What follows belongs to an exercise in optimizing a design on an open flow for a short achievable clock period and few clock cycles; a production flow would make more cautious choices. At most, simulation tests tie the RTL to the original design; equivalence was not proved. Not every run is shown, and edits may drop behaviour that the tests do not exercise. Function not checked in runs 7 and 8: the RTL went through the layout flow alone.

## run.sh

```bash
#!/bin/bash
# synth_recipe.tcl (not shown) runs the flow's synth.tcl, then flattens the netlist and writes it again
# the make line also repeats each setting of config.mk as NAME=value (left out here)
make -C /OpenROAD-flow-scripts/flow DESIGN_CONFIG=/design/flow/config.mk WORK_HOME=/design/flow/orfs CLKGATE_MAP_FILE= SYNTH_SCRIPT=/design/flow/synth_recipe.tcl finish
```

## config.mk

```make
export PLATFORM = sky130hd
export DESIGN_NAME = cpu_top
export DESIGN_NICKNAME = cpu_top
export VERILOG_FILES = /design/flow/design.v
export SDC_FILE = /design/flow/constraint.sdc
export NUM_CORES = 4
export LEC_CHECK = 0
export CAP_MARGIN = 20
export CORE_MARGIN = 2
export CORE_UTILIZATION = 40
export SLEW_MARGIN = 20
```

## constraint.sdc

```tcl
create_clock -name core_clock -period 7.5 [get_ports {Clock}]
set_input_delay 1.5000 -clock core_clock [delete_from_list [all_inputs] [get_ports {Clock}]]
set_output_delay 1.5000 -clock core_clock [all_outputs]
set_load 0.01 [all_outputs]
```

## design.v

```verilog
module regn(R, Rin, Clock, Q);
	parameter n = 9;
	input wire [n-1:0] R;
	input wire Rin, Clock;
	output reg [n-1:0] Q;
	always @(posedge Clock)
		if (Rin)
			Q <= R;
endmodule
module dec3to8(W, En, Y);
	input wire [2:0] W;
	input wire En; 
	output reg [7:0] Y;
	always @(W or En) 
	begin
		if (En == 1)
			case (W)
				3'b111: Y = 8'b10000000;
				3'b110: Y = 8'b01000000;
				3'b101: Y = 8'b00100000;
				3'b100: Y = 8'b00010000;
				3'b011: Y = 8'b00001000;
				3'b010: Y = 8'b00000100;
				3'b001: Y = 8'b00000010;
				3'b000: Y = 8'b00000001; 
			endcase 
		else
			Y = 8'b00000000;
	 end
endmodule
module num_on_bits(num_in, num_of_ones);
	input wire [7:0] num_in;
	output reg [3:0] num_of_ones;
	integer i;
	always @ (num_in)
	begin
		num_of_ones = 4'b0;
		for (i = 0; i < 8; i = i+1)
			num_of_ones = num_of_ones + num_in[i];
	end
endmodule
module ALU(instruction, input_a, input_b, result);
	input wire [8:0] input_a, input_b;
	input wire [2:0] instruction;
	output reg [8:0] result;
	wire [7:0] temp_a, temp_b;
	wire sign_a, sign_b;
	wire [3:0] num_of_ones;
	assign temp_a = input_a[7:0];
	assign temp_b = input_b[7:0];
	assign sign_a = input_a[8];
	assign sign_b = input_b[8];
	num_on_bits ones (.num_in(temp_b), .num_of_ones(num_of_ones));
	parameter ADD = 3'b010, SUB = 3'b011, SLL = 3'b111, SRL = 3'b110, POS = 1'b0, NEG = 1'b1;
	always @*
	begin
		result = 9'b0;
		case(instruction)
			ADD:
			begin
				if((sign_a == POS) && (sign_b == POS))
				begin
					result = temp_a + temp_b;
					result[8] = sign_a;
				end
				else if((sign_a == POS) && (sign_b == NEG))
				begin
					if(temp_a >= temp_b)
					begin
						result = temp_a - temp_b;
						result[8] = sign_a;
					end
					else
					begin
						result = temp_b - temp_a;
						result[8] = sign_b;
					end
				end
				else if((sign_a == NEG) && (sign_b == POS))
				begin
					if(temp_a >= temp_b)
					begin
						result = temp_a - temp_b;
						result[8] = sign_b;
					end
					else
					begin
						result = temp_b - temp_a;
						result[8] = sign_a;
					end
				end
				else
				begin
					result = temp_a + temp_b;
					result[8] = sign_a;
				end
			end
			SUB:
			begin
				if((sign_a == POS) && (sign_b == POS))
				begin
					if(temp_a >= temp_b)
					begin
						result = temp_a - temp_b;
						result[8] = sign_a;
					end
					else
					begin
						result = temp_b - temp_a;
						result[8] = ~sign_a;
					end
				end
				else if((sign_a == POS) && (sign_b == NEG))
				begin
					result = temp_a + temp_b;
					result[8] = sign_a;
				end
				else if((sign_a == NEG) && (sign_b == POS))
				begin
					result = temp_b - temp_a;
					result[8] = sign_a;
				end
				else
				begin
					if(temp_a >= temp_b)
					begin
						result = temp_a - temp_b;
						result[8] = sign_b;
					end
					else
					begin
						result = temp_b - temp_a;
						result[8] = ~sign_a;
					end
				end
			end
			SLL:
			begin
				result[7:0] = temp_a << num_of_ones;
				result[8] = sign_a;
			end
			SRL:
			begin
				result[7:0] = temp_a >> (num_of_ones);  
				result[8] = sign_a;
			end
		endcase
	end
endmodule
module mux_10_to_1(DIN, R0, R1, R2, R3, R4, R5, R6, R7, G, sel, bus_out);
	input wire [8:0] DIN, R0, R1, R2, R3, R4, R5, R6, R7, G;
	input wire [9:0] sel;
	output wire [8:0] bus_out;
	parameter DIN_code = 10'b000000001, G_code = 10'b0000000010, R0_code = 10'b0000000100,
			  R1_code = 10'b0000001000, R2_code = 10'b0000010000, R3_code = 10'b0000100000,
			  R4_code = 10'b0001000000, R5_code = 10'b0010000000, R6_code = 10'b0100000000,
			  R7_code = 10'b1000000000;
	assign bus_out = (sel == DIN_code) ? DIN:
					 (sel == R0_code) ? R0:
					 (sel == R1_code) ? R1:
					 (sel == R2_code) ? R2:
					 (sel == R3_code) ? R3:
					 (sel == R4_code) ? R4:
					 (sel == R5_code) ? R5:
					 (sel == R6_code) ? R6:
					 (sel == R7_code) ? R7:
					 (sel == G_code) ? G:
					 DIN;  
endmodule
module cpu_top (DIN, Resetn, Clock, Run, Done, BusWires, debug_reg0, debug_reg1,
debug_reg2, debug_reg3, debug_reg4, debug_reg5, debug_reg6, debug_reg7);
	input wire [8:0] DIN;
	input wire Resetn, Clock, Run;
	output reg Done;
	output wire[8:0] BusWires;
	reg reset_all;
	output wire [8:0] debug_reg0, debug_reg1;
	output wire [8:0] debug_reg2, debug_reg3, debug_reg4, debug_reg5, debug_reg6, debug_reg7;
	parameter T0 = 2'b00, T1 = 2'b01, T2 = 2'b10, T3 = 2'b11,  
			  mv = 3'b000, mvi = 3'b001, add = 3'b010, sub = 3'b011,  
			  sll = 3'b111, srl = 3'b110;  
	reg [1:0] Tstep_Q, Nstep_Q;  
	wire [2:0] I;
	wire [7:0] Xreg, Yreg;
	reg [7:0] Rin;
	wire [8:0] R0, R1, R2, R3, R4, R5, R6, R7, IR, G, A;
	reg [7:0] Rout;
	reg DIN_out, Gout, IRin, Ain, Gin;
	wire [9:0] mux_10_1_sel;
	wire [8:0] ALU_out;
	assign mux_10_1_sel = {Rout, Gout, DIN_out};
	assign I = IR[8:6];
	dec3to8 decX (IR[5:3], 1'b1, Xreg); 
	dec3to8 decY (IR[2:0], 1'b1, Yreg);
	regn reg_0 (.R(BusWires), .Rin(Rin[0]), .Clock(Clock), .Q(R0));
	regn reg_1 (BusWires, Rin[1], Clock, R1);
	regn reg_2 (BusWires, Rin[2], Clock, R2);
	regn reg_3 (BusWires, Rin[3], Clock, R3);
	regn reg_4 (BusWires, Rin[4], Clock, R4);
	regn reg_5 (BusWires, Rin[5], Clock, R5);
	regn reg_6 (BusWires, Rin[6], Clock, R6);
	regn reg_7 (BusWires, Rin[7], Clock, R7);
	regn Ireg (.R(DIN), .Rin(IRin), .Clock(Clock), .Q(IR));
	regn Greg (.R(ALU_out), .Rin (Gin), .Clock(Clock), .Q(G));
	regn Areg (.R(BusWires), .Rin (Ain), .Clock(Clock), .Q(A));
	mux_10_to_1 multiplexer (.DIN(DIN), .R0(R0), .R1(R1), .R2(R2), .R3(R3),
							 .R4(R4), .R5(R5), .R6(R6), .R7(R7), .G(G), .sel(mux_10_1_sel),
							 .bus_out(BusWires));
	ALU add_sub (.instruction(I), .input_a(A), .input_b(BusWires), .result(ALU_out));
	always @(Tstep_Q, Run, Done) 
	begin
		case (Tstep_Q)
		T0:
		begin
			if(~Run)
				Nstep_Q <= T0;
			else
				Nstep_Q <= T1;
		end
		T1:
		begin
			if(Done)
				Nstep_Q <= T0;
			else
				Nstep_Q <= T2;
		end
		T2:
		begin
			if(Done)
				Nstep_Q <= T0;
			else
				Nstep_Q <= T3;
		end
		T3:
		begin
			Nstep_Q <= T0;
		end
		endcase
	end
	always @(Tstep_Q or I or Xreg or Yreg or reset_all) 
	begin
		Rout <= 8'b0;
		DIN_out <= 1'b0;
		Gout <= 1'b0;
		Rin <= 8'b0;
		Ain <= 1'b0;
		IRin <= 1'b0; 
		Gin <= 1'b0;
		Done <= 1'b0;
		case (Tstep_Q) 
			T0: 
			begin   
				IRin <= 1'b1;
				if (reset_all)
					Rin <= 8'b11111111;
			end
			T1:  
			begin
				case (I)
					mv:
					begin
						Rin <= Xreg;
						Rout <= Yreg;
						Done <= 1'b1;
					end
					mvi:
					begin
						Rin <= Xreg;
						DIN_out <= 1'b1;
						Done <= 1'b1;
					end
					add:
					begin
						Rout <= Xreg;
						Ain <= 1'b1;
					end
					sub:
					begin
						Rout <= Xreg;
						Ain <= 1'b1;
					end
					sll:
					begin
						Rout <= Xreg;
						Ain <= 1'b1;
					end
					srl:
					begin
						Rout <= Xreg;
						Ain <= 1'b1;
					end
				endcase
			end
			T2:
			begin
				case(I)
					add:
					begin
						Rout <= Yreg;
						Gin <= 1'b1;
					end
					sub:
					begin
						Rout <= Yreg;
						Gin <= 1'b1;
					end
					sll:
					begin
						Rout <= Yreg;
						Gin <= 1'b1;
					end
					srl:
					begin
						Rout <= Yreg;
						Gin <= 1'b1;
					end
				endcase
			end
			T3:
			begin
				case(I)
					add:
					begin
						Gout <= 1'b1;
						Rin <= Xreg;
						Done <= 1'b1;
					end
					sub:
					begin
						Gout <= 1'b1;
						Rin <= Xreg;
						Done <= 1'b1;
					end
					sll:
					begin
						Gout <= 1'b1;
						Rin <= Xreg;
						Done <= 1'b1;
					end
					srl:
					begin
						Gout <= 1'b1;
						Rin <= Xreg;
						Done <= 1'b1;
					end
				endcase
			end
		endcase
	end
	always @(posedge Clock, negedge Resetn) 
	begin
		if (!Resetn)
		begin
			Tstep_Q <= T0;
			reset_all <= 1'b1;
		end
		else
		begin
			Tstep_Q <= Nstep_Q;
			reset_all <= 1'b0;
		end
	end
	assign debug_reg0 = R0;
	assign debug_reg1 = R1;
	assign debug_reg2 = R2;
	assign debug_reg3 = R3;
	assign debug_reg4 = R4;
	assign debug_reg5 = R5;
	assign debug_reg6 = R6;
	assign debug_reg7 = R7;
endmodule
```

Fig. 1: run 1, drive-strength map
The bar under the picture is 50 microns long.
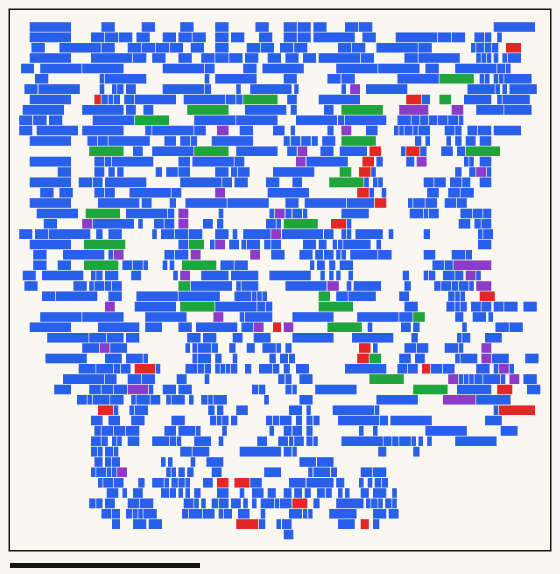
drive 6 and up -> green  # cells 27, share 3.1%
drive 3 to 4 -> purple  # cells 37, share 4.3%
drive 2 -> red  # cells 24, share 2.8%
drive 1 or less -> blue  # cells 779, share 90%

Fig. 2: run 1, gate families picked out
The bar under the picture is 50 microns long.
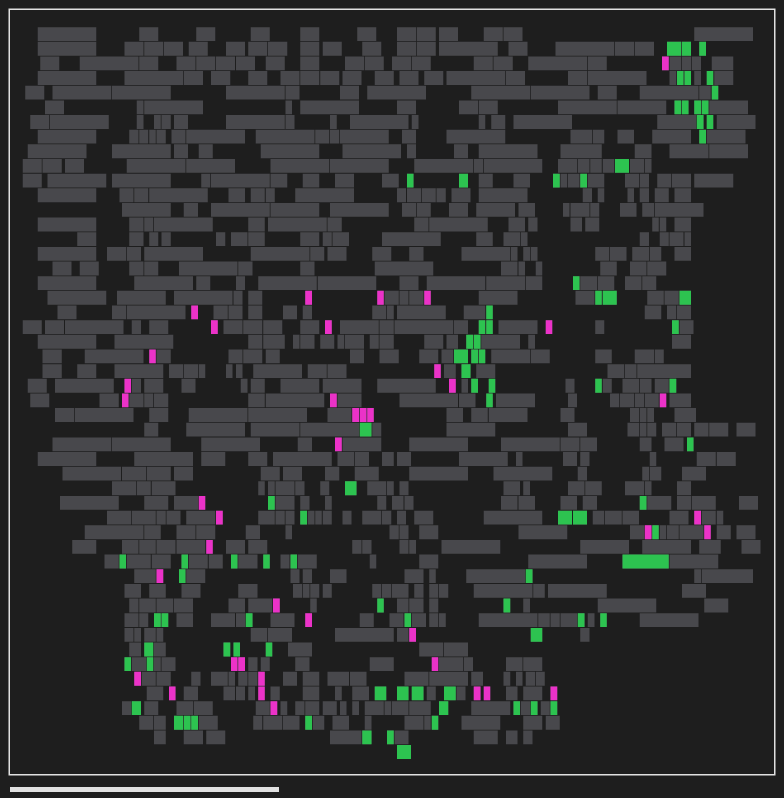
NOR gates -> green  # cells 87, where spread over the die
inverters -> magenta  # cells 40

Fig. 3: run 1, congestion heat map
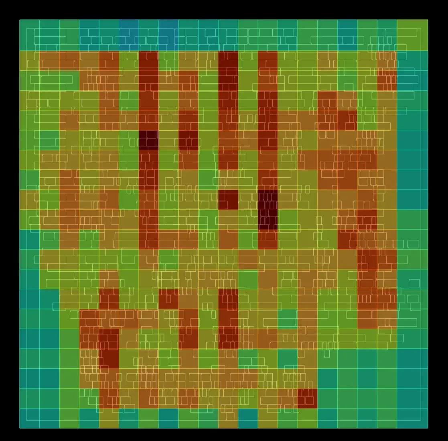
GRT Max-Usage Layer: met2
GR Layer Usage met3: 0.0452

==> impl_metrics.ini, run 1 <==
[run_status]
status = no timing/DRC/antenna violations

[setup_path]
cp_max_fo = 12
startpoint_type = flop
path_common_cell = inv_1
cp-end-kind = flop
required_ns = 7.67
cp.arrival_ns = 7.15

[cts]
htree_levels = 4
cts.repair.resized = 0
clockBufferDepth = 2
clock_latency_ns = 0.42
cts-buffers-inserted = 17
clk_pin_slew_ns = 0.06
cts.sinks = 118
cts_hold_buf = 0
cts_tree = built
postCtsSetupBuffers = 0

[synth]
synth.avg_cell_area_sq_um = 10.1
syn_area_sq_mm = 0.00760
ys_seq_area_frac = 0.443
syn_inst = 756
synth_cell_types = 75

[timing]
rsz0062_at_grt = no
fin_crit_sh = 0.931
finalHoldViolations = 0
worst_pin_slew_ns = 1.16
setup_viol = 0
fin_worst_skew_ns = 0.0181
fin_crit_ns = 6.98
setup_tns_ns = 0
max_freq_mhz = 143

[grt]
grt_usage = 0.252
grt_overflow = 0
antenna_found_initial = 0
grt_pass1_wl_microns = 38000
use_met1 = 0.328

[floorplan]
die_h_microns = 142
coreArea_sq_mm = 0.0186
start_util = 0.408
io_pins = 94

[placement]
dpl_cell_area_sq_mm = 0.00885
gp_congestion = 0.930
dpl.hpwl_microns = 19100

[route]
detail-route-antenna-nets = 0
dr.pass1.iters = 5
wl_per_cell_microns = 22.9
routed_wl_microns = 25200
via_count = 6642

[final_layout]
final_common_cell = edfxtp_1
diodes = 0
final_nets = 903
drive_gt1_frac = 0.101

[flow_run]
max_cap_viol_count = 0

[hold_path]
hold_class = reg2reg
Testbench counts for the RTL of run 1, summed over its fixed seeds: cycles 51,014.
-- run 1: sequential cells by signal (all words and copies together), names as in the netlist, 8 cells and up --
name / cells
Ireg.Q: 9
Xreg: 8
reg_7.Q: 9
reg_6.Q: 9
reg_0.Q: 9
reg_3.Q: 9
reg_5.Q: 9
reg_4.Q: 9
reg_1.Q: 9
Greg.Q: 9
reg_2.Q: 9
Yreg: 8
Areg.Q: 9
-- run 1: critical path: cells and delay by family, from the launching register on --
family	cells	cell delay [ns]
compound gates	9	1.71
simple gates	7	1.57
fa+ha+maj	6	2.33
buf+inv	6	0.72
flops	1	0.39
-- run 1: metrics by stage --
stage           util  setup WS [ns]  cells
2_1_floorplan      -          0.175    756
6_report       0.509          0.517   1101
4_1_cts        0.508          0.612   1101
5_1_grt        0.509          0.264   1101
3_3_place_gp   0.475          0.678   1069
3_5_place_dp   0.475          0.631   1069
-- run 1: Yosys cell counts (all sizes together), types with 12 or more instances --
library cell  instances  area share
a21oi                44       0.029
a22o                 17       0.020
buf                  12      0.0089
clkbuf               30       0.015
dfxtp                16       0.042
edfxtp               99        0.39
ha                   30       0.049
inv                  40       0.020
mux2i                40       0.053
nand2                72       0.036
nand3                24       0.016
nor2                 63       0.031
o211ai               29       0.029
o21a                 17       0.017
o21ai                41       0.027
-- run 1: metal layers --
| metal | share of wire | routed length (microns) |
|---|---|---|
| met1 | 0.43 | 10800 |
| met2 | 0.49 | 12400 |
| met3 | 0.055 | 1390 |
| met4 | 0.026 | 655 |
| met5 | 0 | 0 |
-- run 1: worst paths after layout --
path | startpoint | to | slack [ns] | cells past startpoint
setup / recovery | Tstep_Q[1]$_DFF_PN0_ | Greg.Q[0]$_DFFE_PP_ | 0.52 | 28
max in group asynchronous | Resetn | reset_all$_DFF_PN1_ | 6.02 | 1
min in group asynchronous | Resetn | Tstep_Q[0]$_DFF_PN0_ | 1.26 | 1
hold / removal | Ireg.Q[5]$_DFFE_PP_ | Xreg[6]$_SDFF_PN0_ | 0.62 | 2
setup reg to reg | Tstep_Q[1]$_DFF_PN0_ | Greg.Q[0]$_DFFE_PP_ | 0.52 | 28
hold reg to reg | Ireg.Q[5]$_DFFE_PP_ | Xreg[6]$_SDFF_PN0_ | 0.62 | 2
-- run 1: area by class of cell --
type | instances | area [sq um]
Timing Repair Buffer | 121 | 1140
Tap cell | 234 | 293
Inverter | 40 | 150
Clock buffer | 17 | 425
Fill cell | 1658 | 9150
Sequential cell | 118 | 3370
Clock inverter | 15 | 193
Multi-Input combinational cell | 556 | 3920
-- run 1: logic make-up after synthesis --
family | count (synthesis) | share of synthesized area
buf+inv | 82 | 0.0436
other cells | 1 | 0.000494
xor+xnor | 14 | 0.0171
simple gates | 221 | 0.142
flops | 118 | 0.443
mux | 48 | 0.0650
compound gates | 235 | 0.221
fa+ha+maj | 37 | 0.0678
Fig. 4: run 1, metal layers overlaid
Two of the layers only.
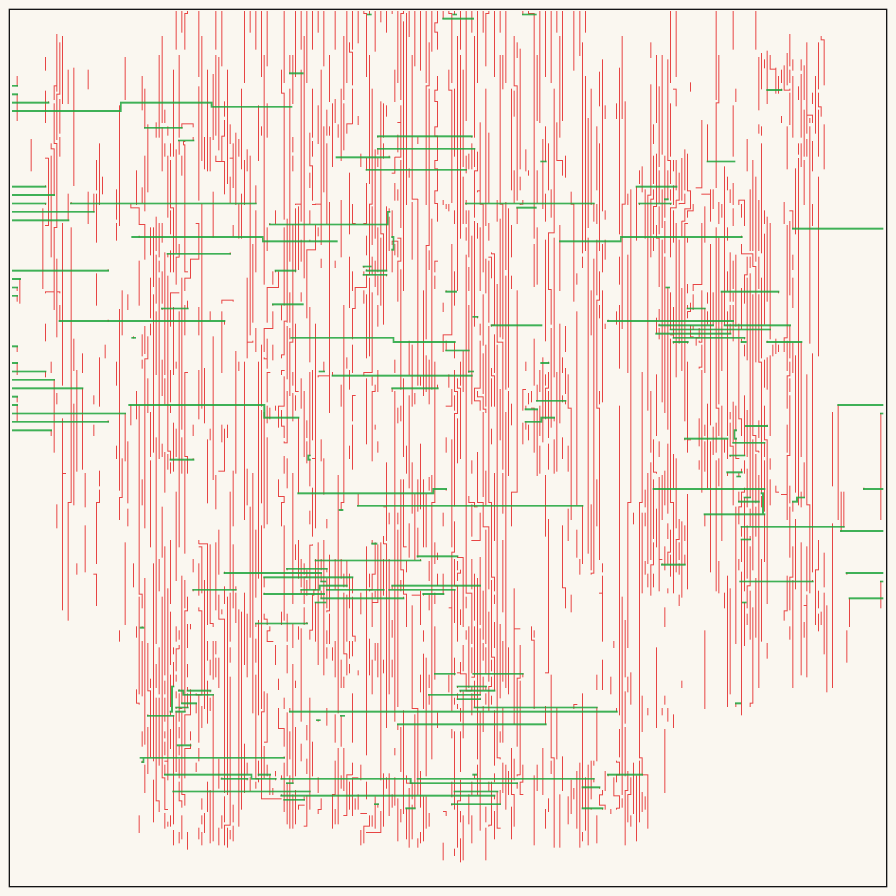

==> run 2: a larger rewrite; changed files in full <==
==> design.v <==
module regn(R, Rin, Clock, Q);
	parameter n = 9;
	input wire [n-1:0] R;
	input wire Rin, Clock;
	output reg [n-1:0] Q;
	always @(posedge Clock)
		if (Rin)
			Q <= R;
endmodule
module dec3to8(W, En, Y);
	input wire [2:0] W;
	input wire En; 
	output reg [7:0] Y;
	always @(W or En) 
	begin
		if (En == 1)
			case (W)
				3'b111: Y = 8'b10000000;
				3'b110: Y = 8'b01000000;
				3'b101: Y = 8'b00100000;
				3'b100: Y = 8'b00010000;
				3'b011: Y = 8'b00001000;
				3'b010: Y = 8'b00000100;
				3'b001: Y = 8'b00000010;
				3'b000: Y = 8'b00000001; 
			endcase 
		else
			Y = 8'b00000000;
	 end
endmodule
module num_on_bits(num_in, one_hot);
	input wire [7:0] num_in;
	output wire [8:0] one_hot;
	reg [3:0] num_of_ones;
	integer i;
	always @*
	begin
		num_of_ones = 4'b0;
		for (i = 0; i < 8; i = i + 1)
			num_of_ones = num_of_ones + num_in[i];
	end
	assign one_hot = 9'b1 << num_of_ones;
endmodule
module ALU(instruction, input_a, input_b, shift_oh, result);
	input wire [8:0] input_a, input_b;
	input wire [2:0] instruction;
	input wire [8:0] shift_oh;    
	output reg [8:0] result;
	localparam MV = 3'b000, ADD = 3'b010, SUB = 3'b011, SLL = 3'b111, SRL = 3'b110;
	wire [7:0] a = input_a[7:0];
	wire [7:0] b = input_b[7:0];
	wire sa = input_a[8];
	wire sb = input_b[8];
	wire [7:0] sum = a + b;
	wire [8:0] d_ab = {1'b0, a} - {1'b0, b};
	wire [7:0] amb = d_ab[7:0];
	wire [7:0] bma = b - a;
	wire lt = d_ab[8];
	wire [7:0] absd = lt ? bma : amb;
	reg [7:0] shl, shr;
	integer j, k;
	always @*
	begin
		shl = 8'b0;
		shr = 8'b0;
		for (j = 0; j < 8; j = j + 1)
			for (k = 0; k < 8; k = k + 1)
			begin
				if (k <= j)
					shl[j] = shl[j] | (a[j-k] & shift_oh[k]);
				if (j + k < 8)
					shr[j] = shr[j] | (a[j+k] & shift_oh[k]);
			end
	end
	always @*
	begin
		result = 9'b0;
		case (instruction)
			MV:  result = input_b;
			ADD: result = (sa == sb) ? {sa, sum} : {lt, absd};
			SUB: result = (sa == sb) ? {lt ^ sa, absd} : (sa ? {1'b1, bma} : {1'b0, sum});
			SLL: result = {sa, shl};
			SRL: result = {sa, shr};
		endcase
	end
endmodule
module mux_10_to_1(DIN, R0, R1, R2, R3, R4, R5, R6, R7, G, sel, bus_out);
	input wire [8:0] DIN, R0, R1, R2, R3, R4, R5, R6, R7, G;
	input wire [9:0] sel;
	output wire [8:0] bus_out;
	parameter DIN_code = 10'b000000001, G_code = 10'b0000000010, R0_code = 10'b0000000100,
			  R1_code = 10'b0000001000, R2_code = 10'b0000010000, R3_code = 10'b0000100000,
			  R4_code = 10'b0001000000, R5_code = 10'b0010000000, R6_code = 10'b0100000000,
			  R7_code = 10'b1000000000;
	assign bus_out = (sel == DIN_code) ? DIN:
					 (sel == R0_code) ? R0:
					 (sel == R1_code) ? R1:
					 (sel == R2_code) ? R2:
					 (sel == R3_code) ? R3:
					 (sel == R4_code) ? R4:
					 (sel == R5_code) ? R5:
					 (sel == R6_code) ? R6:
					 (sel == R7_code) ? R7:
					 (sel == G_code) ? G:
					 DIN;  
endmodule
module cpu_top (DIN, Resetn, Clock, Run, Done, BusWires, debug_reg0, debug_reg1,
debug_reg2, debug_reg3, debug_reg4, debug_reg5, debug_reg6, debug_reg7);
	input wire [8:0] DIN;
	input wire Resetn, Clock, Run;
	output wire Done;
	output wire [8:0] BusWires;
	output wire [8:0] debug_reg0, debug_reg1;
	output wire [8:0] debug_reg2, debug_reg3, debug_reg4, debug_reg5, debug_reg6, debug_reg7;
	localparam mvi = 3'b001;
	reg [8:0] R [0:7];
	reg       pend;      
	reg [2:0] pend_x;    
	wire [2:0] op = DIN[8:6];
	wire [2:0] X  = DIN[5:3];
	wire [2:0] Y  = DIN[2:0];
	wire [8:0] sh_oh [0:7];
	genvar gi;
	generate
		for (gi = 0; gi < 8; gi = gi + 1) begin : g_pop
			num_on_bits pc (.num_in(R[gi][7:0]), .one_hot(sh_oh[gi]));
		end
	endgenerate
	wire [8:0] a  = R[X];
	wire [8:0] b  = R[Y];
	wire [8:0] oh = sh_oh[Y];
	wire [8:0] alu_out;
	ALU alu (.instruction(op), .input_a(a), .input_b(b), .shift_oh(oh), .result(alu_out));
	wire run_exec = Run & ~pend & (op != mvi);
	wire run_mvi  = Run & ~pend & (op == mvi);
	assign Done     = run_exec | pend;
	assign BusWires = pend ? DIN : alu_out;
	wire [2:0] wx = pend ? pend_x : X;
	integer i;
	always @(posedge Clock, negedge Resetn)
	begin
		if (!Resetn)
		begin
			pend <= 1'b0;
			pend_x <= 3'b0;
			for (i = 0; i < 8; i = i + 1)
				R[i] <= 9'b0;
		end
		else
		begin
			pend <= run_mvi;
			if (run_mvi)
				pend_x <= X;
			if (Done)
				R[wx] <= BusWires;
		end
	end
	assign debug_reg0 = R[0];
	assign debug_reg1 = R[1];
	assign debug_reg2 = R[2];
	assign debug_reg3 = R[3];
	assign debug_reg4 = R[4];
	assign debug_reg5 = R[5];
	assign debug_reg6 = R[6];
	assign debug_reg7 = R[7];
endmodule
Fig. 5: run 2, metal layers overlaid
Two of the layers only.
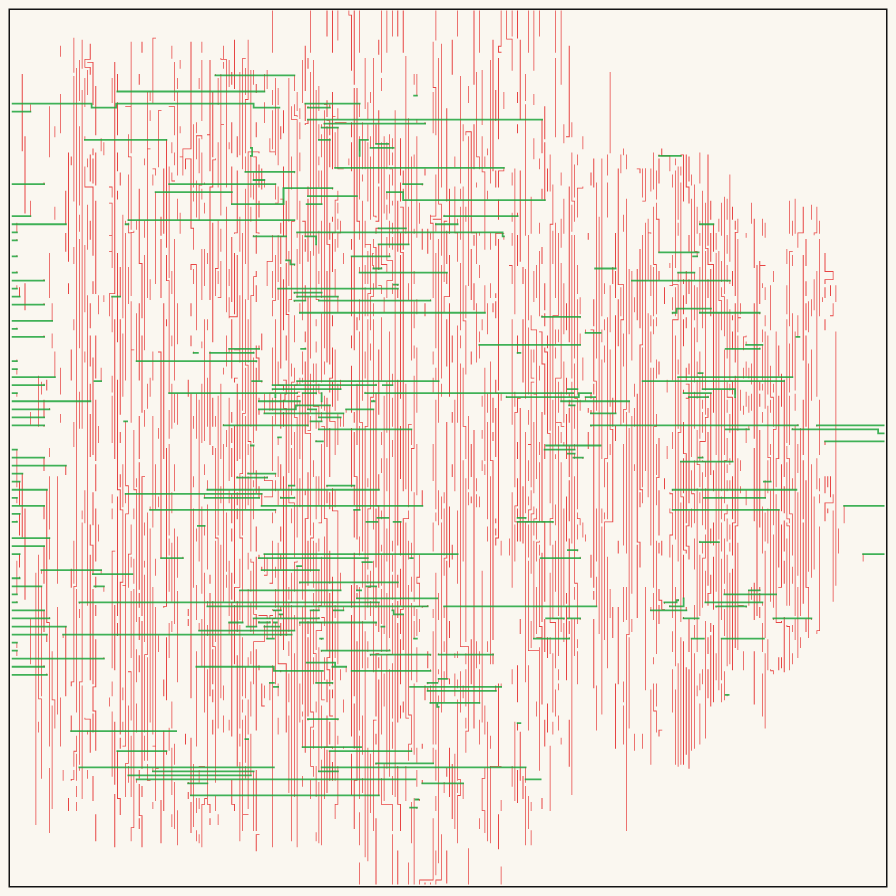
met3 -> green  # wire length 2,240 microns
met2 -> red  # wire length 15,900 microns

Fig. 6: run 2, register map, names as in the netlist
The bar under the picture is 50 microns long.
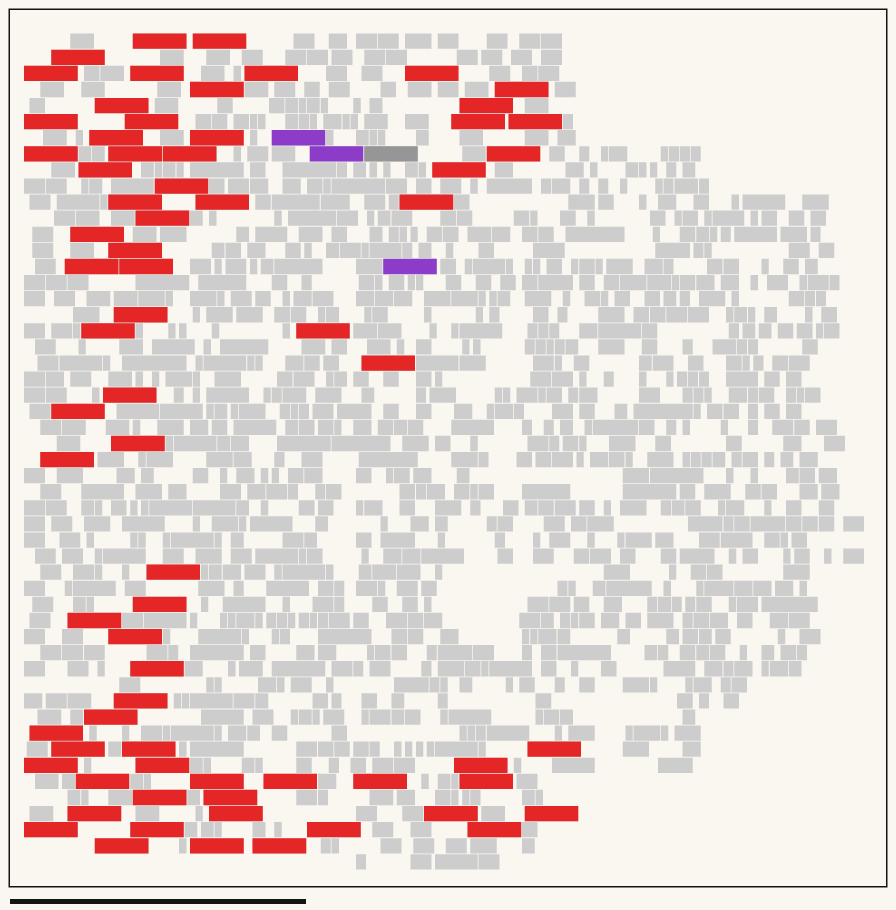
`pend_x` -> purple  # sequential cells 3
`R` -> red  # sequential cells 72
final core utilization: 0.544
Register Area: 0.00190 sq mm

Fig. 7: run 2, congestion heat map
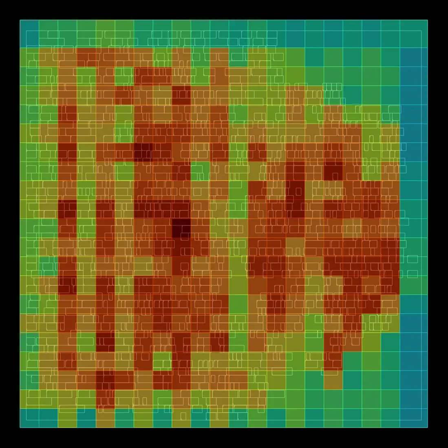
GRT Resource Usage Total: 0.304
met2 layer usage reported by global route: 0.508
GR Layer Usage met3: 0.0368
met1 usage: 0.409
DR WL/cell: 23.6 microns

Fig. 8: run 2, drive-strength map
The bar under the picture is 50 microns long.
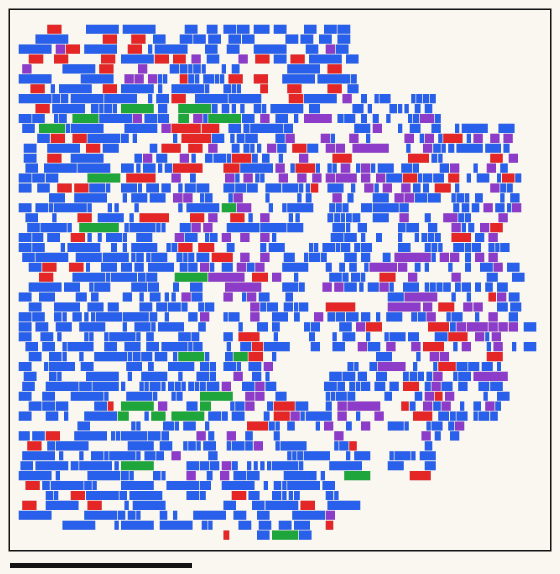
drive 2 -> red  # cells 98, share 8.5%
drive 3 to 4 -> purple  # cells 163, share 14%
drive 6 and up -> green  # cells 21, share 1.8%
drive 1 or less -> blue  # cells 867, share 75%
Non-CTS buffers: 245
Final Cell Area: 0.0110 sq mm
worst setup margin: 0.122 ns

==> impl_metrics.ini, run 2 <==
[synth]
syn_inst = 937
synth.avg_cell_area_sq_um = 8.86
synth_cell_types = 86
synth_top_area_share = 0.229
syn_area_sq_mm = 0.00830
synth_common_cells = inv_1 (118), nor2_1 (78), dfrtp_1 (76)

[route]
detail-route-antenna-nets = 0
via_count = 8443
dr.pass1.iters = 6

[floorplan]
die_h_microns = 148
coreArea_sq_mm = 0.0203
start_util = 0.409

[final_layout]
fin_cells = 1419
nFillCells = 1931
multiInputGateArea_sq_mm = 0.00592
diodes = 0
final_common_cell = buf_4
top_register = R
drive_gt1_frac = 0.245

[timing]
fin_crit_sh = 0.984
setup_viol = 0
finalHoldViolations = 0
fin_worst_skew_ns = 0.0135

[hold_path]
worstHoldStart = pend_x[2]$_DFFE_PN0P_
min_path_cells = 2

[cts]
cts.sinks = 76
clock_latency_ns = 0.35
cts-buffers-inserted = 9
cts_hold_buf = 0

[placement]
pre_cts_slack_ns = -0.271

[setup_path]
r2r_cells = 19
required_ns = 6.00
r2r_setup_slack_ns = 1.93
r2r-end = R[1][6]$_DFFE_PN0P_

[grt]
grt_pass1_wl_microns = 50500

[run_status]
status = no timing/DRC/antenna violations
Testbench counts for the RTL of run 2, summed over its fixed seeds: cycles 20,055.
==> run 2: cell types whose count changed after synthesis, sizes merged, moves of 19 or more <==
cell / before / now
a31oi: 11 / 31
dfrtp: 2 / 76
edfxtp: 99 / 0
fa: 7 / 35
inv: 40 / 118
mux2: 8 / 47
o211ai: 29 / 10
==> run 2: stage by stage <==
step	cell area, sq um	hold WS, ns	TNS [ns]
after floorplan	8300	0.445	0
final	11000	0.553	0
after global placement	10500	0.465	-1.45
after detailed placement	10500	0.508	-1.48
after global routing	11000	0.554	-0.0410
after CTS	10800	0.543	0
==> run 2: final cells by class <==
type	instances	area share
inverters	119	0.0404
flip-flops and latches	76	0.172
well taps	270	0.0306
multi-input cells	693	0.536
repair buffers	245	0.193
clock buffers	9	0.0204
clock inverters	7	0.00725
==> run 2: critical path, delay by kind of cell <==
kind	cells	cell delay (ns)
adders and majority gates	1	0.31
muxes	2	0.62
and+or+nand+nor	2	0.31
buffers and inverters	6	1.64
AOI/OAI and AO/OA	7	1.47
==> run 2: logic make-up after synthesis <==
logic type | Yosys count | share of synthesized area
AOI/OAI and AO/OA | 245 | 0.225
xor gates and xnor gates | 16 | 0.0178
buffers and inverters | 168 | 0.0836
adders and majority gates | 81 | 0.154
and+or+nand+nor | 242 | 0.144
muxes | 109 | 0.148
DFF | 76 | 0.229
==> run 2: what timing repair did <==
action / in CTS / in global routing
gates resized for setup: 19 / 29
setup endpoints to repair: 7 / 9
setup buffers: 1 / 4
pin swaps: 3 / 9
==> run 2: how the worst max path moves through the flow <==
stage | start | cells past startpoint | slack [ns] | end
finish | DIN[1] | 18 | 0.12 | BusWires[2]
global route | DIN[5] | 20 | -0.03 | BusWires[6]
CTS | DIN[1] | 21 | 0.002 | BusWires[3]
detailed placement | DIN[2] | 18 | -0.27 | BusWires[5]
global placement | DIN[2] | 18 | -0.30 | BusWires[5]
floorplan | DIN[0] | 20 | 0.56 | BusWires[6]
==> run 2: metal layers <==
| metal | global-route usage | part of all wire | up-vias |
|---|---|---|---|
| met5 | 0 | 0 | - |
| met3 | 0.0368 | 0.067 | 89 |
| met4 | 0.108 | 0.038 | 0 |
| li1 | - | - | 3790 |
| met2 | 0.508 | 0.48 | 439 |
| met1 | 0.409 | 0.42 | 4125 |
Fig. 9: run 2, gate families picked out
The bar under the picture is 50 microns long.
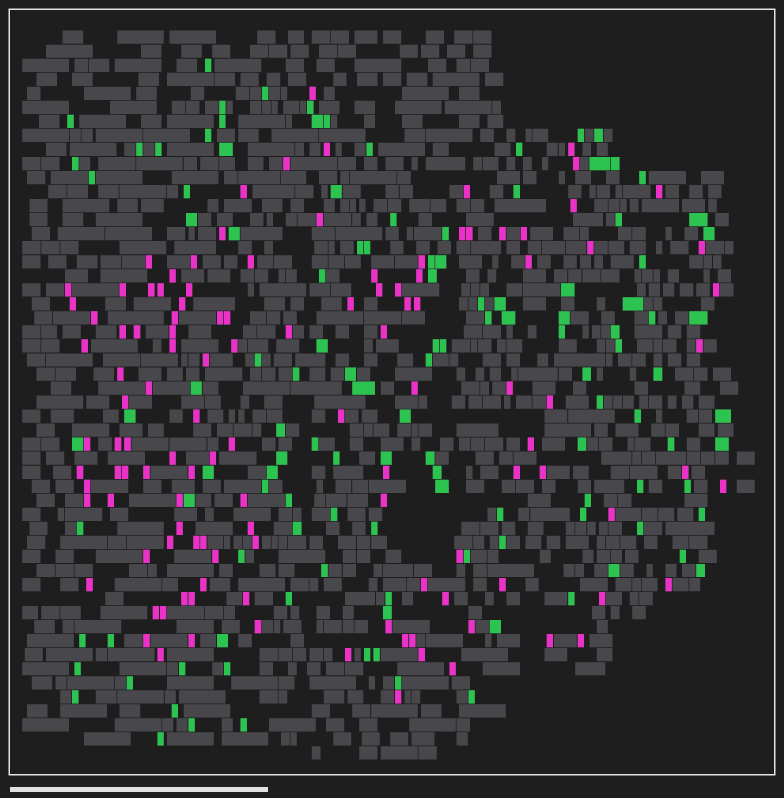

==> run 3, diff against run 2 <==
--- a/config.mk
+++ b/config.mk
@@ -8,4 +8,5 @@
 export CAP_MARGIN = 20
 export CORE_MARGIN = 2
 export CORE_UTILIZATION = 40
+export SETUP_SLACK_MARGIN = 2.5
 export SLEW_MARGIN = 20
Fig. 10: run 3, gate families picked out
The bar under the picture is 50 microns long.
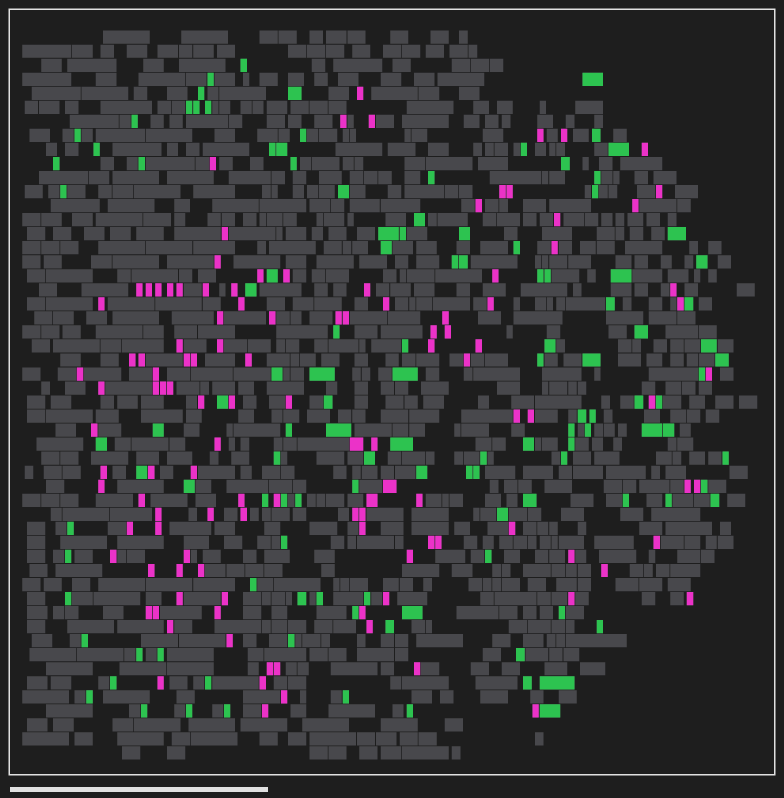
NOR gates -> green  # cells 122, where spread over the die
inverters -> magenta  # cells 119

Fig. 11: run 3, register map, names as in the netlist
The bar under the picture is 50 microns long.
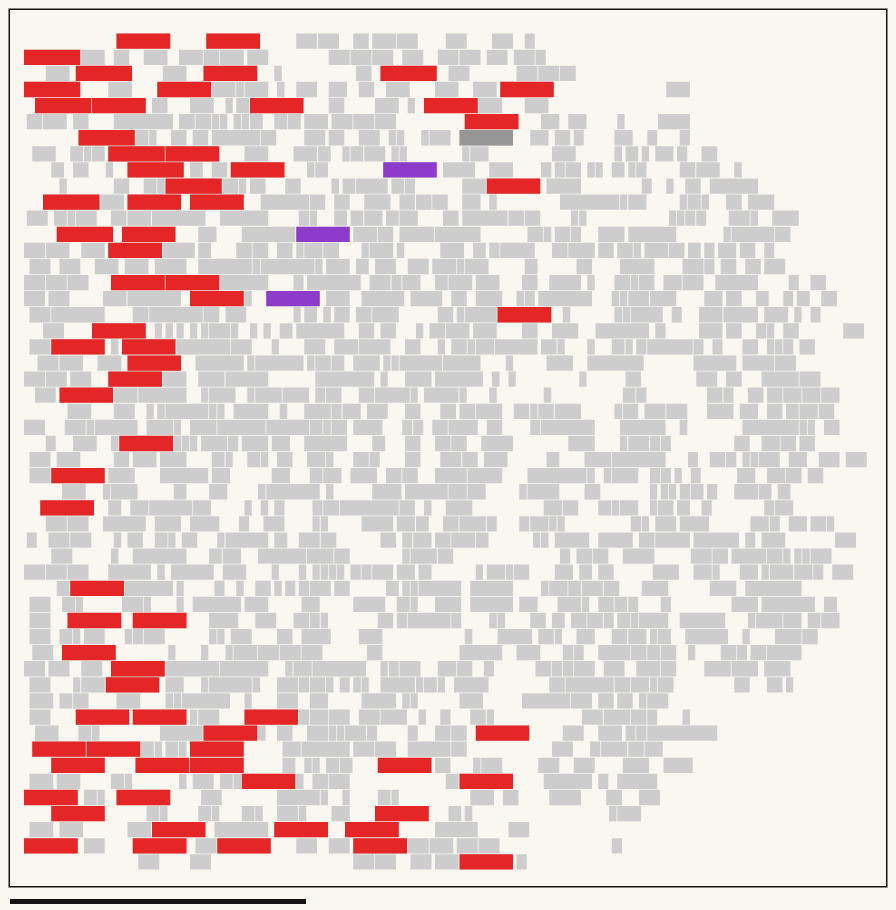
`R` -> red  # sequential cells 72
`pend_x` -> purple  # sequential cells 3
not colored = 1
final core utilization: 0.581
Register Area: 0.00192 sq mm
Seq/total area: 0.163

Fig. 12: run 3, drive-strength map
The bar under the picture is 50 microns long.
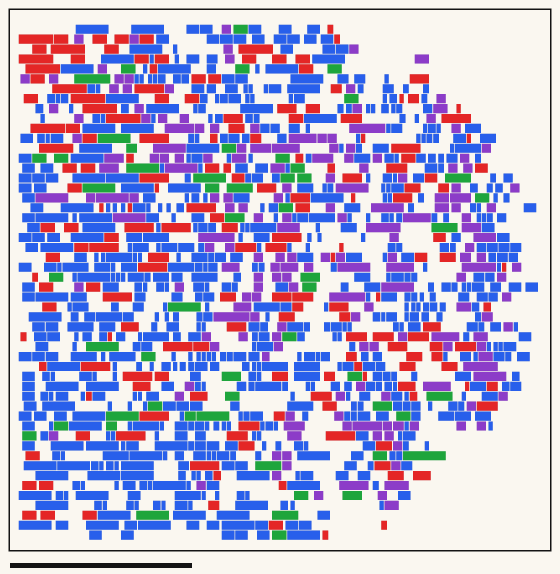
drive 2 -> red  # cells 176, share 15%
drive 1 or less -> blue  # cells 739, share 64%
drive 3 to 4 -> purple  # cells 185, share 16%
drive 6 and up -> green  # cells 53, share 4.6%

Fig. 13: run 3, metal layers overlaid
Two of the layers only.
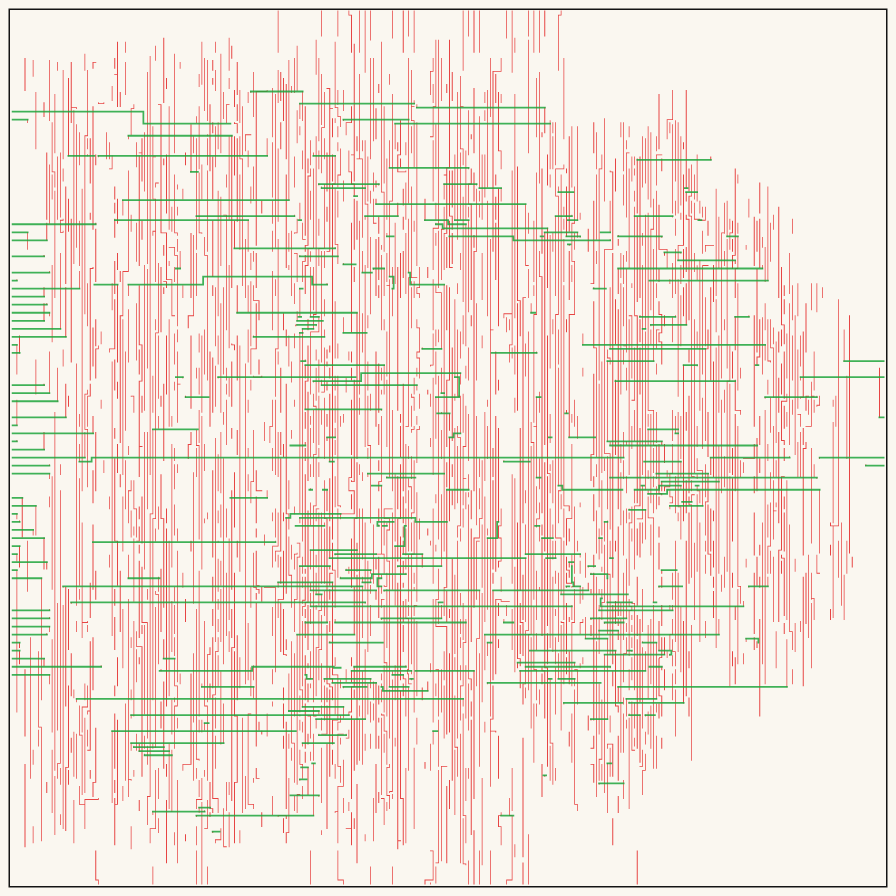
met3 -> green  # wire length 2,510 microns
met2 -> red  # wire length 16,300 microns
GRT Resource Usage Total: 0.311
via count: 8,625
DR WL/cell: 24.4 microns
drt total wl: 34,700 microns

==> impl_metrics.ini, run 3 <==
[run_status]
status = no timing/DRC/antenna violations

[placement]
dp_cells = 1341
gp_congestion = 0.973
dpl.hpwl_microns = 26000

[cts]
clock_latency_ns = 0.36
cts_tree = built
cts_hold_buf = 0
cts.root.buffer_cell = clkbuf_16
cts.sinks = 76
cts-buffers-inserted = 9

[final_layout]
top_register = R
areaGrowthSynthToFinish_pct = 42.0
final_cell_mix = buf_4 (127), inv_1 (101), clkdlybuf4s50_1 (77)
reg.largest.list = R x72, pend_x x3, pend x1
final_common_cell = buf_4
drive_gt1_frac = 0.359
fin_cells = 1423
diodes = 0

[floorplan]
core.rowCount = 52
die_h_microns = 148
coreArea_sq_mm = 0.0203
fp.dieArea_sq_mm = 0.0219
start_util = 0.409

[route]
drc = 0
detail-route-antenna-nets = 0
dr.pass1.iters = 5

[setup_path]
path_buf_inv = 6
cp_max_fo = 5
crit_type = reg2out
slowest_delay_ns = 0.58
required_ns = 6.00
cp.arrival_ns = 5.25
critPathTopFamily = adder cells
cp_cell_sequence = ha_4 > inv_1 > fa_2 > fa_1 > fa_2 > inv_1 > fa_1 > a21boi_1 > a211oi_2 > o32ai_2 > buf_4 > buf_8 > nor2_4 > a22oi_2 > nor3b_1 > buf_4 > o41ai_4 > nand2_2 > buf_6

[timing]
fin_crit_sh = 0.900
finalHoldViolations = 0
setup_tns_ns = 0
worst_pin_slew_ns = 0.887
fin_worst_skew_ns = 0.0164
setup_viol = 0
rsz0062_at_grt = yes

[grt]
grt_pass1_wl_microns = 51400
antenna_found_initial = 0

[synth]
yosys.area.top_type = dfrtp_1
ys_seq_area_frac = 0.229
synth_top_area_share = 0.229
synth_flop_cell = dfrtp_1
synth_cell_types = 86
synth_common_cells = inv_1 (118), nor2_1 (78), dfrtp_1 (76)
syn_area_sq_mm = 0.00830
synth.avg_cell_area_sq_um = 8.86
syn_inst = 937
==> run 3: cell types whose count changed in the layout (fill, tap and decap cells not counted), sizes merged <==
cell,previous run,this run
bufinv,1,0
bufbuf,0,1
buf,154,171
clkinv,2,1
clkdlybuf4s50,84,77
dlymetal6s2s,3,0
clkinvlp,1,4
dlygate4sd2,4,0
inv,122,121
==> run 3: what timing repair did <==
item / CTS / global route
cloned: 4 / 0
resized for setup: 184 / 76
setup endpoints to repair: 82 / 74
pin swaps: 52 / 30
setup buffers: 34 / 27
==> run 3: area by class of cell <==
type / instances / area, sq um
Timing Repair Buffer: 249 / 2290
Multi-Input combinational cell: 693 / 6500
Clock inverter: 7 / 57.6
Sequential cell: 76 / 1920
Tap cell: 270 / 338
Fill cell: 1789 / 8510
Clock buffer: 9 / 225
Inverter: 119 / 457
==> run 3: stage by stage <==
stage                     area (sq um)  hold WS [ns]  setup WS, ns
after floorplan                   8580         0.445          1.16
after global placement           10200         0.467        -0.117
after detailed placement         10200         0.471        -0.134
after CTS                        11200         0.497         0.817
after global routing             11800         0.511         0.715
final                            11800         0.495         0.747
==> run 3: worst paths after layout <==
kind                                             from               endpoint  slack (ns)  depth (start not counted)
worst max-delay path              R[7][1]$_DFFE_PN0P_            BusWires[1]        0.75                         19
worst min-delay path            pend_x[2]$_DFFE_PN0P_  pend_x[2]$_DFFE_PN0P_        0.49                          2
worst max register to register    R[7][1]$_DFFE_PN0P_    R[0][5]$_DFFE_PN0P_        2.21                         22
worst min register to register  pend_x[2]$_DFFE_PN0P_  pend_x[2]$_DFFE_PN0P_        0.49                          2
max in group asynchronous                      Resetn    R[0][5]$_DFFE_PN0P_        5.88                          2
min in group asynchronous                      Resetn    R[7][8]$_DFFE_PN0P_        1.03                          1
==> run 3: kinds of logic (layout without fill, tap and decap cells) <==
group / count (synthesis) / count (layout) / share of synthesized area
buffers and inverters: 168 / 384 / 0.0836
muxes: 109 / 109 / 0.148
adders and majority gates: 81 / 81 / 0.154
AOI/OAI and AO/OA: 245 / 245 / 0.225
xor gates and xnor gates: 16 / 16 / 0.0178
and+or+nand+nor: 242 / 242 / 0.144
DFF: 76 / 76 / 0.229
==> run 3: per-layer routing <==
layer | global-route usage | share of wire | wire length, microns
met1 | 0.405 | 0.41 | 14100
met5 | 0 | 0 | 0
met3 | 0.0460 | 0.073 | 2510
met2 | 0.517 | 0.47 | 16300
met4 | 0.140 | 0.051 | 1780
==> run 3: worst reg2reg max path, stage by stage, from the launching register on <==
cell and delay, ns:
dfrtp_2 0.46, ha_4 0.28, inv_1 0.04, fa_2 0.58
fa_1 0.46, fa_2 0.45, inv_1 0.08, fa_1 0.41
a21boi_1 0.18, a211oi_2 0.08, o32ai_2 0.25, buf_4 0.17
buf_4 0.12, buf_6 0.12, buf_4 0.11, nor3_1 0.04
o31ai_2 0.26, a31oi_1 0.12, and4bb_2 0.38, nor2_4 0.07
buf_4 0.15, buf_6 0.12, mux2_2 0.25
Fig. 14: run 3, congestion heat map
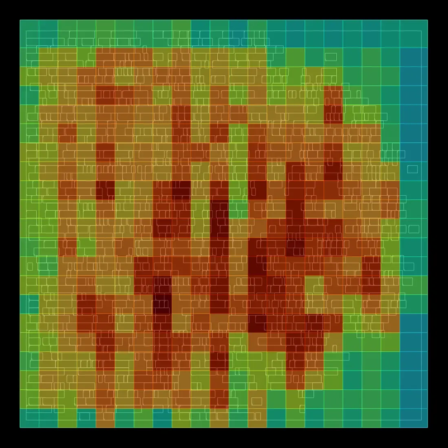

--- run 4 (changed files replaced; the others as in run 3) ---
==> design.v <==
module regn(R, Rin, Clock, Q);
	parameter n = 9;
	input wire [n-1:0] R;
	input wire Rin, Clock;
	output reg [n-1:0] Q;
	always @(posedge Clock)
		if (Rin)
			Q <= R;
endmodule
module dec3to8(W, En, Y);
	input wire [2:0] W;
	input wire En; 
	output reg [7:0] Y;
	always @(W or En) 
	begin
		if (En == 1)
			case (W)
				3'b111: Y = 8'b10000000;
				3'b110: Y = 8'b01000000;
				3'b101: Y = 8'b00100000;
				3'b100: Y = 8'b00010000;
				3'b011: Y = 8'b00001000;
				3'b010: Y = 8'b00000100;
				3'b001: Y = 8'b00000010;
				3'b000: Y = 8'b00000001; 
			endcase 
		else
			Y = 8'b00000000;
	 end
endmodule
module num_on_bits(num_in, one_hot);
	input wire [7:0] num_in;
	output wire [8:0] one_hot;
	wire [4:0] lo, hi;
	nib_count cl (.v(num_in[3:0]), .c(lo));
	nib_count ch (.v(num_in[7:4]), .c(hi));
	assign one_hot[0] = lo[0] & hi[0];
	assign one_hot[1] = (lo[1] & hi[0]) | (lo[0] & hi[1]);
	assign one_hot[2] = (lo[2] & hi[0]) | (lo[1] & hi[1]) | (lo[0] & hi[2]);
	assign one_hot[3] = (lo[3] & hi[0]) | (lo[2] & hi[1]) | (lo[1] & hi[2]) | (lo[0] & hi[3]);
	assign one_hot[4] = (lo[4] & hi[0]) | (lo[3] & hi[1]) | (lo[2] & hi[2]) | (lo[1] & hi[3]) | (lo[0] & hi[4]);
	assign one_hot[5] = (lo[4] & hi[1]) | (lo[3] & hi[2]) | (lo[2] & hi[3]) | (lo[1] & hi[4]);
	assign one_hot[6] = (lo[4] & hi[2]) | (lo[3] & hi[3]) | (lo[2] & hi[4]);
	assign one_hot[7] = (lo[4] & hi[3]) | (lo[3] & hi[4]);
	assign one_hot[8] = lo[4] & hi[4];
endmodule
module nib_count(v, c);
	input wire [3:0] v;
	output reg [4:0] c;
	always @*
		case (v)
			4'b0000: c = 5'b00001;
			4'b0001, 4'b0010, 4'b0100, 4'b1000: c = 5'b00010;
			4'b0011, 4'b0101, 4'b0110, 4'b1001, 4'b1010, 4'b1100: c = 5'b00100;
			4'b1111: c = 5'b10000;
			default: c = 5'b01000;
		endcase
endmodule
module ALU(instruction, input_a, input_b, shift_oh, result);
	input wire [8:0] input_a, input_b;
	input wire [2:0] instruction;
	input wire [8:0] shift_oh;    
	output wire [8:0] result;
	localparam MV = 3'b000, ADD = 3'b010, SUB = 3'b011, SLL = 3'b111, SRL = 3'b110;
	wire [7:0] a = input_a[7:0];
	wire [7:0] b = input_b[7:0];
	wire sa = input_a[8];
	wire sb = input_b[8];
	wire [7:0] sum, amb, bma;
	wire c_sum, c_amb, c_bma;
	ks_add8 u_sum (.x(a), .y(b),  .ci(1'b0), .s(sum), .co(c_sum));
	ks_add8 u_amb (.x(a), .y(~b), .ci(1'b1), .s(amb), .co(c_amb));
	ks_add8 u_bma (.x(b), .y(~a), .ci(1'b1), .s(bma), .co(c_bma));
	wire lt = ~c_amb;    
	reg [7:0] shl, shr;
	integer j, k;
	always @*
	begin
		shl = 8'b0;
		shr = 8'b0;
		for (j = 0; j < 8; j = j + 1)
			for (k = 0; k < 8; k = k + 1)
			begin
				if (k <= j)
					shl[j] = shl[j] | (a[j-k] & shift_oh[k]);
				if (j + k < 8)
					shr[j] = shr[j] | (a[j+k] & shift_oh[k]);
			end
	end
	wire is_add = (instruction == ADD);
	wire is_sub = (instruction == SUB);
	wire is_sll = (instruction == SLL);
	wire is_srl = (instruction == SRL);
	wire is_mv  = (instruction == MV);
	wire eq_s   = (sa == sb);
	wire use_sum  = (is_add & eq_s) | (is_sub & ~sa & sb);
	wire use_absd = (is_add & ~eq_s) | (is_sub & eq_s);
	wire use_bma  = is_sub & sa & ~sb;
	wire sel_sum = use_sum;
	wire sel_bma = use_bma | (use_absd & lt);
	wire sel_amb = use_absd & ~lt;
	assign result[7:0] = ({8{sel_sum}} & sum) | ({8{sel_bma}} & bma) | ({8{sel_amb}} & amb)
	                   | ({8{is_sll}} & shl) | ({8{is_srl}} & shr) | ({8{is_mv}} & b);
	wire sgn_static = (is_mv & sb) | ((is_add | is_sub | is_sll | is_srl) & sa);
	assign result[8] = use_absd ? (lt ^ (is_sub & sa)) : sgn_static;
endmodule
module ks_add8(x, y, ci, s, co);
	input wire [7:0] x, y;
	input wire ci;
	output wire [7:0] s;
	output wire co;
	wire [7:0] p = x ^ y;
	wire [7:0] g0 = x & y;
	wire [7:0] g = {g0[7:1], g0[0] | (p[0] & ci)};
	wire [7:0] pp = {p[7:1], 1'b0};
	wire [7:0] g1, p1, g2, p2, g3, p3;
	genvar i;
	generate
		for (i = 0; i < 8; i = i + 1) begin : l1
			if (i >= 1) begin
				assign g1[i] = g[i] | (pp[i] & g[i-1]);
				assign p1[i] = pp[i] & pp[i-1];
			end else begin
				assign g1[i] = g[i];
				assign p1[i] = pp[i];
			end
		end
		for (i = 0; i < 8; i = i + 1) begin : l2
			if (i >= 2) begin
				assign g2[i] = g1[i] | (p1[i] & g1[i-2]);
				assign p2[i] = p1[i] & p1[i-2];
			end else begin
				assign g2[i] = g1[i];
				assign p2[i] = p1[i];
			end
		end
		for (i = 0; i < 8; i = i + 1) begin : l3
			if (i >= 4) begin
				assign g3[i] = g2[i] | (p2[i] & g2[i-4]);
				assign p3[i] = p2[i] & p2[i-4];
			end else begin
				assign g3[i] = g2[i];
				assign p3[i] = p2[i];
			end
		end
	endgenerate
	assign s = p ^ {g3[6:0], ci};
	assign co = g3[7];
endmodule
module mux_10_to_1(DIN, R0, R1, R2, R3, R4, R5, R6, R7, G, sel, bus_out);
	input wire [8:0] DIN, R0, R1, R2, R3, R4, R5, R6, R7, G;
	input wire [9:0] sel;
	output wire [8:0] bus_out;
	parameter DIN_code = 10'b000000001, G_code = 10'b0000000010, R0_code = 10'b0000000100,
			  R1_code = 10'b0000001000, R2_code = 10'b0000010000, R3_code = 10'b0000100000,
			  R4_code = 10'b0001000000, R5_code = 10'b0010000000, R6_code = 10'b0100000000,
			  R7_code = 10'b1000000000;
	assign bus_out = (sel == DIN_code) ? DIN:
					 (sel == R0_code) ? R0:
					 (sel == R1_code) ? R1:
					 (sel == R2_code) ? R2:
					 (sel == R3_code) ? R3:
					 (sel == R4_code) ? R4:
					 (sel == R5_code) ? R5:
					 (sel == R6_code) ? R6:
					 (sel == R7_code) ? R7:
					 (sel == G_code) ? G:
					 DIN;  
endmodule
module cpu_top (DIN, Resetn, Clock, Run, Done, BusWires, debug_reg0, debug_reg1,
debug_reg2, debug_reg3, debug_reg4, debug_reg5, debug_reg6, debug_reg7);
	input wire [8:0] DIN;
	input wire Resetn, Clock, Run;
	output wire Done;
	output wire [8:0] BusWires;
	output wire [8:0] debug_reg0, debug_reg1;
	output wire [8:0] debug_reg2, debug_reg3, debug_reg4, debug_reg5, debug_reg6, debug_reg7;
	localparam mvi = 3'b001;
	reg [8:0] R [0:7];
	reg       pend;      
	reg [2:0] pend_x;    
	wire [2:0] op = DIN[8:6];
	wire [2:0] X  = DIN[5:3];
	wire [2:0] Y  = DIN[2:0];
	wire [8:0] sh_oh [0:7];
	genvar gi;
	generate
		for (gi = 0; gi < 8; gi = gi + 1) begin : g_pop
			num_on_bits pc (.num_in(R[gi][7:0]), .one_hot(sh_oh[gi]));
		end
	endgenerate
	wire [8:0] a  = R[X];
	wire [8:0] b  = R[Y];
	wire [8:0] oh = sh_oh[Y];
	wire [8:0] alu_out;
	ALU alu (.instruction(op), .input_a(a), .input_b(b), .shift_oh(oh), .result(alu_out));
	wire run_exec = Run & ~pend & (op != mvi);
	wire run_mvi  = Run & ~pend & (op == mvi);
	assign Done     = run_exec | pend;
	assign BusWires = pend ? DIN : alu_out;
	wire [2:0] wx = pend ? pend_x : X;
	integer i;
	always @(posedge Clock, negedge Resetn)
	begin
		if (!Resetn)
		begin
			pend <= 1'b0;
			pend_x <= 3'b0;
			for (i = 0; i < 8; i = i + 1)
				R[i] <= 9'b0;
		end
		else
		begin
			pend <= run_mvi;
			if (run_mvi)
				pend_x <= X;
			if (Done)
				R[wx] <= BusWires;
		end
	end
	assign debug_reg0 = R[0];
	assign debug_reg1 = R[1];
	assign debug_reg2 = R[2];
	assign debug_reg3 = R[3];
	assign debug_reg4 = R[4];
	assign debug_reg5 = R[5];
	assign debug_reg6 = R[6];
	assign debug_reg7 = R[7];
endmodule
Fig. 15: run 4, congestion heat map
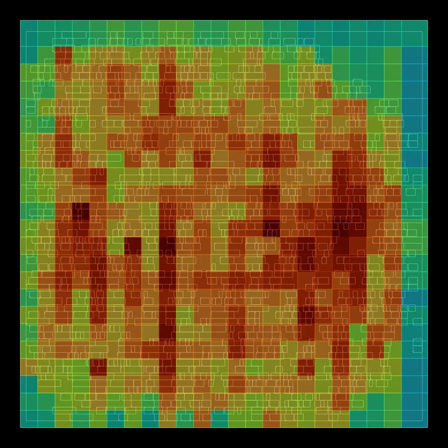
GRT Resource Usage Total: 0.349
GR Layer Usage met3: 0.0442
DR WL/cell: 27.2 microns
final core utilization: 0.540

Fig. 16: run 4, register map, names as in the netlist
The bar under the picture is 50 microns long.
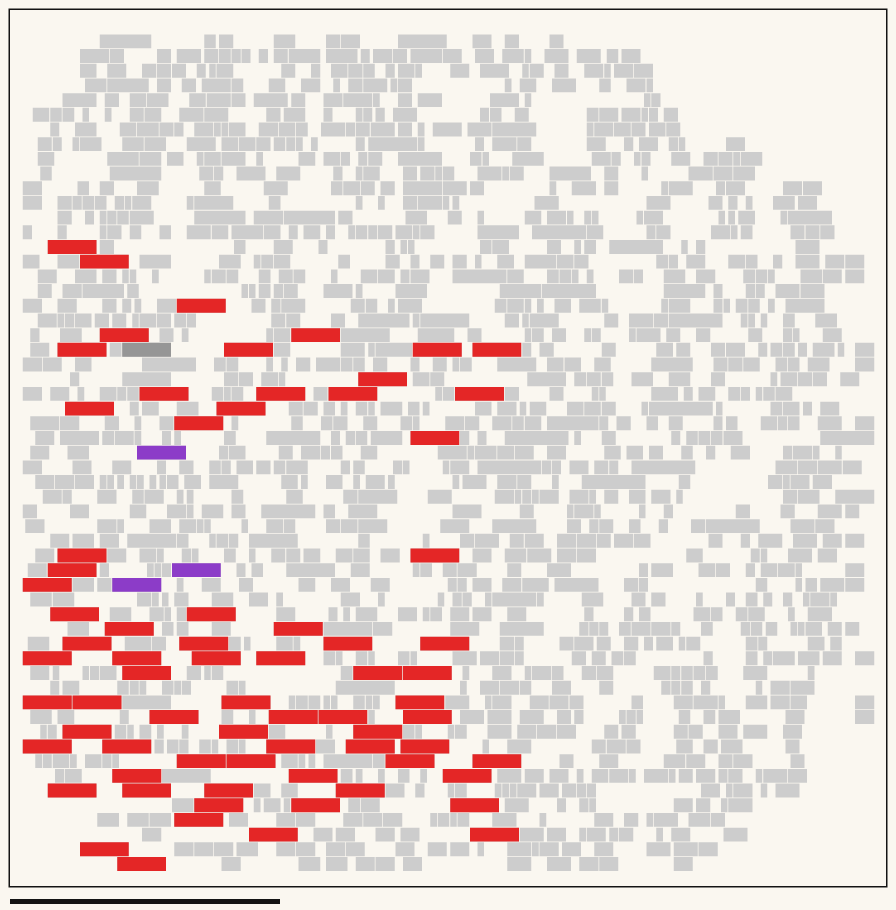
`R` -> red  # sequential cells 72
`pend_x` -> purple  # sequential cells 3
Seq/total area: 0.144
Register Area: 0.00190 sq mm

Fig. 17: run 4, metal layers overlaid
Two of the layers only.
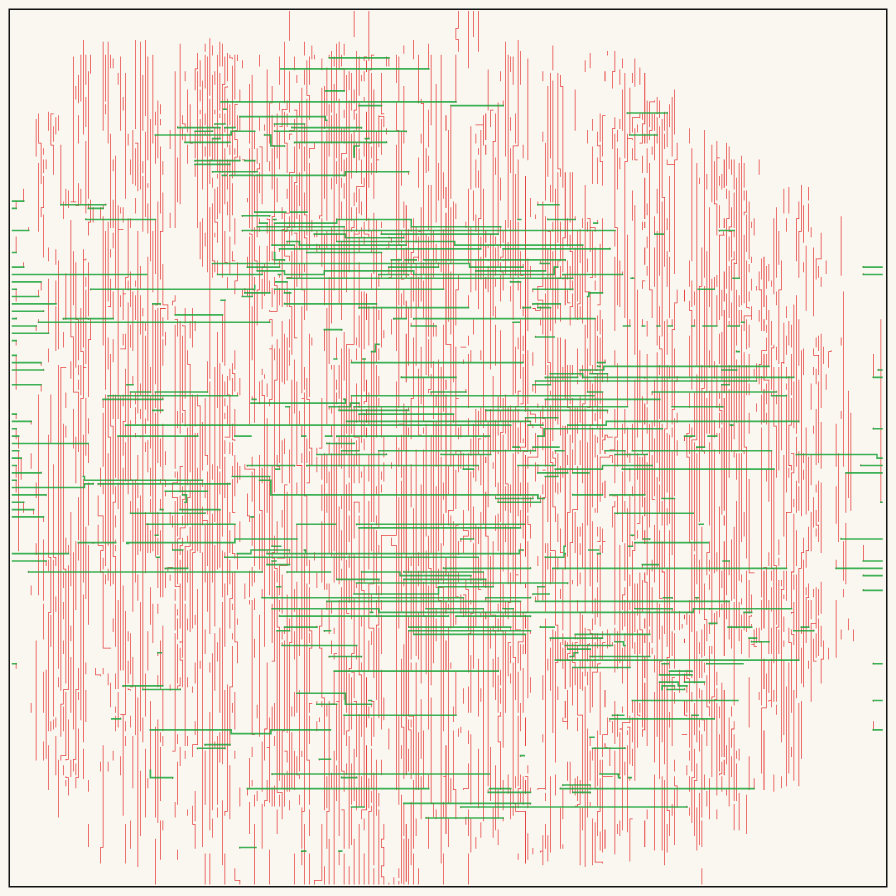
met3 -> green  # wire length 3,980 microns
met2 -> red  # wire length 21.0 mm

Fig. 18: run 4, drive-strength map
The bar under the picture is 50 microns long.
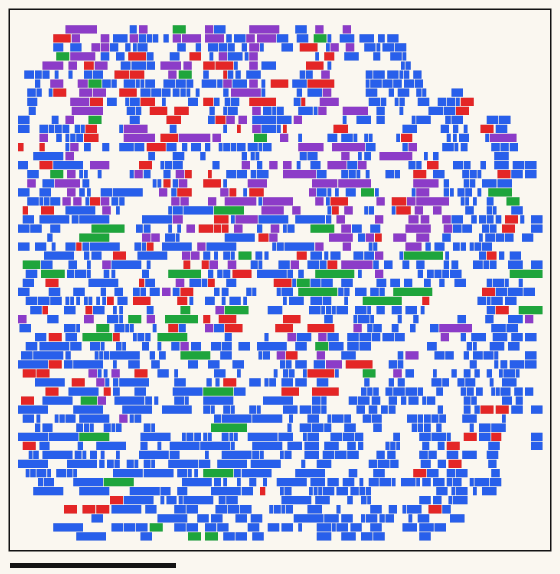
drive 2 -> red  # cells 124, share 9.0%
drive 3 to 4 -> purple  # cells 160, share 12%
drive 1 or less -> blue  # cells 1,055, share 76%
drive 6 and up -> green  # cells 46, share 3.3%

==> impl_metrics.ini, run 4 <==
[final_layout]
final_common_cell = mux2i_1
drive_gt1_frac = 0.238
reg.largest.list = R x72, pend_x x3, pend x1
finalInstanceArea_sq_mm = 0.0132
top_register = R

[route]
detail-route-antenna-nets = 0
routed_wl_microns = 46500
via_count = 11300
dr.pass1.iters = 7

[synth]
synth_flop_cell = dfrtp_1
syn_inst = 1234
synth_top_family_by_area = compound AO/OA/AOI/OAI gates
synth_cell_types = 87
muxShareOfSynthArea = 0.155
synth_fa_ha_area_frac = 0.0972
syn_area_sq_mm = 0.0100
ys_seq_area_frac = 0.190

[placement]
dpl_cell_area_sq_mm = 0.0118
dp_cells = 1633
pre_cts_slack_ns = -0.00477
gp_congestion = 1.05

[setup_path]
critPathTopFamily = compound AO/OA/AOI/OAI gates
crit_type = in2out
cp.arrival_ns = 4.83
path_buf_inv = 4
required_ns = 6.00

[cts]
clock_latency_ns = 0.35

[timing]
setup_ws_ns = 1.17
rsz0062_at_grt = yes
finalHoldViolations = 0
setup_viol = 0
worst_pin_slew_ns = 0.933
fin_crit_sh = 0.844

[run_status]
status = no timing/DRC/antenna violations

[floorplan]
die_h_microns = 162
Testbench counts for the RTL of run 4, summed over its fixed seeds: cycles 20,055.
run 4: final timing paths:
kind | start | to | slack (ns) | cells after the start
hold / removal | pend_x[2]$_DFFE_PN0P_ | pend_x[2]$_DFFE_PN0P_ | 0.53 | 2
hold reg to reg | pend_x[2]$_DFFE_PN0P_ | pend_x[2]$_DFFE_PN0P_ | 0.53 | 2
setup reg to reg | R[3][0]$_DFFE_PN0P_ | R[7][3]$_DFFE_PN0P_ | 2.98 | 13
min in group asynchronous | Resetn | R[0][3]$_DFFE_PN0P_ | 1.05 | 1
max in group asynchronous | Resetn | R[7][7]$_DFFE_PN0P_ | 5.85 | 2
setup / recovery | DIN[0] | BusWires[7] | 1.17 | 16
run 4: final cells by class:
| cell class | instances | area, sq um |
|---|---|---|
| inverter | 73 | 285 |
| fill | 2299 | 11300 |
| clock inverter | 5 | 60.1 |
| multi-input combinational | 1001 | 8140 |
| tap | 324 | 405 |
| timing repair buffer | 219 | 2170 |
| sequential | 76 | 1900 |
| clock buffer | 11 | 243 |
run 4: metrics by stage:
step | TNS, ns | hold WS, ns | utilization
6_report | 0 | 0.526 | 0.540
5_1_grt | 0 | 0.565 | 0.540
4_1_cts | 0 | 0.520 | 0.536
3_5_place_dp | -0.00477 | 0.503 | 0.483
3_3_place_gp | -0.000854 | 0.496 | 0.483
2_1_floorplan | 0 | 0.450 | -
run 4: repair_timing:
action,4_1_cts,5_1_grt
buffers inserted,48,4
gates resized for setup,175,9
pin swaps,58,21
cloned,7,0
setup endpoints to repair,73,10
run 4: worst min-delay path, cell delays in order, from the launching register on:
cell and delay [ns]:
dfrtp_1 0.36, nand2_1 0.05, o21ai_0 0.08
run 4: kinds of logic (layout without fill, tap and decap cells):
kind of cell	after synthesis	after routing
flip-flops	76	76
adder cells (fa/ha/maj)	76	76
multiplexers	145	145
AO/OA/AOI/OAI	412	412
XOR/XNOR	10	10
AND/OR/NAND/NOR	358	358
buffers and inverters	157	308
run 4: layer usage:
layer | vias up | part of all wire | track usage
met4 | 0 | 0.044 | 0.142
met1 | 5549 | 0.42 | 0.475
met3 | 111 | 0.086 | 0.0442
met2 | 643 | 0.45 | 0.562
met5 | - | 0 | 0
li1 | 5014 | - | -
==> run 5, diff against run 4 <==
--- a/config.mk
+++ b/config.mk
@@ -7,6 +7,7 @@
 export LEC_CHECK = 0
 export CAP_MARGIN = 20
 export CORE_MARGIN = 2
-export CORE_UTILIZATION = 40
-export SETUP_SLACK_MARGIN = 2.5
+export CORE_UTILIZATION = 70
+export PLACE_DENSITY = 0.85
+export SETUP_SLACK_MARGIN = 3.5
 export SLEW_MARGIN = 20
==> impl_metrics.ini, run 5 <==
[cts]
cts.sinks = 76
cts-buffers-inserted = 9
htree_levels = 3
cts.root.buffer_cell = clkbuf_16
clockBufferDepth = 2

[grt]
grt_pass1_wl_microns = 96700
grt_usage = 0.845
grt_pass1_vias = 15700
grt_max_degree = 77
grt_overflow = 161

[run_status]
firstError = [ERROR GRT-0116] Global routing finished with congestion. Check the congestion regions in the DRC Viewer.
status = stopped before the end
haltStage = 5_1_grt

[synth]
synth_common_cells = mux2i_1 (106), nand2_1 (100), nor2_1 (95)
syn_area_sq_mm = 0.0100
synth_flop_cell = dfrtp_1
synth_top_area_share = 0.190
synth_area_leaders = dfrtp_1 (19%), mux2i_1 (11%), ha_1 (9.1%)
yosys.area.top_type = dfrtp_1
synth_cell_types = 87
synth_edf_count = 0
synth.most_common_cell = mux2i_1
synthArstFlopShare = 1.00
ys_seq_area_frac = 0.190
synth.avg_cell_area_sq_um = 8.11
synth-seq-cells = 76
syn_inst = 1234
ys_warn_count = 5

[placement]
gp_congestion = 1.15
dpl.hpwl_microns = 30100
port_buffers = 93
dpl_cell_area_sq_mm = 0.0116

[floorplan]
die_h_microns = 124
chipWidth_microns = 124
core.rowCount = 43
io_pins = 94
start_util = 0.718
==> run 5: cell counts after synthesis <==
No cell type changed its count.
==> run 5: logic make-up after synthesis <==
family,after synthesis,synth area share
compound gates,412,0.306
simple gates,358,0.178
buf+inv,157,0.0651
mux,145,0.155
fa+ha+maj,76,0.0972
flops,76,0.190
xor+xnor,10,0.00875
==> run 5: worst max path at each step <==
stage / start / to / slack, ns / cells past startpoint
floorplan: DIN[0] / BusWires[4] / 1.50 / 17
global placement: DIN[3] / BusWires[5] / 0.20 / 17
detailed placement: DIN[3] / BusWires[5] / 0.15 / 17
CTS: DIN[0] / BusWires[5] / 1.24 / 19
==> run 5: stage by stage <==
stage | utilization | hold slack, ns | cells | worst slack [ns]
after floorplan | - | 0.450 | 1234 | 1.50
after global placement | 0.832 | 0.466 | 1478 | 0.197
after detailed placement | 0.832 | 0.510 | 1478 | 0.146
after CTS | 0.955 | 0.520 | 1574 | 1.24
==> run 5: timing repair <==
action / CTS
endpoints found under the setup margin: 82
gates resized for setup: 234
pin swaps: 68
buffers inserted: 74
gates cloned: 6
hold buffers: 0
==> run 5: per-layer routing <==
| layer | global-route usage | GRT overflow |
|---|---|---|
| met1 | 0.831 | 2 |
| met2 | 0.976 | 84 |
| met3 | 0.720 | 3 |
| met4 | 0.888 | 72 |
| met5 | 0.420 | 0 |
==> run 6, diff against run 5 <==
--- a/config.mk
+++ b/config.mk
@@ -7,7 +7,7 @@
 export LEC_CHECK = 0
 export CAP_MARGIN = 20
 export CORE_MARGIN = 2
-export CORE_UTILIZATION = 70
-export PLACE_DENSITY = 0.85
+export CORE_UTILIZATION = 50
+export PLACE_DENSITY = 0.7
 export SETUP_SLACK_MARGIN = 3.5
 export SLEW_MARGIN = 20
Fig. 19: run 6, drive-strength map
The bar under the picture is 50 microns long.
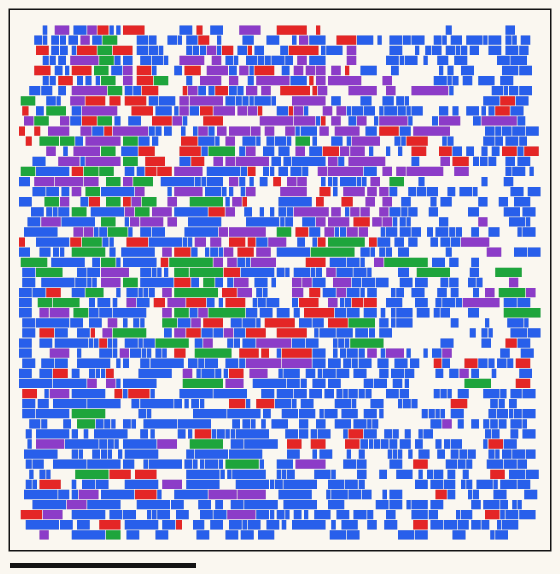
drive 3 to 4 -> purple  # cells 205, share 14%
drive 1 or less -> blue  # cells 1,002, share 71%
drive 6 and up -> green  # cells 72, share 5.1%
drive 2 -> red  # cells 140, share 9.9%
Non-CTS buffers: 253
worst setup margin: 1.22 ns
P&R area growth vs syn: 39.9%

Fig. 20: run 6, metal layers overlaid
Two of the layers only.
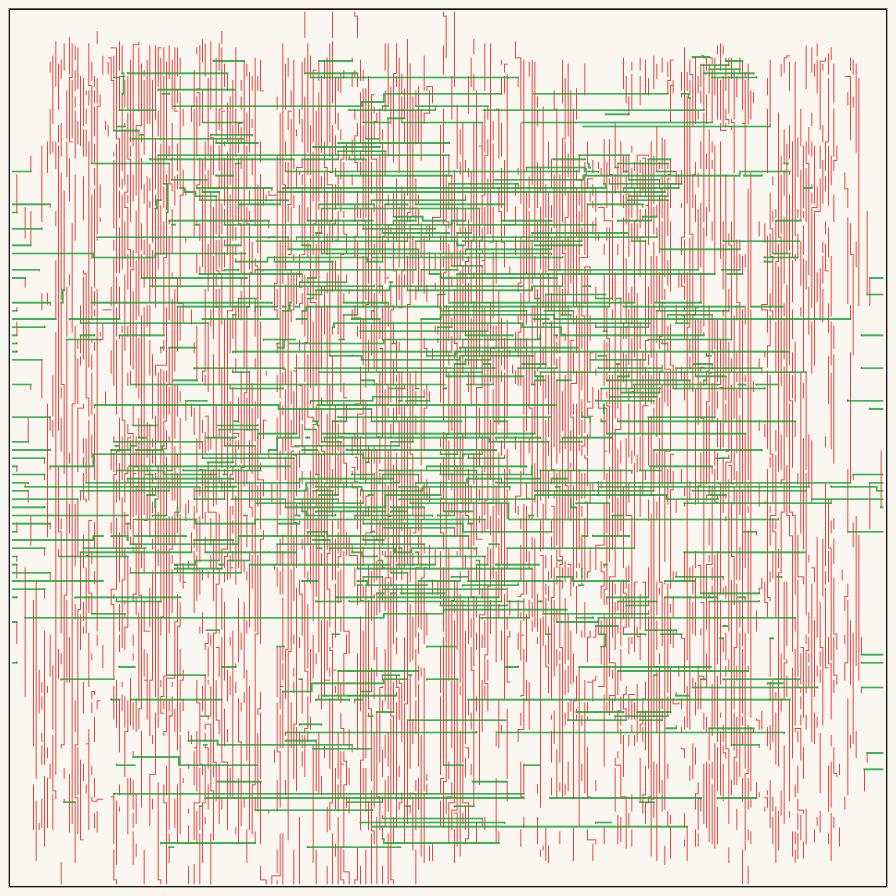
met2 -> red  # wire length 20,000 microns
met3 -> green  # wire length 6,260 microns
via count: 11,900
DR WL/cell: 28.1 microns
GRT Resource Usage Total: 0.414
drt total wl: 47,400 microns

Fig. 21: run 6, gate families picked out
The bar under the picture is 50 microns long.
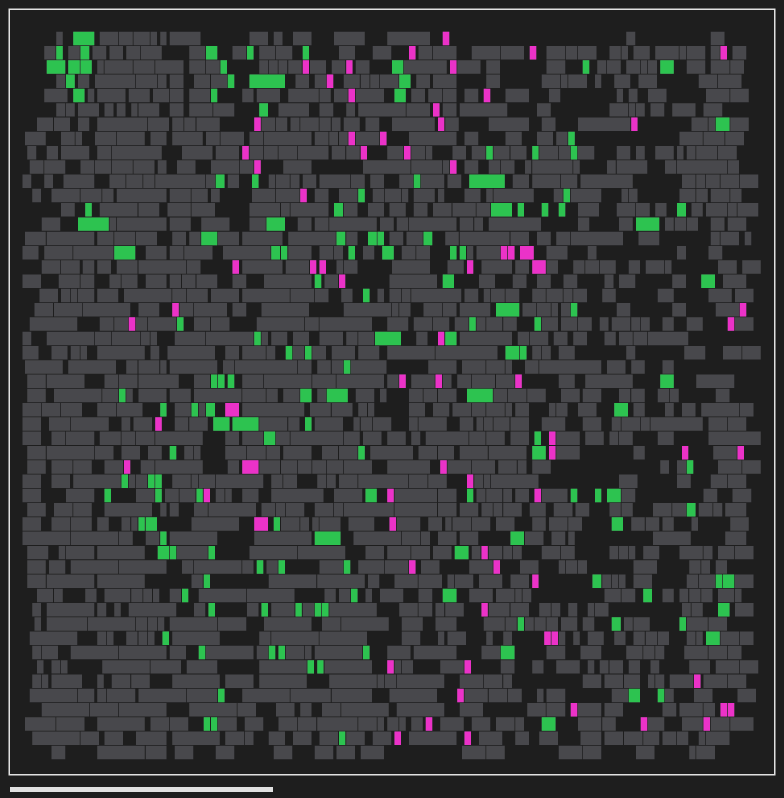
NOR gates -> green  # cells 151, where spread over the die
inverters -> magenta  # cells 73
most common library cell in the layout ignoring fill and taps: buf_4
fraction of area in multi-input gates: 0.615
Post-Layout Cell Count: 1,686

Fig. 22: run 6, congestion heat map
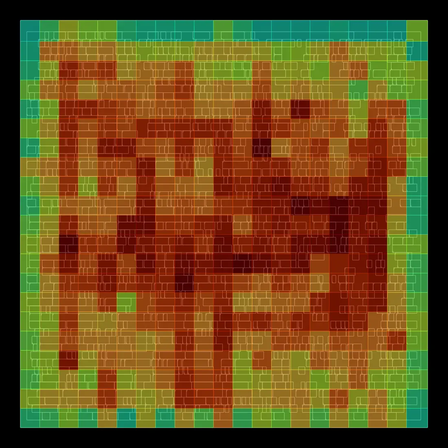
met2 layer usage reported by global route: 0.623
met1 usage: 0.533
GR Layer Usage met3: 0.117
final core utilization: 0.717

==> impl_metrics.ini, run 6 <==
[grt]
grt_pass1_wl_microns = 67400
grt_overflow = 0
grt_pass1_vias = 10900
grt_max_degree = 77

[run_status]
status = no timing/DRC/antenna violations

[synth]
yosys.area.top_type = dfrtp_1
synth-xor-area-share = 0.00875
ys_warn_count = 5
synth_area_leaders = dfrtp_1 (19%), mux2i_1 (11%), ha_1 (9.1%)
synth_top_family_by_area = compound AO/OA/AOI/OAI gates
synth-simple-area-share = 0.178
synthArstFlopShare = 1.00
muxShareOfSynthArea = 0.155
synth_edf_count = 0
synth_fa_ha_area_frac = 0.0972
synth_common_cells = mux2i_1 (106), nand2_1 (100), nor2_1 (95)
synth.avg_cell_area_sq_um = 8.11
synth-seq-cells = 76
synth_cell_types = 87
synth-compound-area-share = 0.306
synth.most_common_cell = mux2i_1
synth_top_area_share = 0.190
syn_area_sq_mm = 0.0100
ys_seq_area_frac = 0.190
syn_inst = 1234
synth_flop_cell = dfrtp_1

[placement]
port_buffers = 93
pre_cts_slack_ns = 0.210
gp_congestion = 1.08
dpl_cell_area_sq_mm = 0.0118
dpl.hpwl_microns = 34000

[floorplan]
core.rowCount = 51
chipWidth_microns = 146
die_h_microns = 146
io_pins = 94
coreArea_sq_mm = 0.0195
start_util = 0.513

[setup_path]
cp.arrival_ns = 6.54
slowest_stage = a221oi_2

[final_layout]
reg.largest.list = R x72, pend_x x3, pend x1
nFillCells = 1486

[cts]
cts.root.buffer_cell = clkbuf_16
clock_latency_ns = 0.34
htree_levels = 3
clockBufferDepth = 2
cts-buffers-inserted = 9
cts.sinks = 76
cts_hold_buf = 0

[timing]
fin_crit_sh = 0.838
finalHoldViolations = 0

[hold_path]
hold_class = reg2reg

[route]
detail-route-antenna-nets = 0
run 6: cell counts after synthesis:
No cell type changed its count.
run 6: path summary, 6_finish.rpt:
path                                  startpoint                     to  slack (ns)  cells past startpoint
hold reg to reg            pend_x[2]$_DFFE_PN0P_  pend_x[2]$_DFFE_PN0P_        0.51                      2
setup reg to reg             R[5][4]$_DFFE_PN0P_    R[6][6]$_DFFE_PN0P_        1.87                     35
hold / removal             pend_x[2]$_DFFE_PN0P_  pend_x[2]$_DFFE_PN0P_        0.51                      2
setup / recovery                          DIN[5]    R[6][6]$_DFFE_PN0P_        1.22                     36
max in group asynchronous                 Resetn    R[7][7]$_DFFE_PN0P_        5.53                      1
min in group asynchronous                 Resetn    R[4][4]$_DFFE_PN0P_        1.30                      1
run 6: timing repair:
action	CTS	global route
buffers inserted	59	29
gates resized for setup	209	87
pin swaps	60	20
gates cloned	7	2
setup endpoints to repair	82	82
run 6: through the flow:
stage	cells	hold WS, ns
after floorplan	1234	0.450
after detailed placement	1571	0.487
final	1686	0.514
after global routing	1685	0.541
after CTS	1653	0.505
after global placement	1569	0.468
run 6: final cells by class:
cell class,instances,area [sq um],share of cell area
Multi-Input combinational cell,1001,8610,0.615
Inverter,73,294,0.0210
Sequential cell,76,1900,0.136
Tap cell,265,332,0.0237
Clock buffer,12,256,0.0183
Timing Repair Buffer,253,2550,0.182
Clock inverter,4,55.1,0.00393
Antenna cell,2,5.00,0.000357
run 6: per-layer routing:
metal	up-vias	global-route usage	share of wire
met3	248	0.117	0.13
met2	940	0.623	0.42
met1	5643	0.533	0.37
li1	5077	-	-
met5	-	0	0
met4	0	0.238	0.074
run 6: kinds of logic (layout without fill, tap and decap cells):
| logic type | after synthesis | after routing |
|---|---|---|
| buffers and inverters | 157 | 342 |
| other | 0 | 2 |
| muxes | 145 | 145 |
| xor gates and xnor gates | 10 | 10 |
| adders and majority gates | 76 | 76 |
| DFF | 76 | 76 |
| AOI/OAI and AO/OA | 412 | 412 |
| and+or+nand+nor | 358 | 358 |
run 6: worst max-delay path, delay by kind of cell:
family,cells,cell delay (ns)
buf+inv,22,2.44
compound gates,9,1.72
fa+ha+maj,2,0.40
simple gates,2,0.32
mux,1,0.10
Fig. 23: run 6, register map, names as in the netlist
The bar under the picture is 50 microns long.
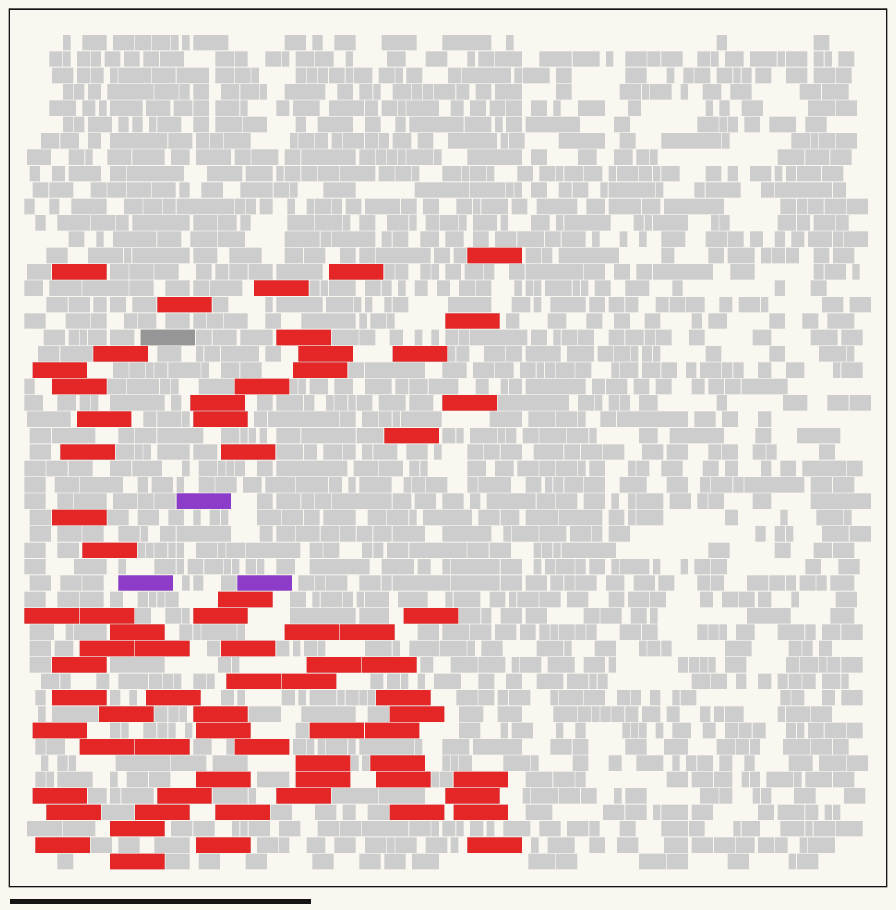

--- run 7 (changed files replaced; the others as in run 6) ---
==> design.v <==
module regn(R, Rin, Clock, Q);
	parameter n = 9;
	input wire [n-1:0] R;
	input wire Rin, Clock;
	output reg [n-1:0] Q;
	always @(posedge Clock)
		if (Rin)
			Q <= R;
endmodule
module dec3to8(W, En, Y);
	input wire [2:0] W;
	input wire En; 
	output reg [7:0] Y;
	always @(W or En) 
	begin
		if (En == 1)
			case (W)
				3'b111: Y = 8'b10000000;
				3'b110: Y = 8'b01000000;
				3'b101: Y = 8'b00100000;
				3'b100: Y = 8'b00010000;
				3'b011: Y = 8'b00001000;
				3'b010: Y = 8'b00000100;
				3'b001: Y = 8'b00000010;
				3'b000: Y = 8'b00000001; 
			endcase 
		else
			Y = 8'b00000000;
	 end
endmodule
module num_on_bits(num_in, one_hot);
	input wire [7:0] num_in;
	output wire [8:0] one_hot;
	wire [4:0] lo, hi;
	nib_count cl (.v(num_in[3:0]), .c(lo));
	nib_count ch (.v(num_in[7:4]), .c(hi));
	assign one_hot[0] = lo[0] & hi[0];
	assign one_hot[1] = (lo[1] & hi[0]) | (lo[0] & hi[1]);
	assign one_hot[2] = (lo[2] & hi[0]) | (lo[1] & hi[1]) | (lo[0] & hi[2]);
	assign one_hot[3] = (lo[3] & hi[0]) | (lo[2] & hi[1]) | (lo[1] & hi[2]) | (lo[0] & hi[3]);
	assign one_hot[4] = (lo[4] & hi[0]) | (lo[3] & hi[1]) | (lo[2] & hi[2]) | (lo[1] & hi[3]) | (lo[0] & hi[4]);
	assign one_hot[5] = (lo[4] & hi[1]) | (lo[3] & hi[2]) | (lo[2] & hi[3]) | (lo[1] & hi[4]);
	assign one_hot[6] = (lo[4] & hi[2]) | (lo[3] & hi[3]) | (lo[2] & hi[4]);
	assign one_hot[7] = (lo[4] & hi[3]) | (lo[3] & hi[4]);
	assign one_hot[8] = lo[4] & hi[4];
endmodule
module nib_count(v, c);
	input wire [3:0] v;
	output reg [4:0] c;
	always @*
		case (v)
			4'b0000: c = 5'b00001;
			4'b0001, 4'b0010, 4'b0100, 4'b1000: c = 5'b00010;
			4'b0011, 4'b0101, 4'b0110, 4'b1001, 4'b1010, 4'b1100: c = 5'b00100;
			4'b1111: c = 5'b10000;
			default: c = 5'b01000;
		endcase
endmodule
module ALU(instruction, input_a, input_b, shift_oh, result);
	input wire [8:0] input_a, input_b;
	input wire [2:0] instruction;
	input wire [8:0] shift_oh;    
	output wire [8:0] result;
	localparam MV = 3'b000, ADD = 3'b010, SUB = 3'b011, SLL = 3'b111, SRL = 3'b110;
	wire [7:0] a = input_a[7:0];
	wire [7:0] b = input_b[7:0];
	wire sa = input_a[8];
	wire sb = input_b[8];
	wire [7:0] cs;                        
	wire [7:0] gs_all, ps_all;
	ks_prefix8 u_s (.g(a & b), .p(a ^ b), .G(gs_all), .P(ps_all));
	assign cs = {gs_all[6:0], 1'b0};
	wire [7:0] sum = (a ^ b) ^ cs;
	wire [7:0] pd = ~(a ^ b);
	wire [7:0] gd = a & ~b;
	wire [7:0] Gd, Pd;
	ks_prefix8 u_d (.g(gd), .p(pd), .G(Gd), .P(Pd));
	wire [7:0] c0 = {Gd[6:0], 1'b0};               
	wire [7:0] c1 = {Gd[6:0] | Pd[6:0], 1'b1};     
	wire [7:0] amb = pd ^ c1;                      
	wire [7:0] bma = ~(pd ^ c0);                   
	wire lt = ~(Gd[7] | Pd[7]);                    
	reg [7:0] shl, shr;
	integer j, k;
	always @*
	begin
		shl = 8'b0;
		shr = 8'b0;
		for (j = 0; j < 8; j = j + 1)
			for (k = 0; k < 8; k = k + 1)
			begin
				if (k <= j)
					shl[j] = shl[j] | (a[j-k] & shift_oh[k]);
				if (j + k < 8)
					shr[j] = shr[j] | (a[j+k] & shift_oh[k]);
			end
	end
	wire is_add = (instruction == ADD);
	wire is_sub = (instruction == SUB);
	wire is_sll = (instruction == SLL);
	wire is_srl = (instruction == SRL);
	wire is_mv  = (instruction == MV);
	wire eq_s   = (sa == sb);
	wire use_sum  = (is_add & eq_s) | (is_sub & ~sa & sb);
	wire use_absd = (is_add & ~eq_s) | (is_sub & eq_s);
	wire use_bma  = is_sub & sa & ~sb;
	wire [7:0] base = ({8{use_sum}} & sum) | ({8{use_bma}} & bma)
	                | ({8{is_sll}} & shl) | ({8{is_srl}} & shr) | ({8{is_mv}} & b);
	wire [7:0] m_lt = base | ({8{use_absd}} & bma);
	wire [7:0] m_ge = base | ({8{use_absd}} & amb);
	wire sgn_static = (is_mv & sb) | ((is_add | is_sub | is_sll | is_srl) & sa);
	wire s_lt = use_absd ? ~(is_sub & sa) : sgn_static;
	wire s_ge = use_absd ?  (is_sub & sa) : sgn_static;
	assign result = lt ? {s_lt, m_lt} : {s_ge, m_ge};
endmodule
module ks_prefix8(g, p, G, P);
	input wire [7:0] g, p;
	output wire [7:0] G, P;
	wire [7:0] g1, p1, g2, p2;
	genvar i;
	generate
		for (i = 0; i < 8; i = i + 1) begin : l1
			if (i >= 1) begin
				assign g1[i] = g[i] | (p[i] & g[i-1]);
				assign p1[i] = p[i] & p[i-1];
			end else begin
				assign g1[i] = g[i];
				assign p1[i] = p[i];
			end
		end
		for (i = 0; i < 8; i = i + 1) begin : l2
			if (i >= 2) begin
				assign g2[i] = g1[i] | (p1[i] & g1[i-2]);
				assign p2[i] = p1[i] & p1[i-2];
			end else begin
				assign g2[i] = g1[i];
				assign p2[i] = p1[i];
			end
		end
		for (i = 0; i < 8; i = i + 1) begin : l3
			if (i >= 4) begin
				assign G[i] = g2[i] | (p2[i] & g2[i-4]);
				assign P[i] = p2[i] & p2[i-4];
			end else begin
				assign G[i] = g2[i];
				assign P[i] = p2[i];
			end
		end
	endgenerate
endmodule
module mux_10_to_1(DIN, R0, R1, R2, R3, R4, R5, R6, R7, G, sel, bus_out);
	input wire [8:0] DIN, R0, R1, R2, R3, R4, R5, R6, R7, G;
	input wire [9:0] sel;
	output wire [8:0] bus_out;
	parameter DIN_code = 10'b000000001, G_code = 10'b0000000010, R0_code = 10'b0000000100,
			  R1_code = 10'b0000001000, R2_code = 10'b0000010000, R3_code = 10'b0000100000,
			  R4_code = 10'b0001000000, R5_code = 10'b0010000000, R6_code = 10'b0100000000,
			  R7_code = 10'b1000000000;
	assign bus_out = (sel == DIN_code) ? DIN:
					 (sel == R0_code) ? R0:
					 (sel == R1_code) ? R1:
					 (sel == R2_code) ? R2:
					 (sel == R3_code) ? R3:
					 (sel == R4_code) ? R4:
					 (sel == R5_code) ? R5:
					 (sel == R6_code) ? R6:
					 (sel == R7_code) ? R7:
					 (sel == G_code) ? G:
					 DIN;  
endmodule
module cpu_top (DIN, Resetn, Clock, Run, Done, BusWires, debug_reg0, debug_reg1,
debug_reg2, debug_reg3, debug_reg4, debug_reg5, debug_reg6, debug_reg7);
	input wire [8:0] DIN;
	input wire Resetn, Clock, Run;
	output wire Done;
	output wire [8:0] BusWires;
	output wire [8:0] debug_reg0, debug_reg1;
	output wire [8:0] debug_reg2, debug_reg3, debug_reg4, debug_reg5, debug_reg6, debug_reg7;
	localparam mvi = 3'b001;
	reg [8:0] R [0:7];
	reg [8:0] SH [0:7];  
	reg       pend;      
	reg [2:0] pend_x;    
	wire [2:0] op = DIN[8:6];
	wire [2:0] X  = DIN[5:3];
	wire [2:0] Y  = DIN[2:0];
	wire [7:0] xd, yd;
	dec3to8 decX (X, 1'b1, xd);
	dec3to8 decY (Y, 1'b1, yd);
	reg [8:0] a, b, oh;
	integer n;
	always @*
	begin
		a = 9'b0;
		b = 9'b0;
		oh = 9'b0;
		for (n = 0; n < 8; n = n + 1)
		begin
			a = a | ({9{xd[n]}} & R[n]);
			b = b | ({9{yd[n]}} & R[n]);
			oh = oh | ({9{yd[n]}} & SH[n]);
		end
	end
	wire [8:0] alu_out;
	ALU alu (.instruction(op), .input_a(a), .input_b(b), .shift_oh(oh), .result(alu_out));
	wire run_exec = Run & ~pend & (op != mvi);
	wire run_mvi  = Run & ~pend & (op == mvi);
	assign Done     = run_exec | pend;
	assign BusWires = pend ? DIN : alu_out;
	wire [8:0] bus_oh;
	num_on_bits pc (.num_in(BusWires[7:0]), .one_hot(bus_oh));
	wire [2:0] wx = pend ? pend_x : X;
	integer i;
	always @(posedge Clock, negedge Resetn)
	begin
		if (!Resetn)
		begin
			pend <= 1'b0;
			pend_x <= 3'b0;
			for (i = 0; i < 8; i = i + 1)
			begin
				R[i] <= 9'b0;
				SH[i] <= 9'b1;
			end
		end
		else
		begin
			pend <= run_mvi;
			if (run_mvi)
				pend_x <= X;
			if (Done)
			begin
				R[wx] <= BusWires;
				SH[wx] <= bus_oh;
			end
		end
	end
	assign debug_reg0 = R[0];
	assign debug_reg1 = R[1];
	assign debug_reg2 = R[2];
	assign debug_reg3 = R[3];
	assign debug_reg4 = R[4];
	assign debug_reg5 = R[5];
	assign debug_reg6 = R[6];
	assign debug_reg7 = R[7];
endmodule
Fig. 24: run 7, register map, names as in the netlist
The bar under the picture is 50 microns long.
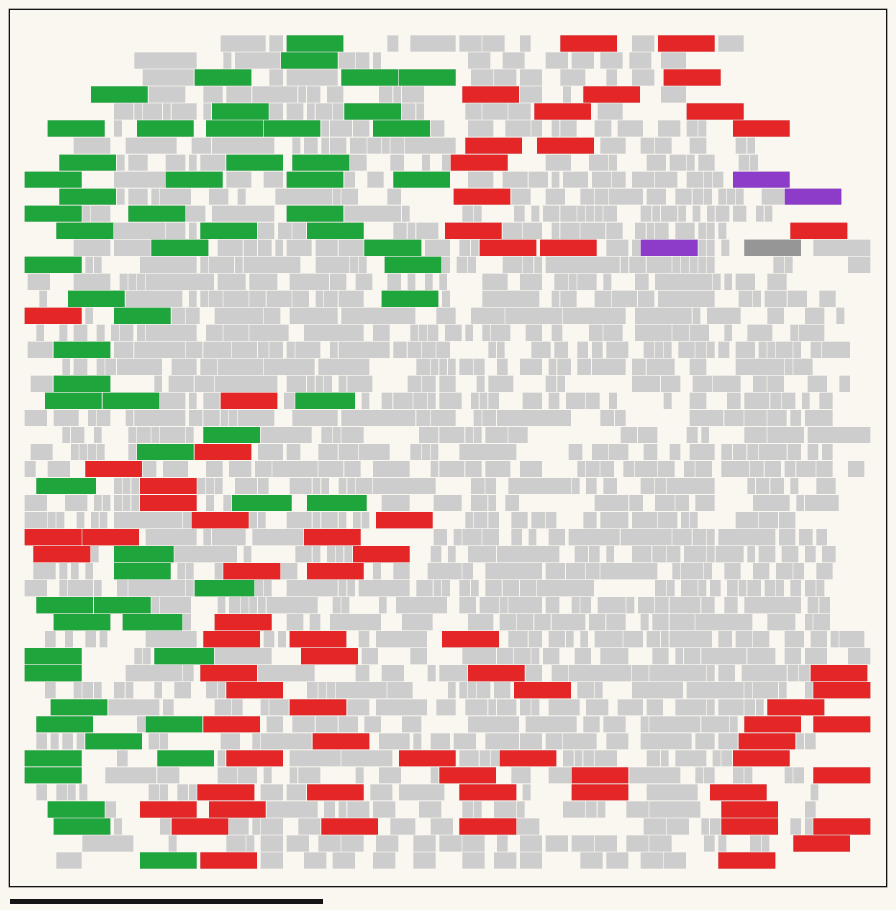
`R` -> red  # sequential cells 72, where spread over the die
`SH` -> green  # sequential cells 64
`pend_x` -> purple  # sequential cells 3
not colored = 1
Seq/total area: 0.272
Register Area: 0.00351 sq mm

Fig. 25: run 7, metal layers overlaid
Two of the layers only.
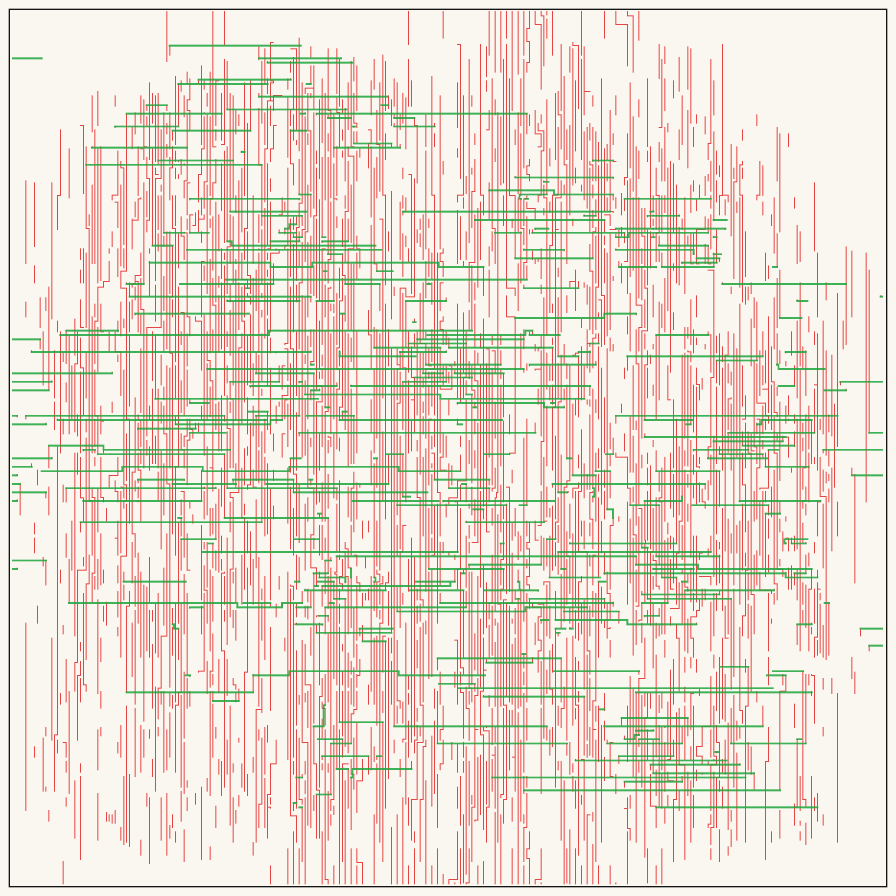
met3 -> green  # wire length 3,490 microns
met2 -> red  # wire length 16,500 microns
GRT Resource Usage Total: 0.362
via count: 9,405

==> impl_metrics.ini, run 7 <==
[setup_path]
slowest_stage = a2111oi_1
cp.arrival_ns = 4.89

[cts]
htree_levels = 4
clock_latency_ns = 0.43
cts.root.buffer_cell = clkbuf_16
cts-buffers-inserted = 17
cts.sinks = 140

[floorplan]
start_util = 0.513
io_pins = 94
coreArea_sq_mm = 0.0180

[synth]
synth_area_leaders = dfrtp_1 (36%), mux4_2 (8.0%), nand2_1 (7.6%)
synth.avg_cell_area_sq_um = 9.04
ys_warn_count = 6
synthArstFlopShare = 1.00
synth_top_area_share = 0.357
ys_seq_area_frac = 0.380
synth-seq-cells = 140
synth_common_cells = nand2_1 (187), dfrtp_1 (132), nor2_1 (112)
synth_flop_cell = dfrtp_1
syn_area_sq_mm = 0.00925
synth.most_common_cell = nand2_1
synth_cell_types = 78
yosys.area.top_type = dfrtp_1

[timing]
fin_crit_sh = 0.852
finalHoldViolations = 0
holdWs_ns = 0.468

[route]
wl_per_cell_microns = 24.6
detail-route-antenna-nets = 0
routed_wl_microns = 35600

[grt]
grt_overflow = 0
grt_max_degree = 80
grt_pass1_wl_microns = 54100

[final_layout]
multiInputGateArea_sq_mm = 0.00595
final_common_cell = nand2_1
nFillCells = 1303
diodes = 0

[run_status]
status = no timing/DRC/antenna violations

[hold_path]
hold_class = reg2reg

[placement]
gp_congestion = 0.964
Fig. 26: run 7, drive-strength map
The bar under the picture is 50 microns long.
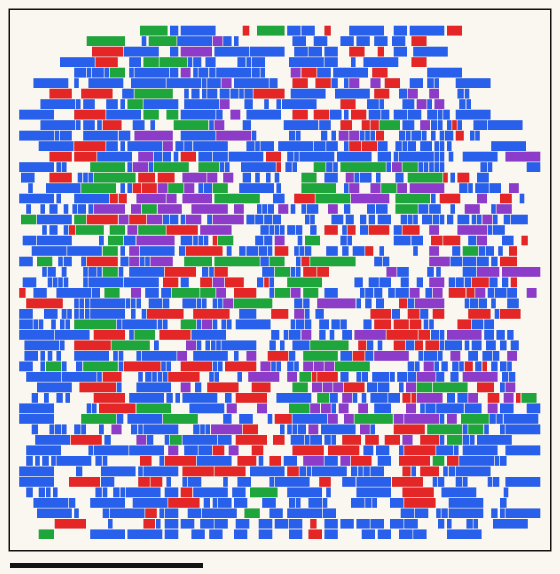
drive 1 or less -> blue  # cells 831, share 68%
drive 2 -> red  # cells 170, share 14%
drive 6 and up -> green  # cells 85, share 7.0%
drive 3 to 4 -> purple  # cells 134, share 11%
Non-CTS buffers: 228
Final Cell Area: 0.0129 sq mm
worst setup margin: 1.11 ns
P&R area growth vs syn: 39.4%

Fig. 27: run 7, gate families picked out
The bar under the picture is 50 microns long.
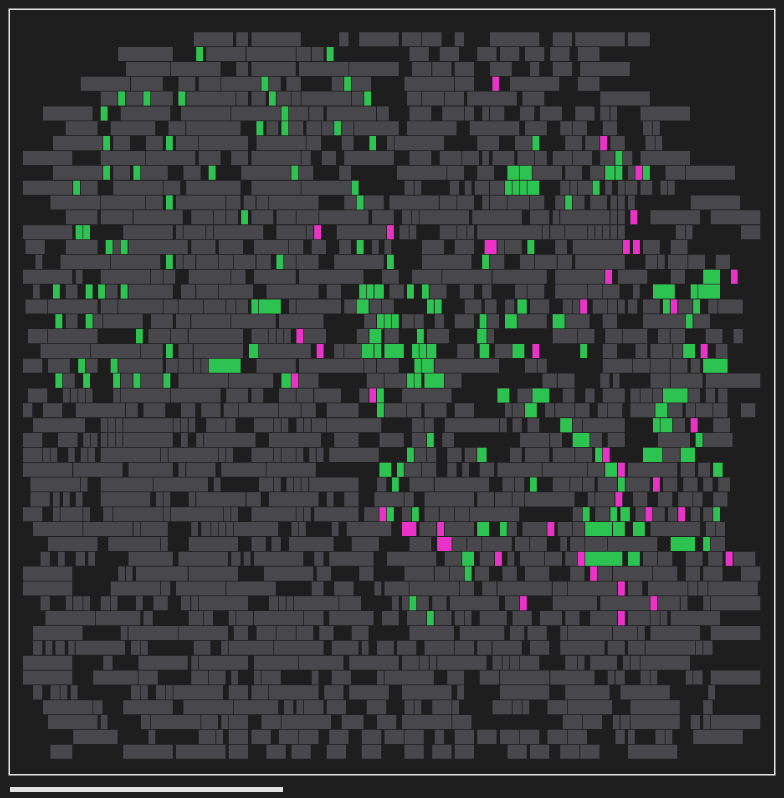
inverters -> magenta  # cells 39
NOR gates -> green  # cells 154

==> run 7: kinds of logic after synthesis <==
kind of cell             after synthesis  synth area share
multiplexers                          85             0.144
flip-flops                           140             0.380
AND/OR/NAND/NOR                      394             0.187
buffers and inverters                102            0.0455
adder cells (fa/ha/maj)               22            0.0314
XOR/XNOR                              11            0.0104
AO/OA/AOI/OAI                        269             0.201
==> run 7: metrics by stage <==
stage | std cells | utilization | setup slack [ns]
CTS | 1430 | 0.698 | 1.24
global placement | 1331 | 0.594 | 0.290
finish | 1449 | 0.715 | 1.11
floorplan | 1023 | - | 1.15
global route | 1449 | 0.715 | 0.990
detailed placement | 1331 | 0.594 | 0.209
==> run 7: worst max-delay path, delay by kind of cell <==
kind	cells	cell delay (ns)
fa+ha+maj	1	0.28
compound gates	7	1.40
simple gates	2	0.52
buf+inv	10	1.19
==> run 7: repair_timing <==
action,CTS,global route
buffers inserted,60,19
hold buffers,0,0
setup endpoints to repair,146,146
hold endpoints to repair,0,0
cloned,7,0
resized for setup,252,33
pin swaps,56,17
==> run 7: layer usage <==
metal / global-route usage / vias up / share of wire
met4: 0.195 / 0 / 0.058
met5: 0 / - / 0
met3: 0.0913 / 131 / 0.098
li1: - / 4089 / -
met2: 0.559 / 577 / 0.46
met1: 0.470 / 4608 / 0.38
==> run 7: worst paths after layout <==
check / start / endpoint / slack [ns] / cells past startpoint
worst max-delay path: DIN[0] / BusWires[8] / 1.11 / 20
worst min-delay path: SH[0][0]$_DFFE_PN1P_ / SH[0][0]$_DFFE_PN1P_ / 0.47 / 2
worst max register to register: R[4][0]$_DFFE_PN0P_ / SH[1][3]$_DFFE_PN0P_ / 1.96 / 29
worst min register to register: SH[0][0]$_DFFE_PN1P_ / SH[0][0]$_DFFE_PN1P_ / 0.47 / 2
max in group asynchronous: Resetn / pend_x[1]$_DFFE_PN0P_ / 5.32 / 2
min in group asynchronous: Resetn / SH[3][1]$_DFFE_PN0P_ / 1.03 / 1
==> run 7: layout make-up <==
| type | count | share of cell area |
|---|---|---|
| inverters | 39 | 0.0121 |
| multi-input cells | 781 | 0.462 |
| clock inverters | 15 | 0.0148 |
| well taps | 229 | 0.0222 |
| flip-flops and latches | 140 | 0.272 |
| clock buffers | 17 | 0.0330 |
| repair buffers | 228 | 0.184 |
Fig. 28: run 7, congestion heat map
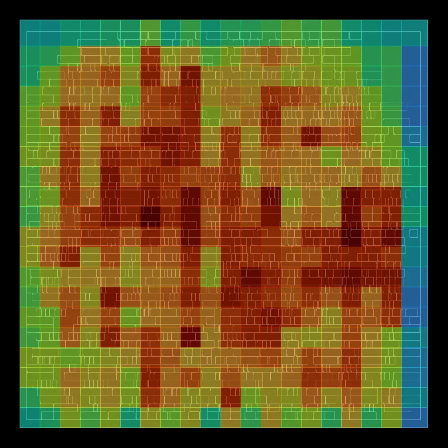

==> run 8, diff against run 7 <==
--- a/config.mk
+++ b/config.mk
@@ -11,3 +11,5 @@
 export PLACE_DENSITY = 0.7
 export SETUP_SLACK_MARGIN = 3.5
 export SLEW_MARGIN = 20
+export SYNTH_HIERARCHICAL = 1
+export SYNTH_MINIMUM_KEEP_SIZE = 0
Fig. 29: run 8, congestion heat map
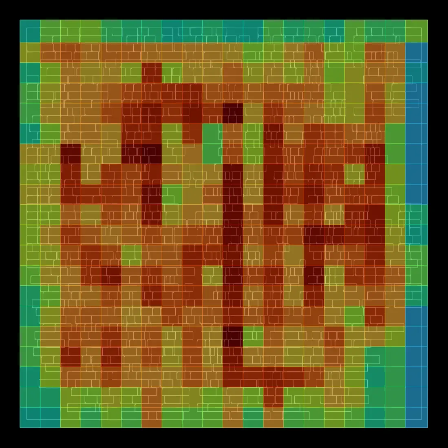
final core utilization: 0.690
GRT Resource Usage Total: 0.347

Fig. 30: run 8, register map, names as in the netlist
The bar under the picture is 50 microns long.
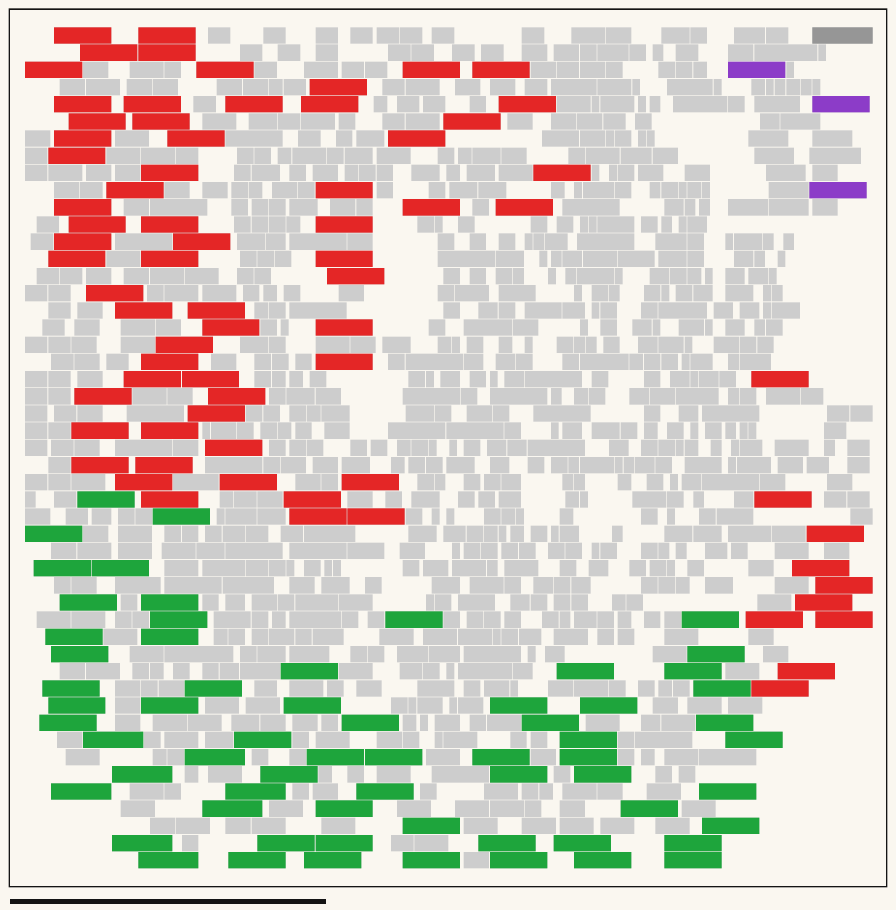
`SH` -> green  # sequential cells 64
`pend_x` -> purple  # sequential cells 3
`R` -> red  # sequential cells 72
not colored = 1
Register Area: 0.00351 sq mm
Seq/total area: 0.284

Fig. 31: run 8, gate families picked out
The bar under the picture is 50 microns long.
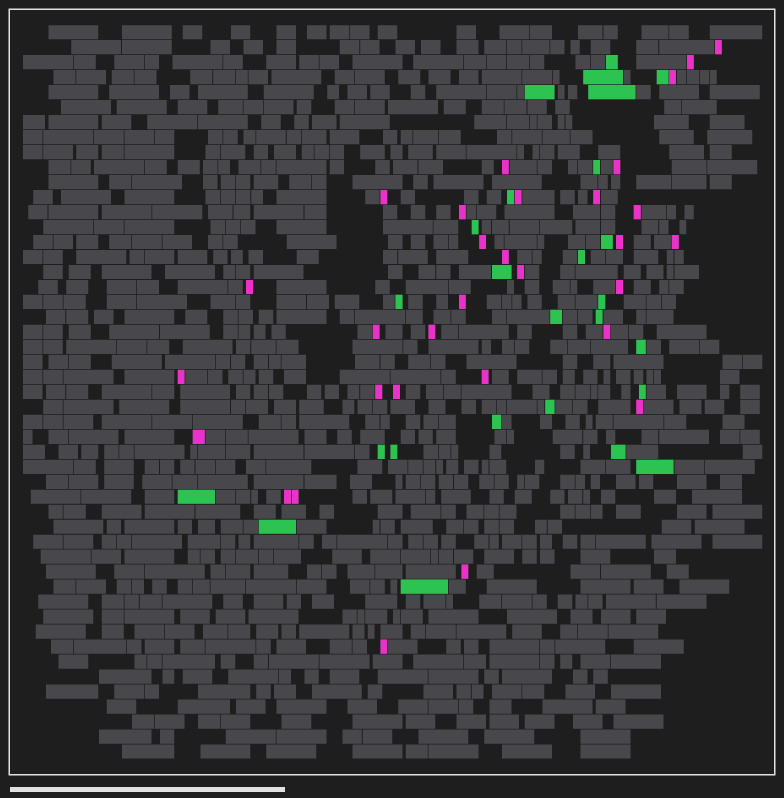
NOR gates -> green  # cells 26
inverters -> magenta  # cells 31

Fig. 32: run 8, metal layers overlaid
Two of the layers only.
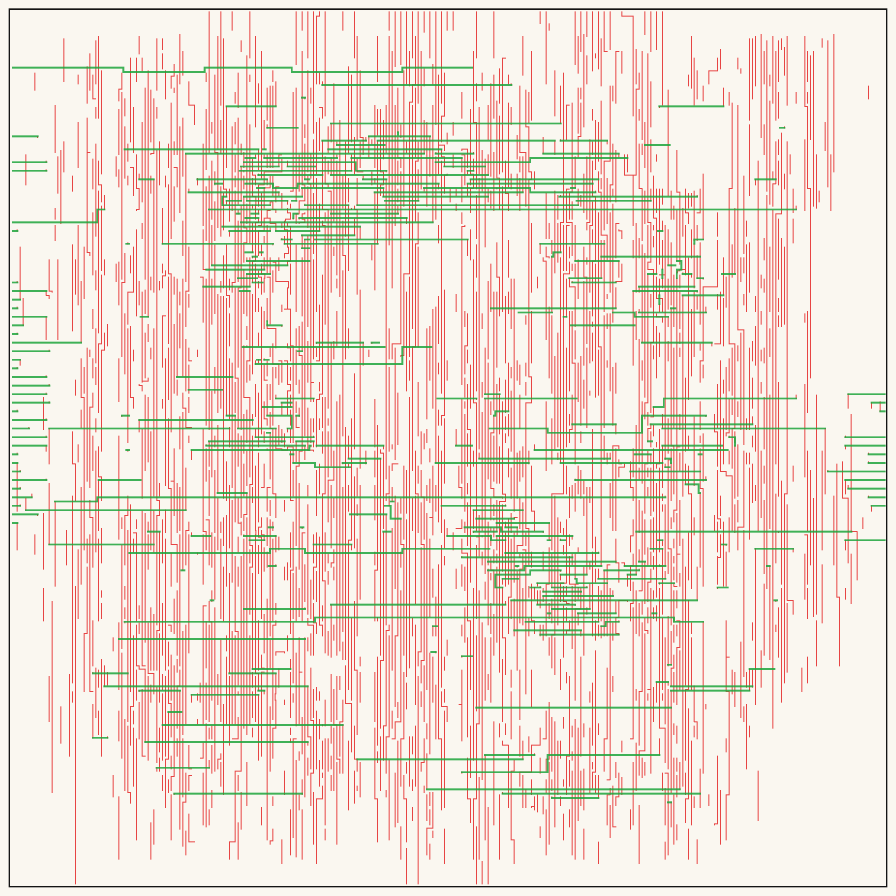
met3 -> green  # wire length 3,070 microns
met2 -> red  # wire length 15,800 microns

==> impl_metrics.ini, run 8 <==
[setup_path]
path_buf_inv = 4
r2r_setup_slack_ns = 2.45
slowest_stage = and4bb_2
r2r_cells = 23

[route]
via_count = 8217
routed_wl_microns = 34200
detail-route-antenna-nets = 0
wl_per_cell_microns = 28.1

[floorplan]
coreArea_sq_mm = 0.0179

[placement]
gp_congestion = 0.990
dp_cells = 1107

[cts]
cts.root.buffer_cell = clkbuf_16
cts_hold_buf = 0
cts-buffers-inserted = 17

[final_layout]
diodes = 0
finalInstanceArea_sq_mm = 0.0124
final_common_cell = dfrtp_1

[hold_path]
min_to = SH[6][1]$_DFFE_PN0P_
hold_class = reg2reg

[timing]
finalHoldViolations = 0
fin_crit_sh = 0.823

[grt]
grt-busiest-layer = met2
use_met2 = 0.545
grt_pass1_wl_microns = 50900
grt_overflow = 0
use_met1 = 0.467

[synth]
syn_area_sq_mm = 0.00907
ys_warn_count = 12

[run_status]
status = no timing/DRC/antenna violations
-- run 8: layout make-up --
| cell class | count | area, sq um | share of cell area |
|---|---|---|---|
| Multi-Input combinational cell | 567 | 5790 | 0.468 |
| Tap cell | 229 | 287 | 0.0232 |
| Clock buffer | 17 | 425 | 0.0344 |
| Timing Repair Buffer | 218 | 2050 | 0.166 |
| Sequential cell | 140 | 3510 | 0.284 |
| Inverter | 31 | 119 | 0.00962 |
| Clock inverter | 15 | 174 | 0.0141 |
-- run 8: repair_timing --
item	CTS	global route
pin swaps	59	39
resized for setup	188	54
cloned	4	1
setup buffers	48	25
setup endpoints to repair	146	146
-- run 8: worst max-delay path by stage --
stage                      start  slack (ns)  cells after the start              endpoint
after floorplan           DIN[2]        1.70                     17           BusWires[3]
after global placement    DIN[2]        0.29                     25  SH[5][2]$_DFFE_PN0P_
after detailed placement  DIN[3]        0.31                     15           BusWires[1]
after CTS                 DIN[0]        1.39                     18           BusWires[1]
after global routing      DIN[2]        1.22                     28  SH[5][6]$_DFFE_PN0P_
final                     DIN[0]        1.33                     17           BusWires[6]
-- run 8: routing by layer --
metal  share of wire  up-vias  wire (microns)
met5               0        -               0
met4           0.043        0            1470
met3           0.090      117            3070
met2            0.46      537           15800
met1            0.41     4156           13900
li1                -     3407               -
-- run 8: through the flow --
step,hold WS (ns),worst slack (ns)
2_1_floorplan,0.480,1.70
3_3_place_gp,0.488,0.292
3_5_place_dp,0.494,0.310
4_1_cts,0.511,1.39
5_1_grt,0.513,1.22
6_report,0.511,1.33

## separate check: timing with driven ports
How much do the figures lean on ideal ports? The routed layouts below were timed once more, with nothing changed but the port constraints. Step 1: set_driving_cell puts a clkbuf_16 on Clock and a buf_2 on each other input, an assumption about the parent block. Step 2 adds t to the input delays and takes it off the output delays; t is the mean of the earliest and latest rising clock arrival at the registers after step 1. Input paths then give back, and output paths get back, about the clock's delay inside the block. a / b / c = ideal / step 1 / step 2; a / b = the first two.
| run | shift t [ns] | setup WS [ns] | worst slew at a driven data input, ns |
|---|---|---|---|
| run 1 | 0.456 | 0.517 / 0.517 / 0.517 | 0.06 |
| run 2 | 0.384 | 0.122 / 0.100 / 0.100 | 0.03 |
| run 3 | 0.396 | 0.747 / 0.702 / 0.831 | 0.07 |
| run 4 | 0.382 | 1.173 / 1.044 / 1.044 | 0.13 |
| run 6 | 0.378 | 1.218 / 1.098 / 0.770 | 0.15 |
| run 7 | 0.474 | 1.107 / 0.998 / 0.550 | 0.24 |
| run 8 | 0.484 | 1.327 / 1.285 / 0.906 | 0.06 |
After both steps setup and hold are still met in every run listed. The setup slack of run 7, which loses most, moves by -0.109 ns with the drivers and by -0.557 ns with both steps.
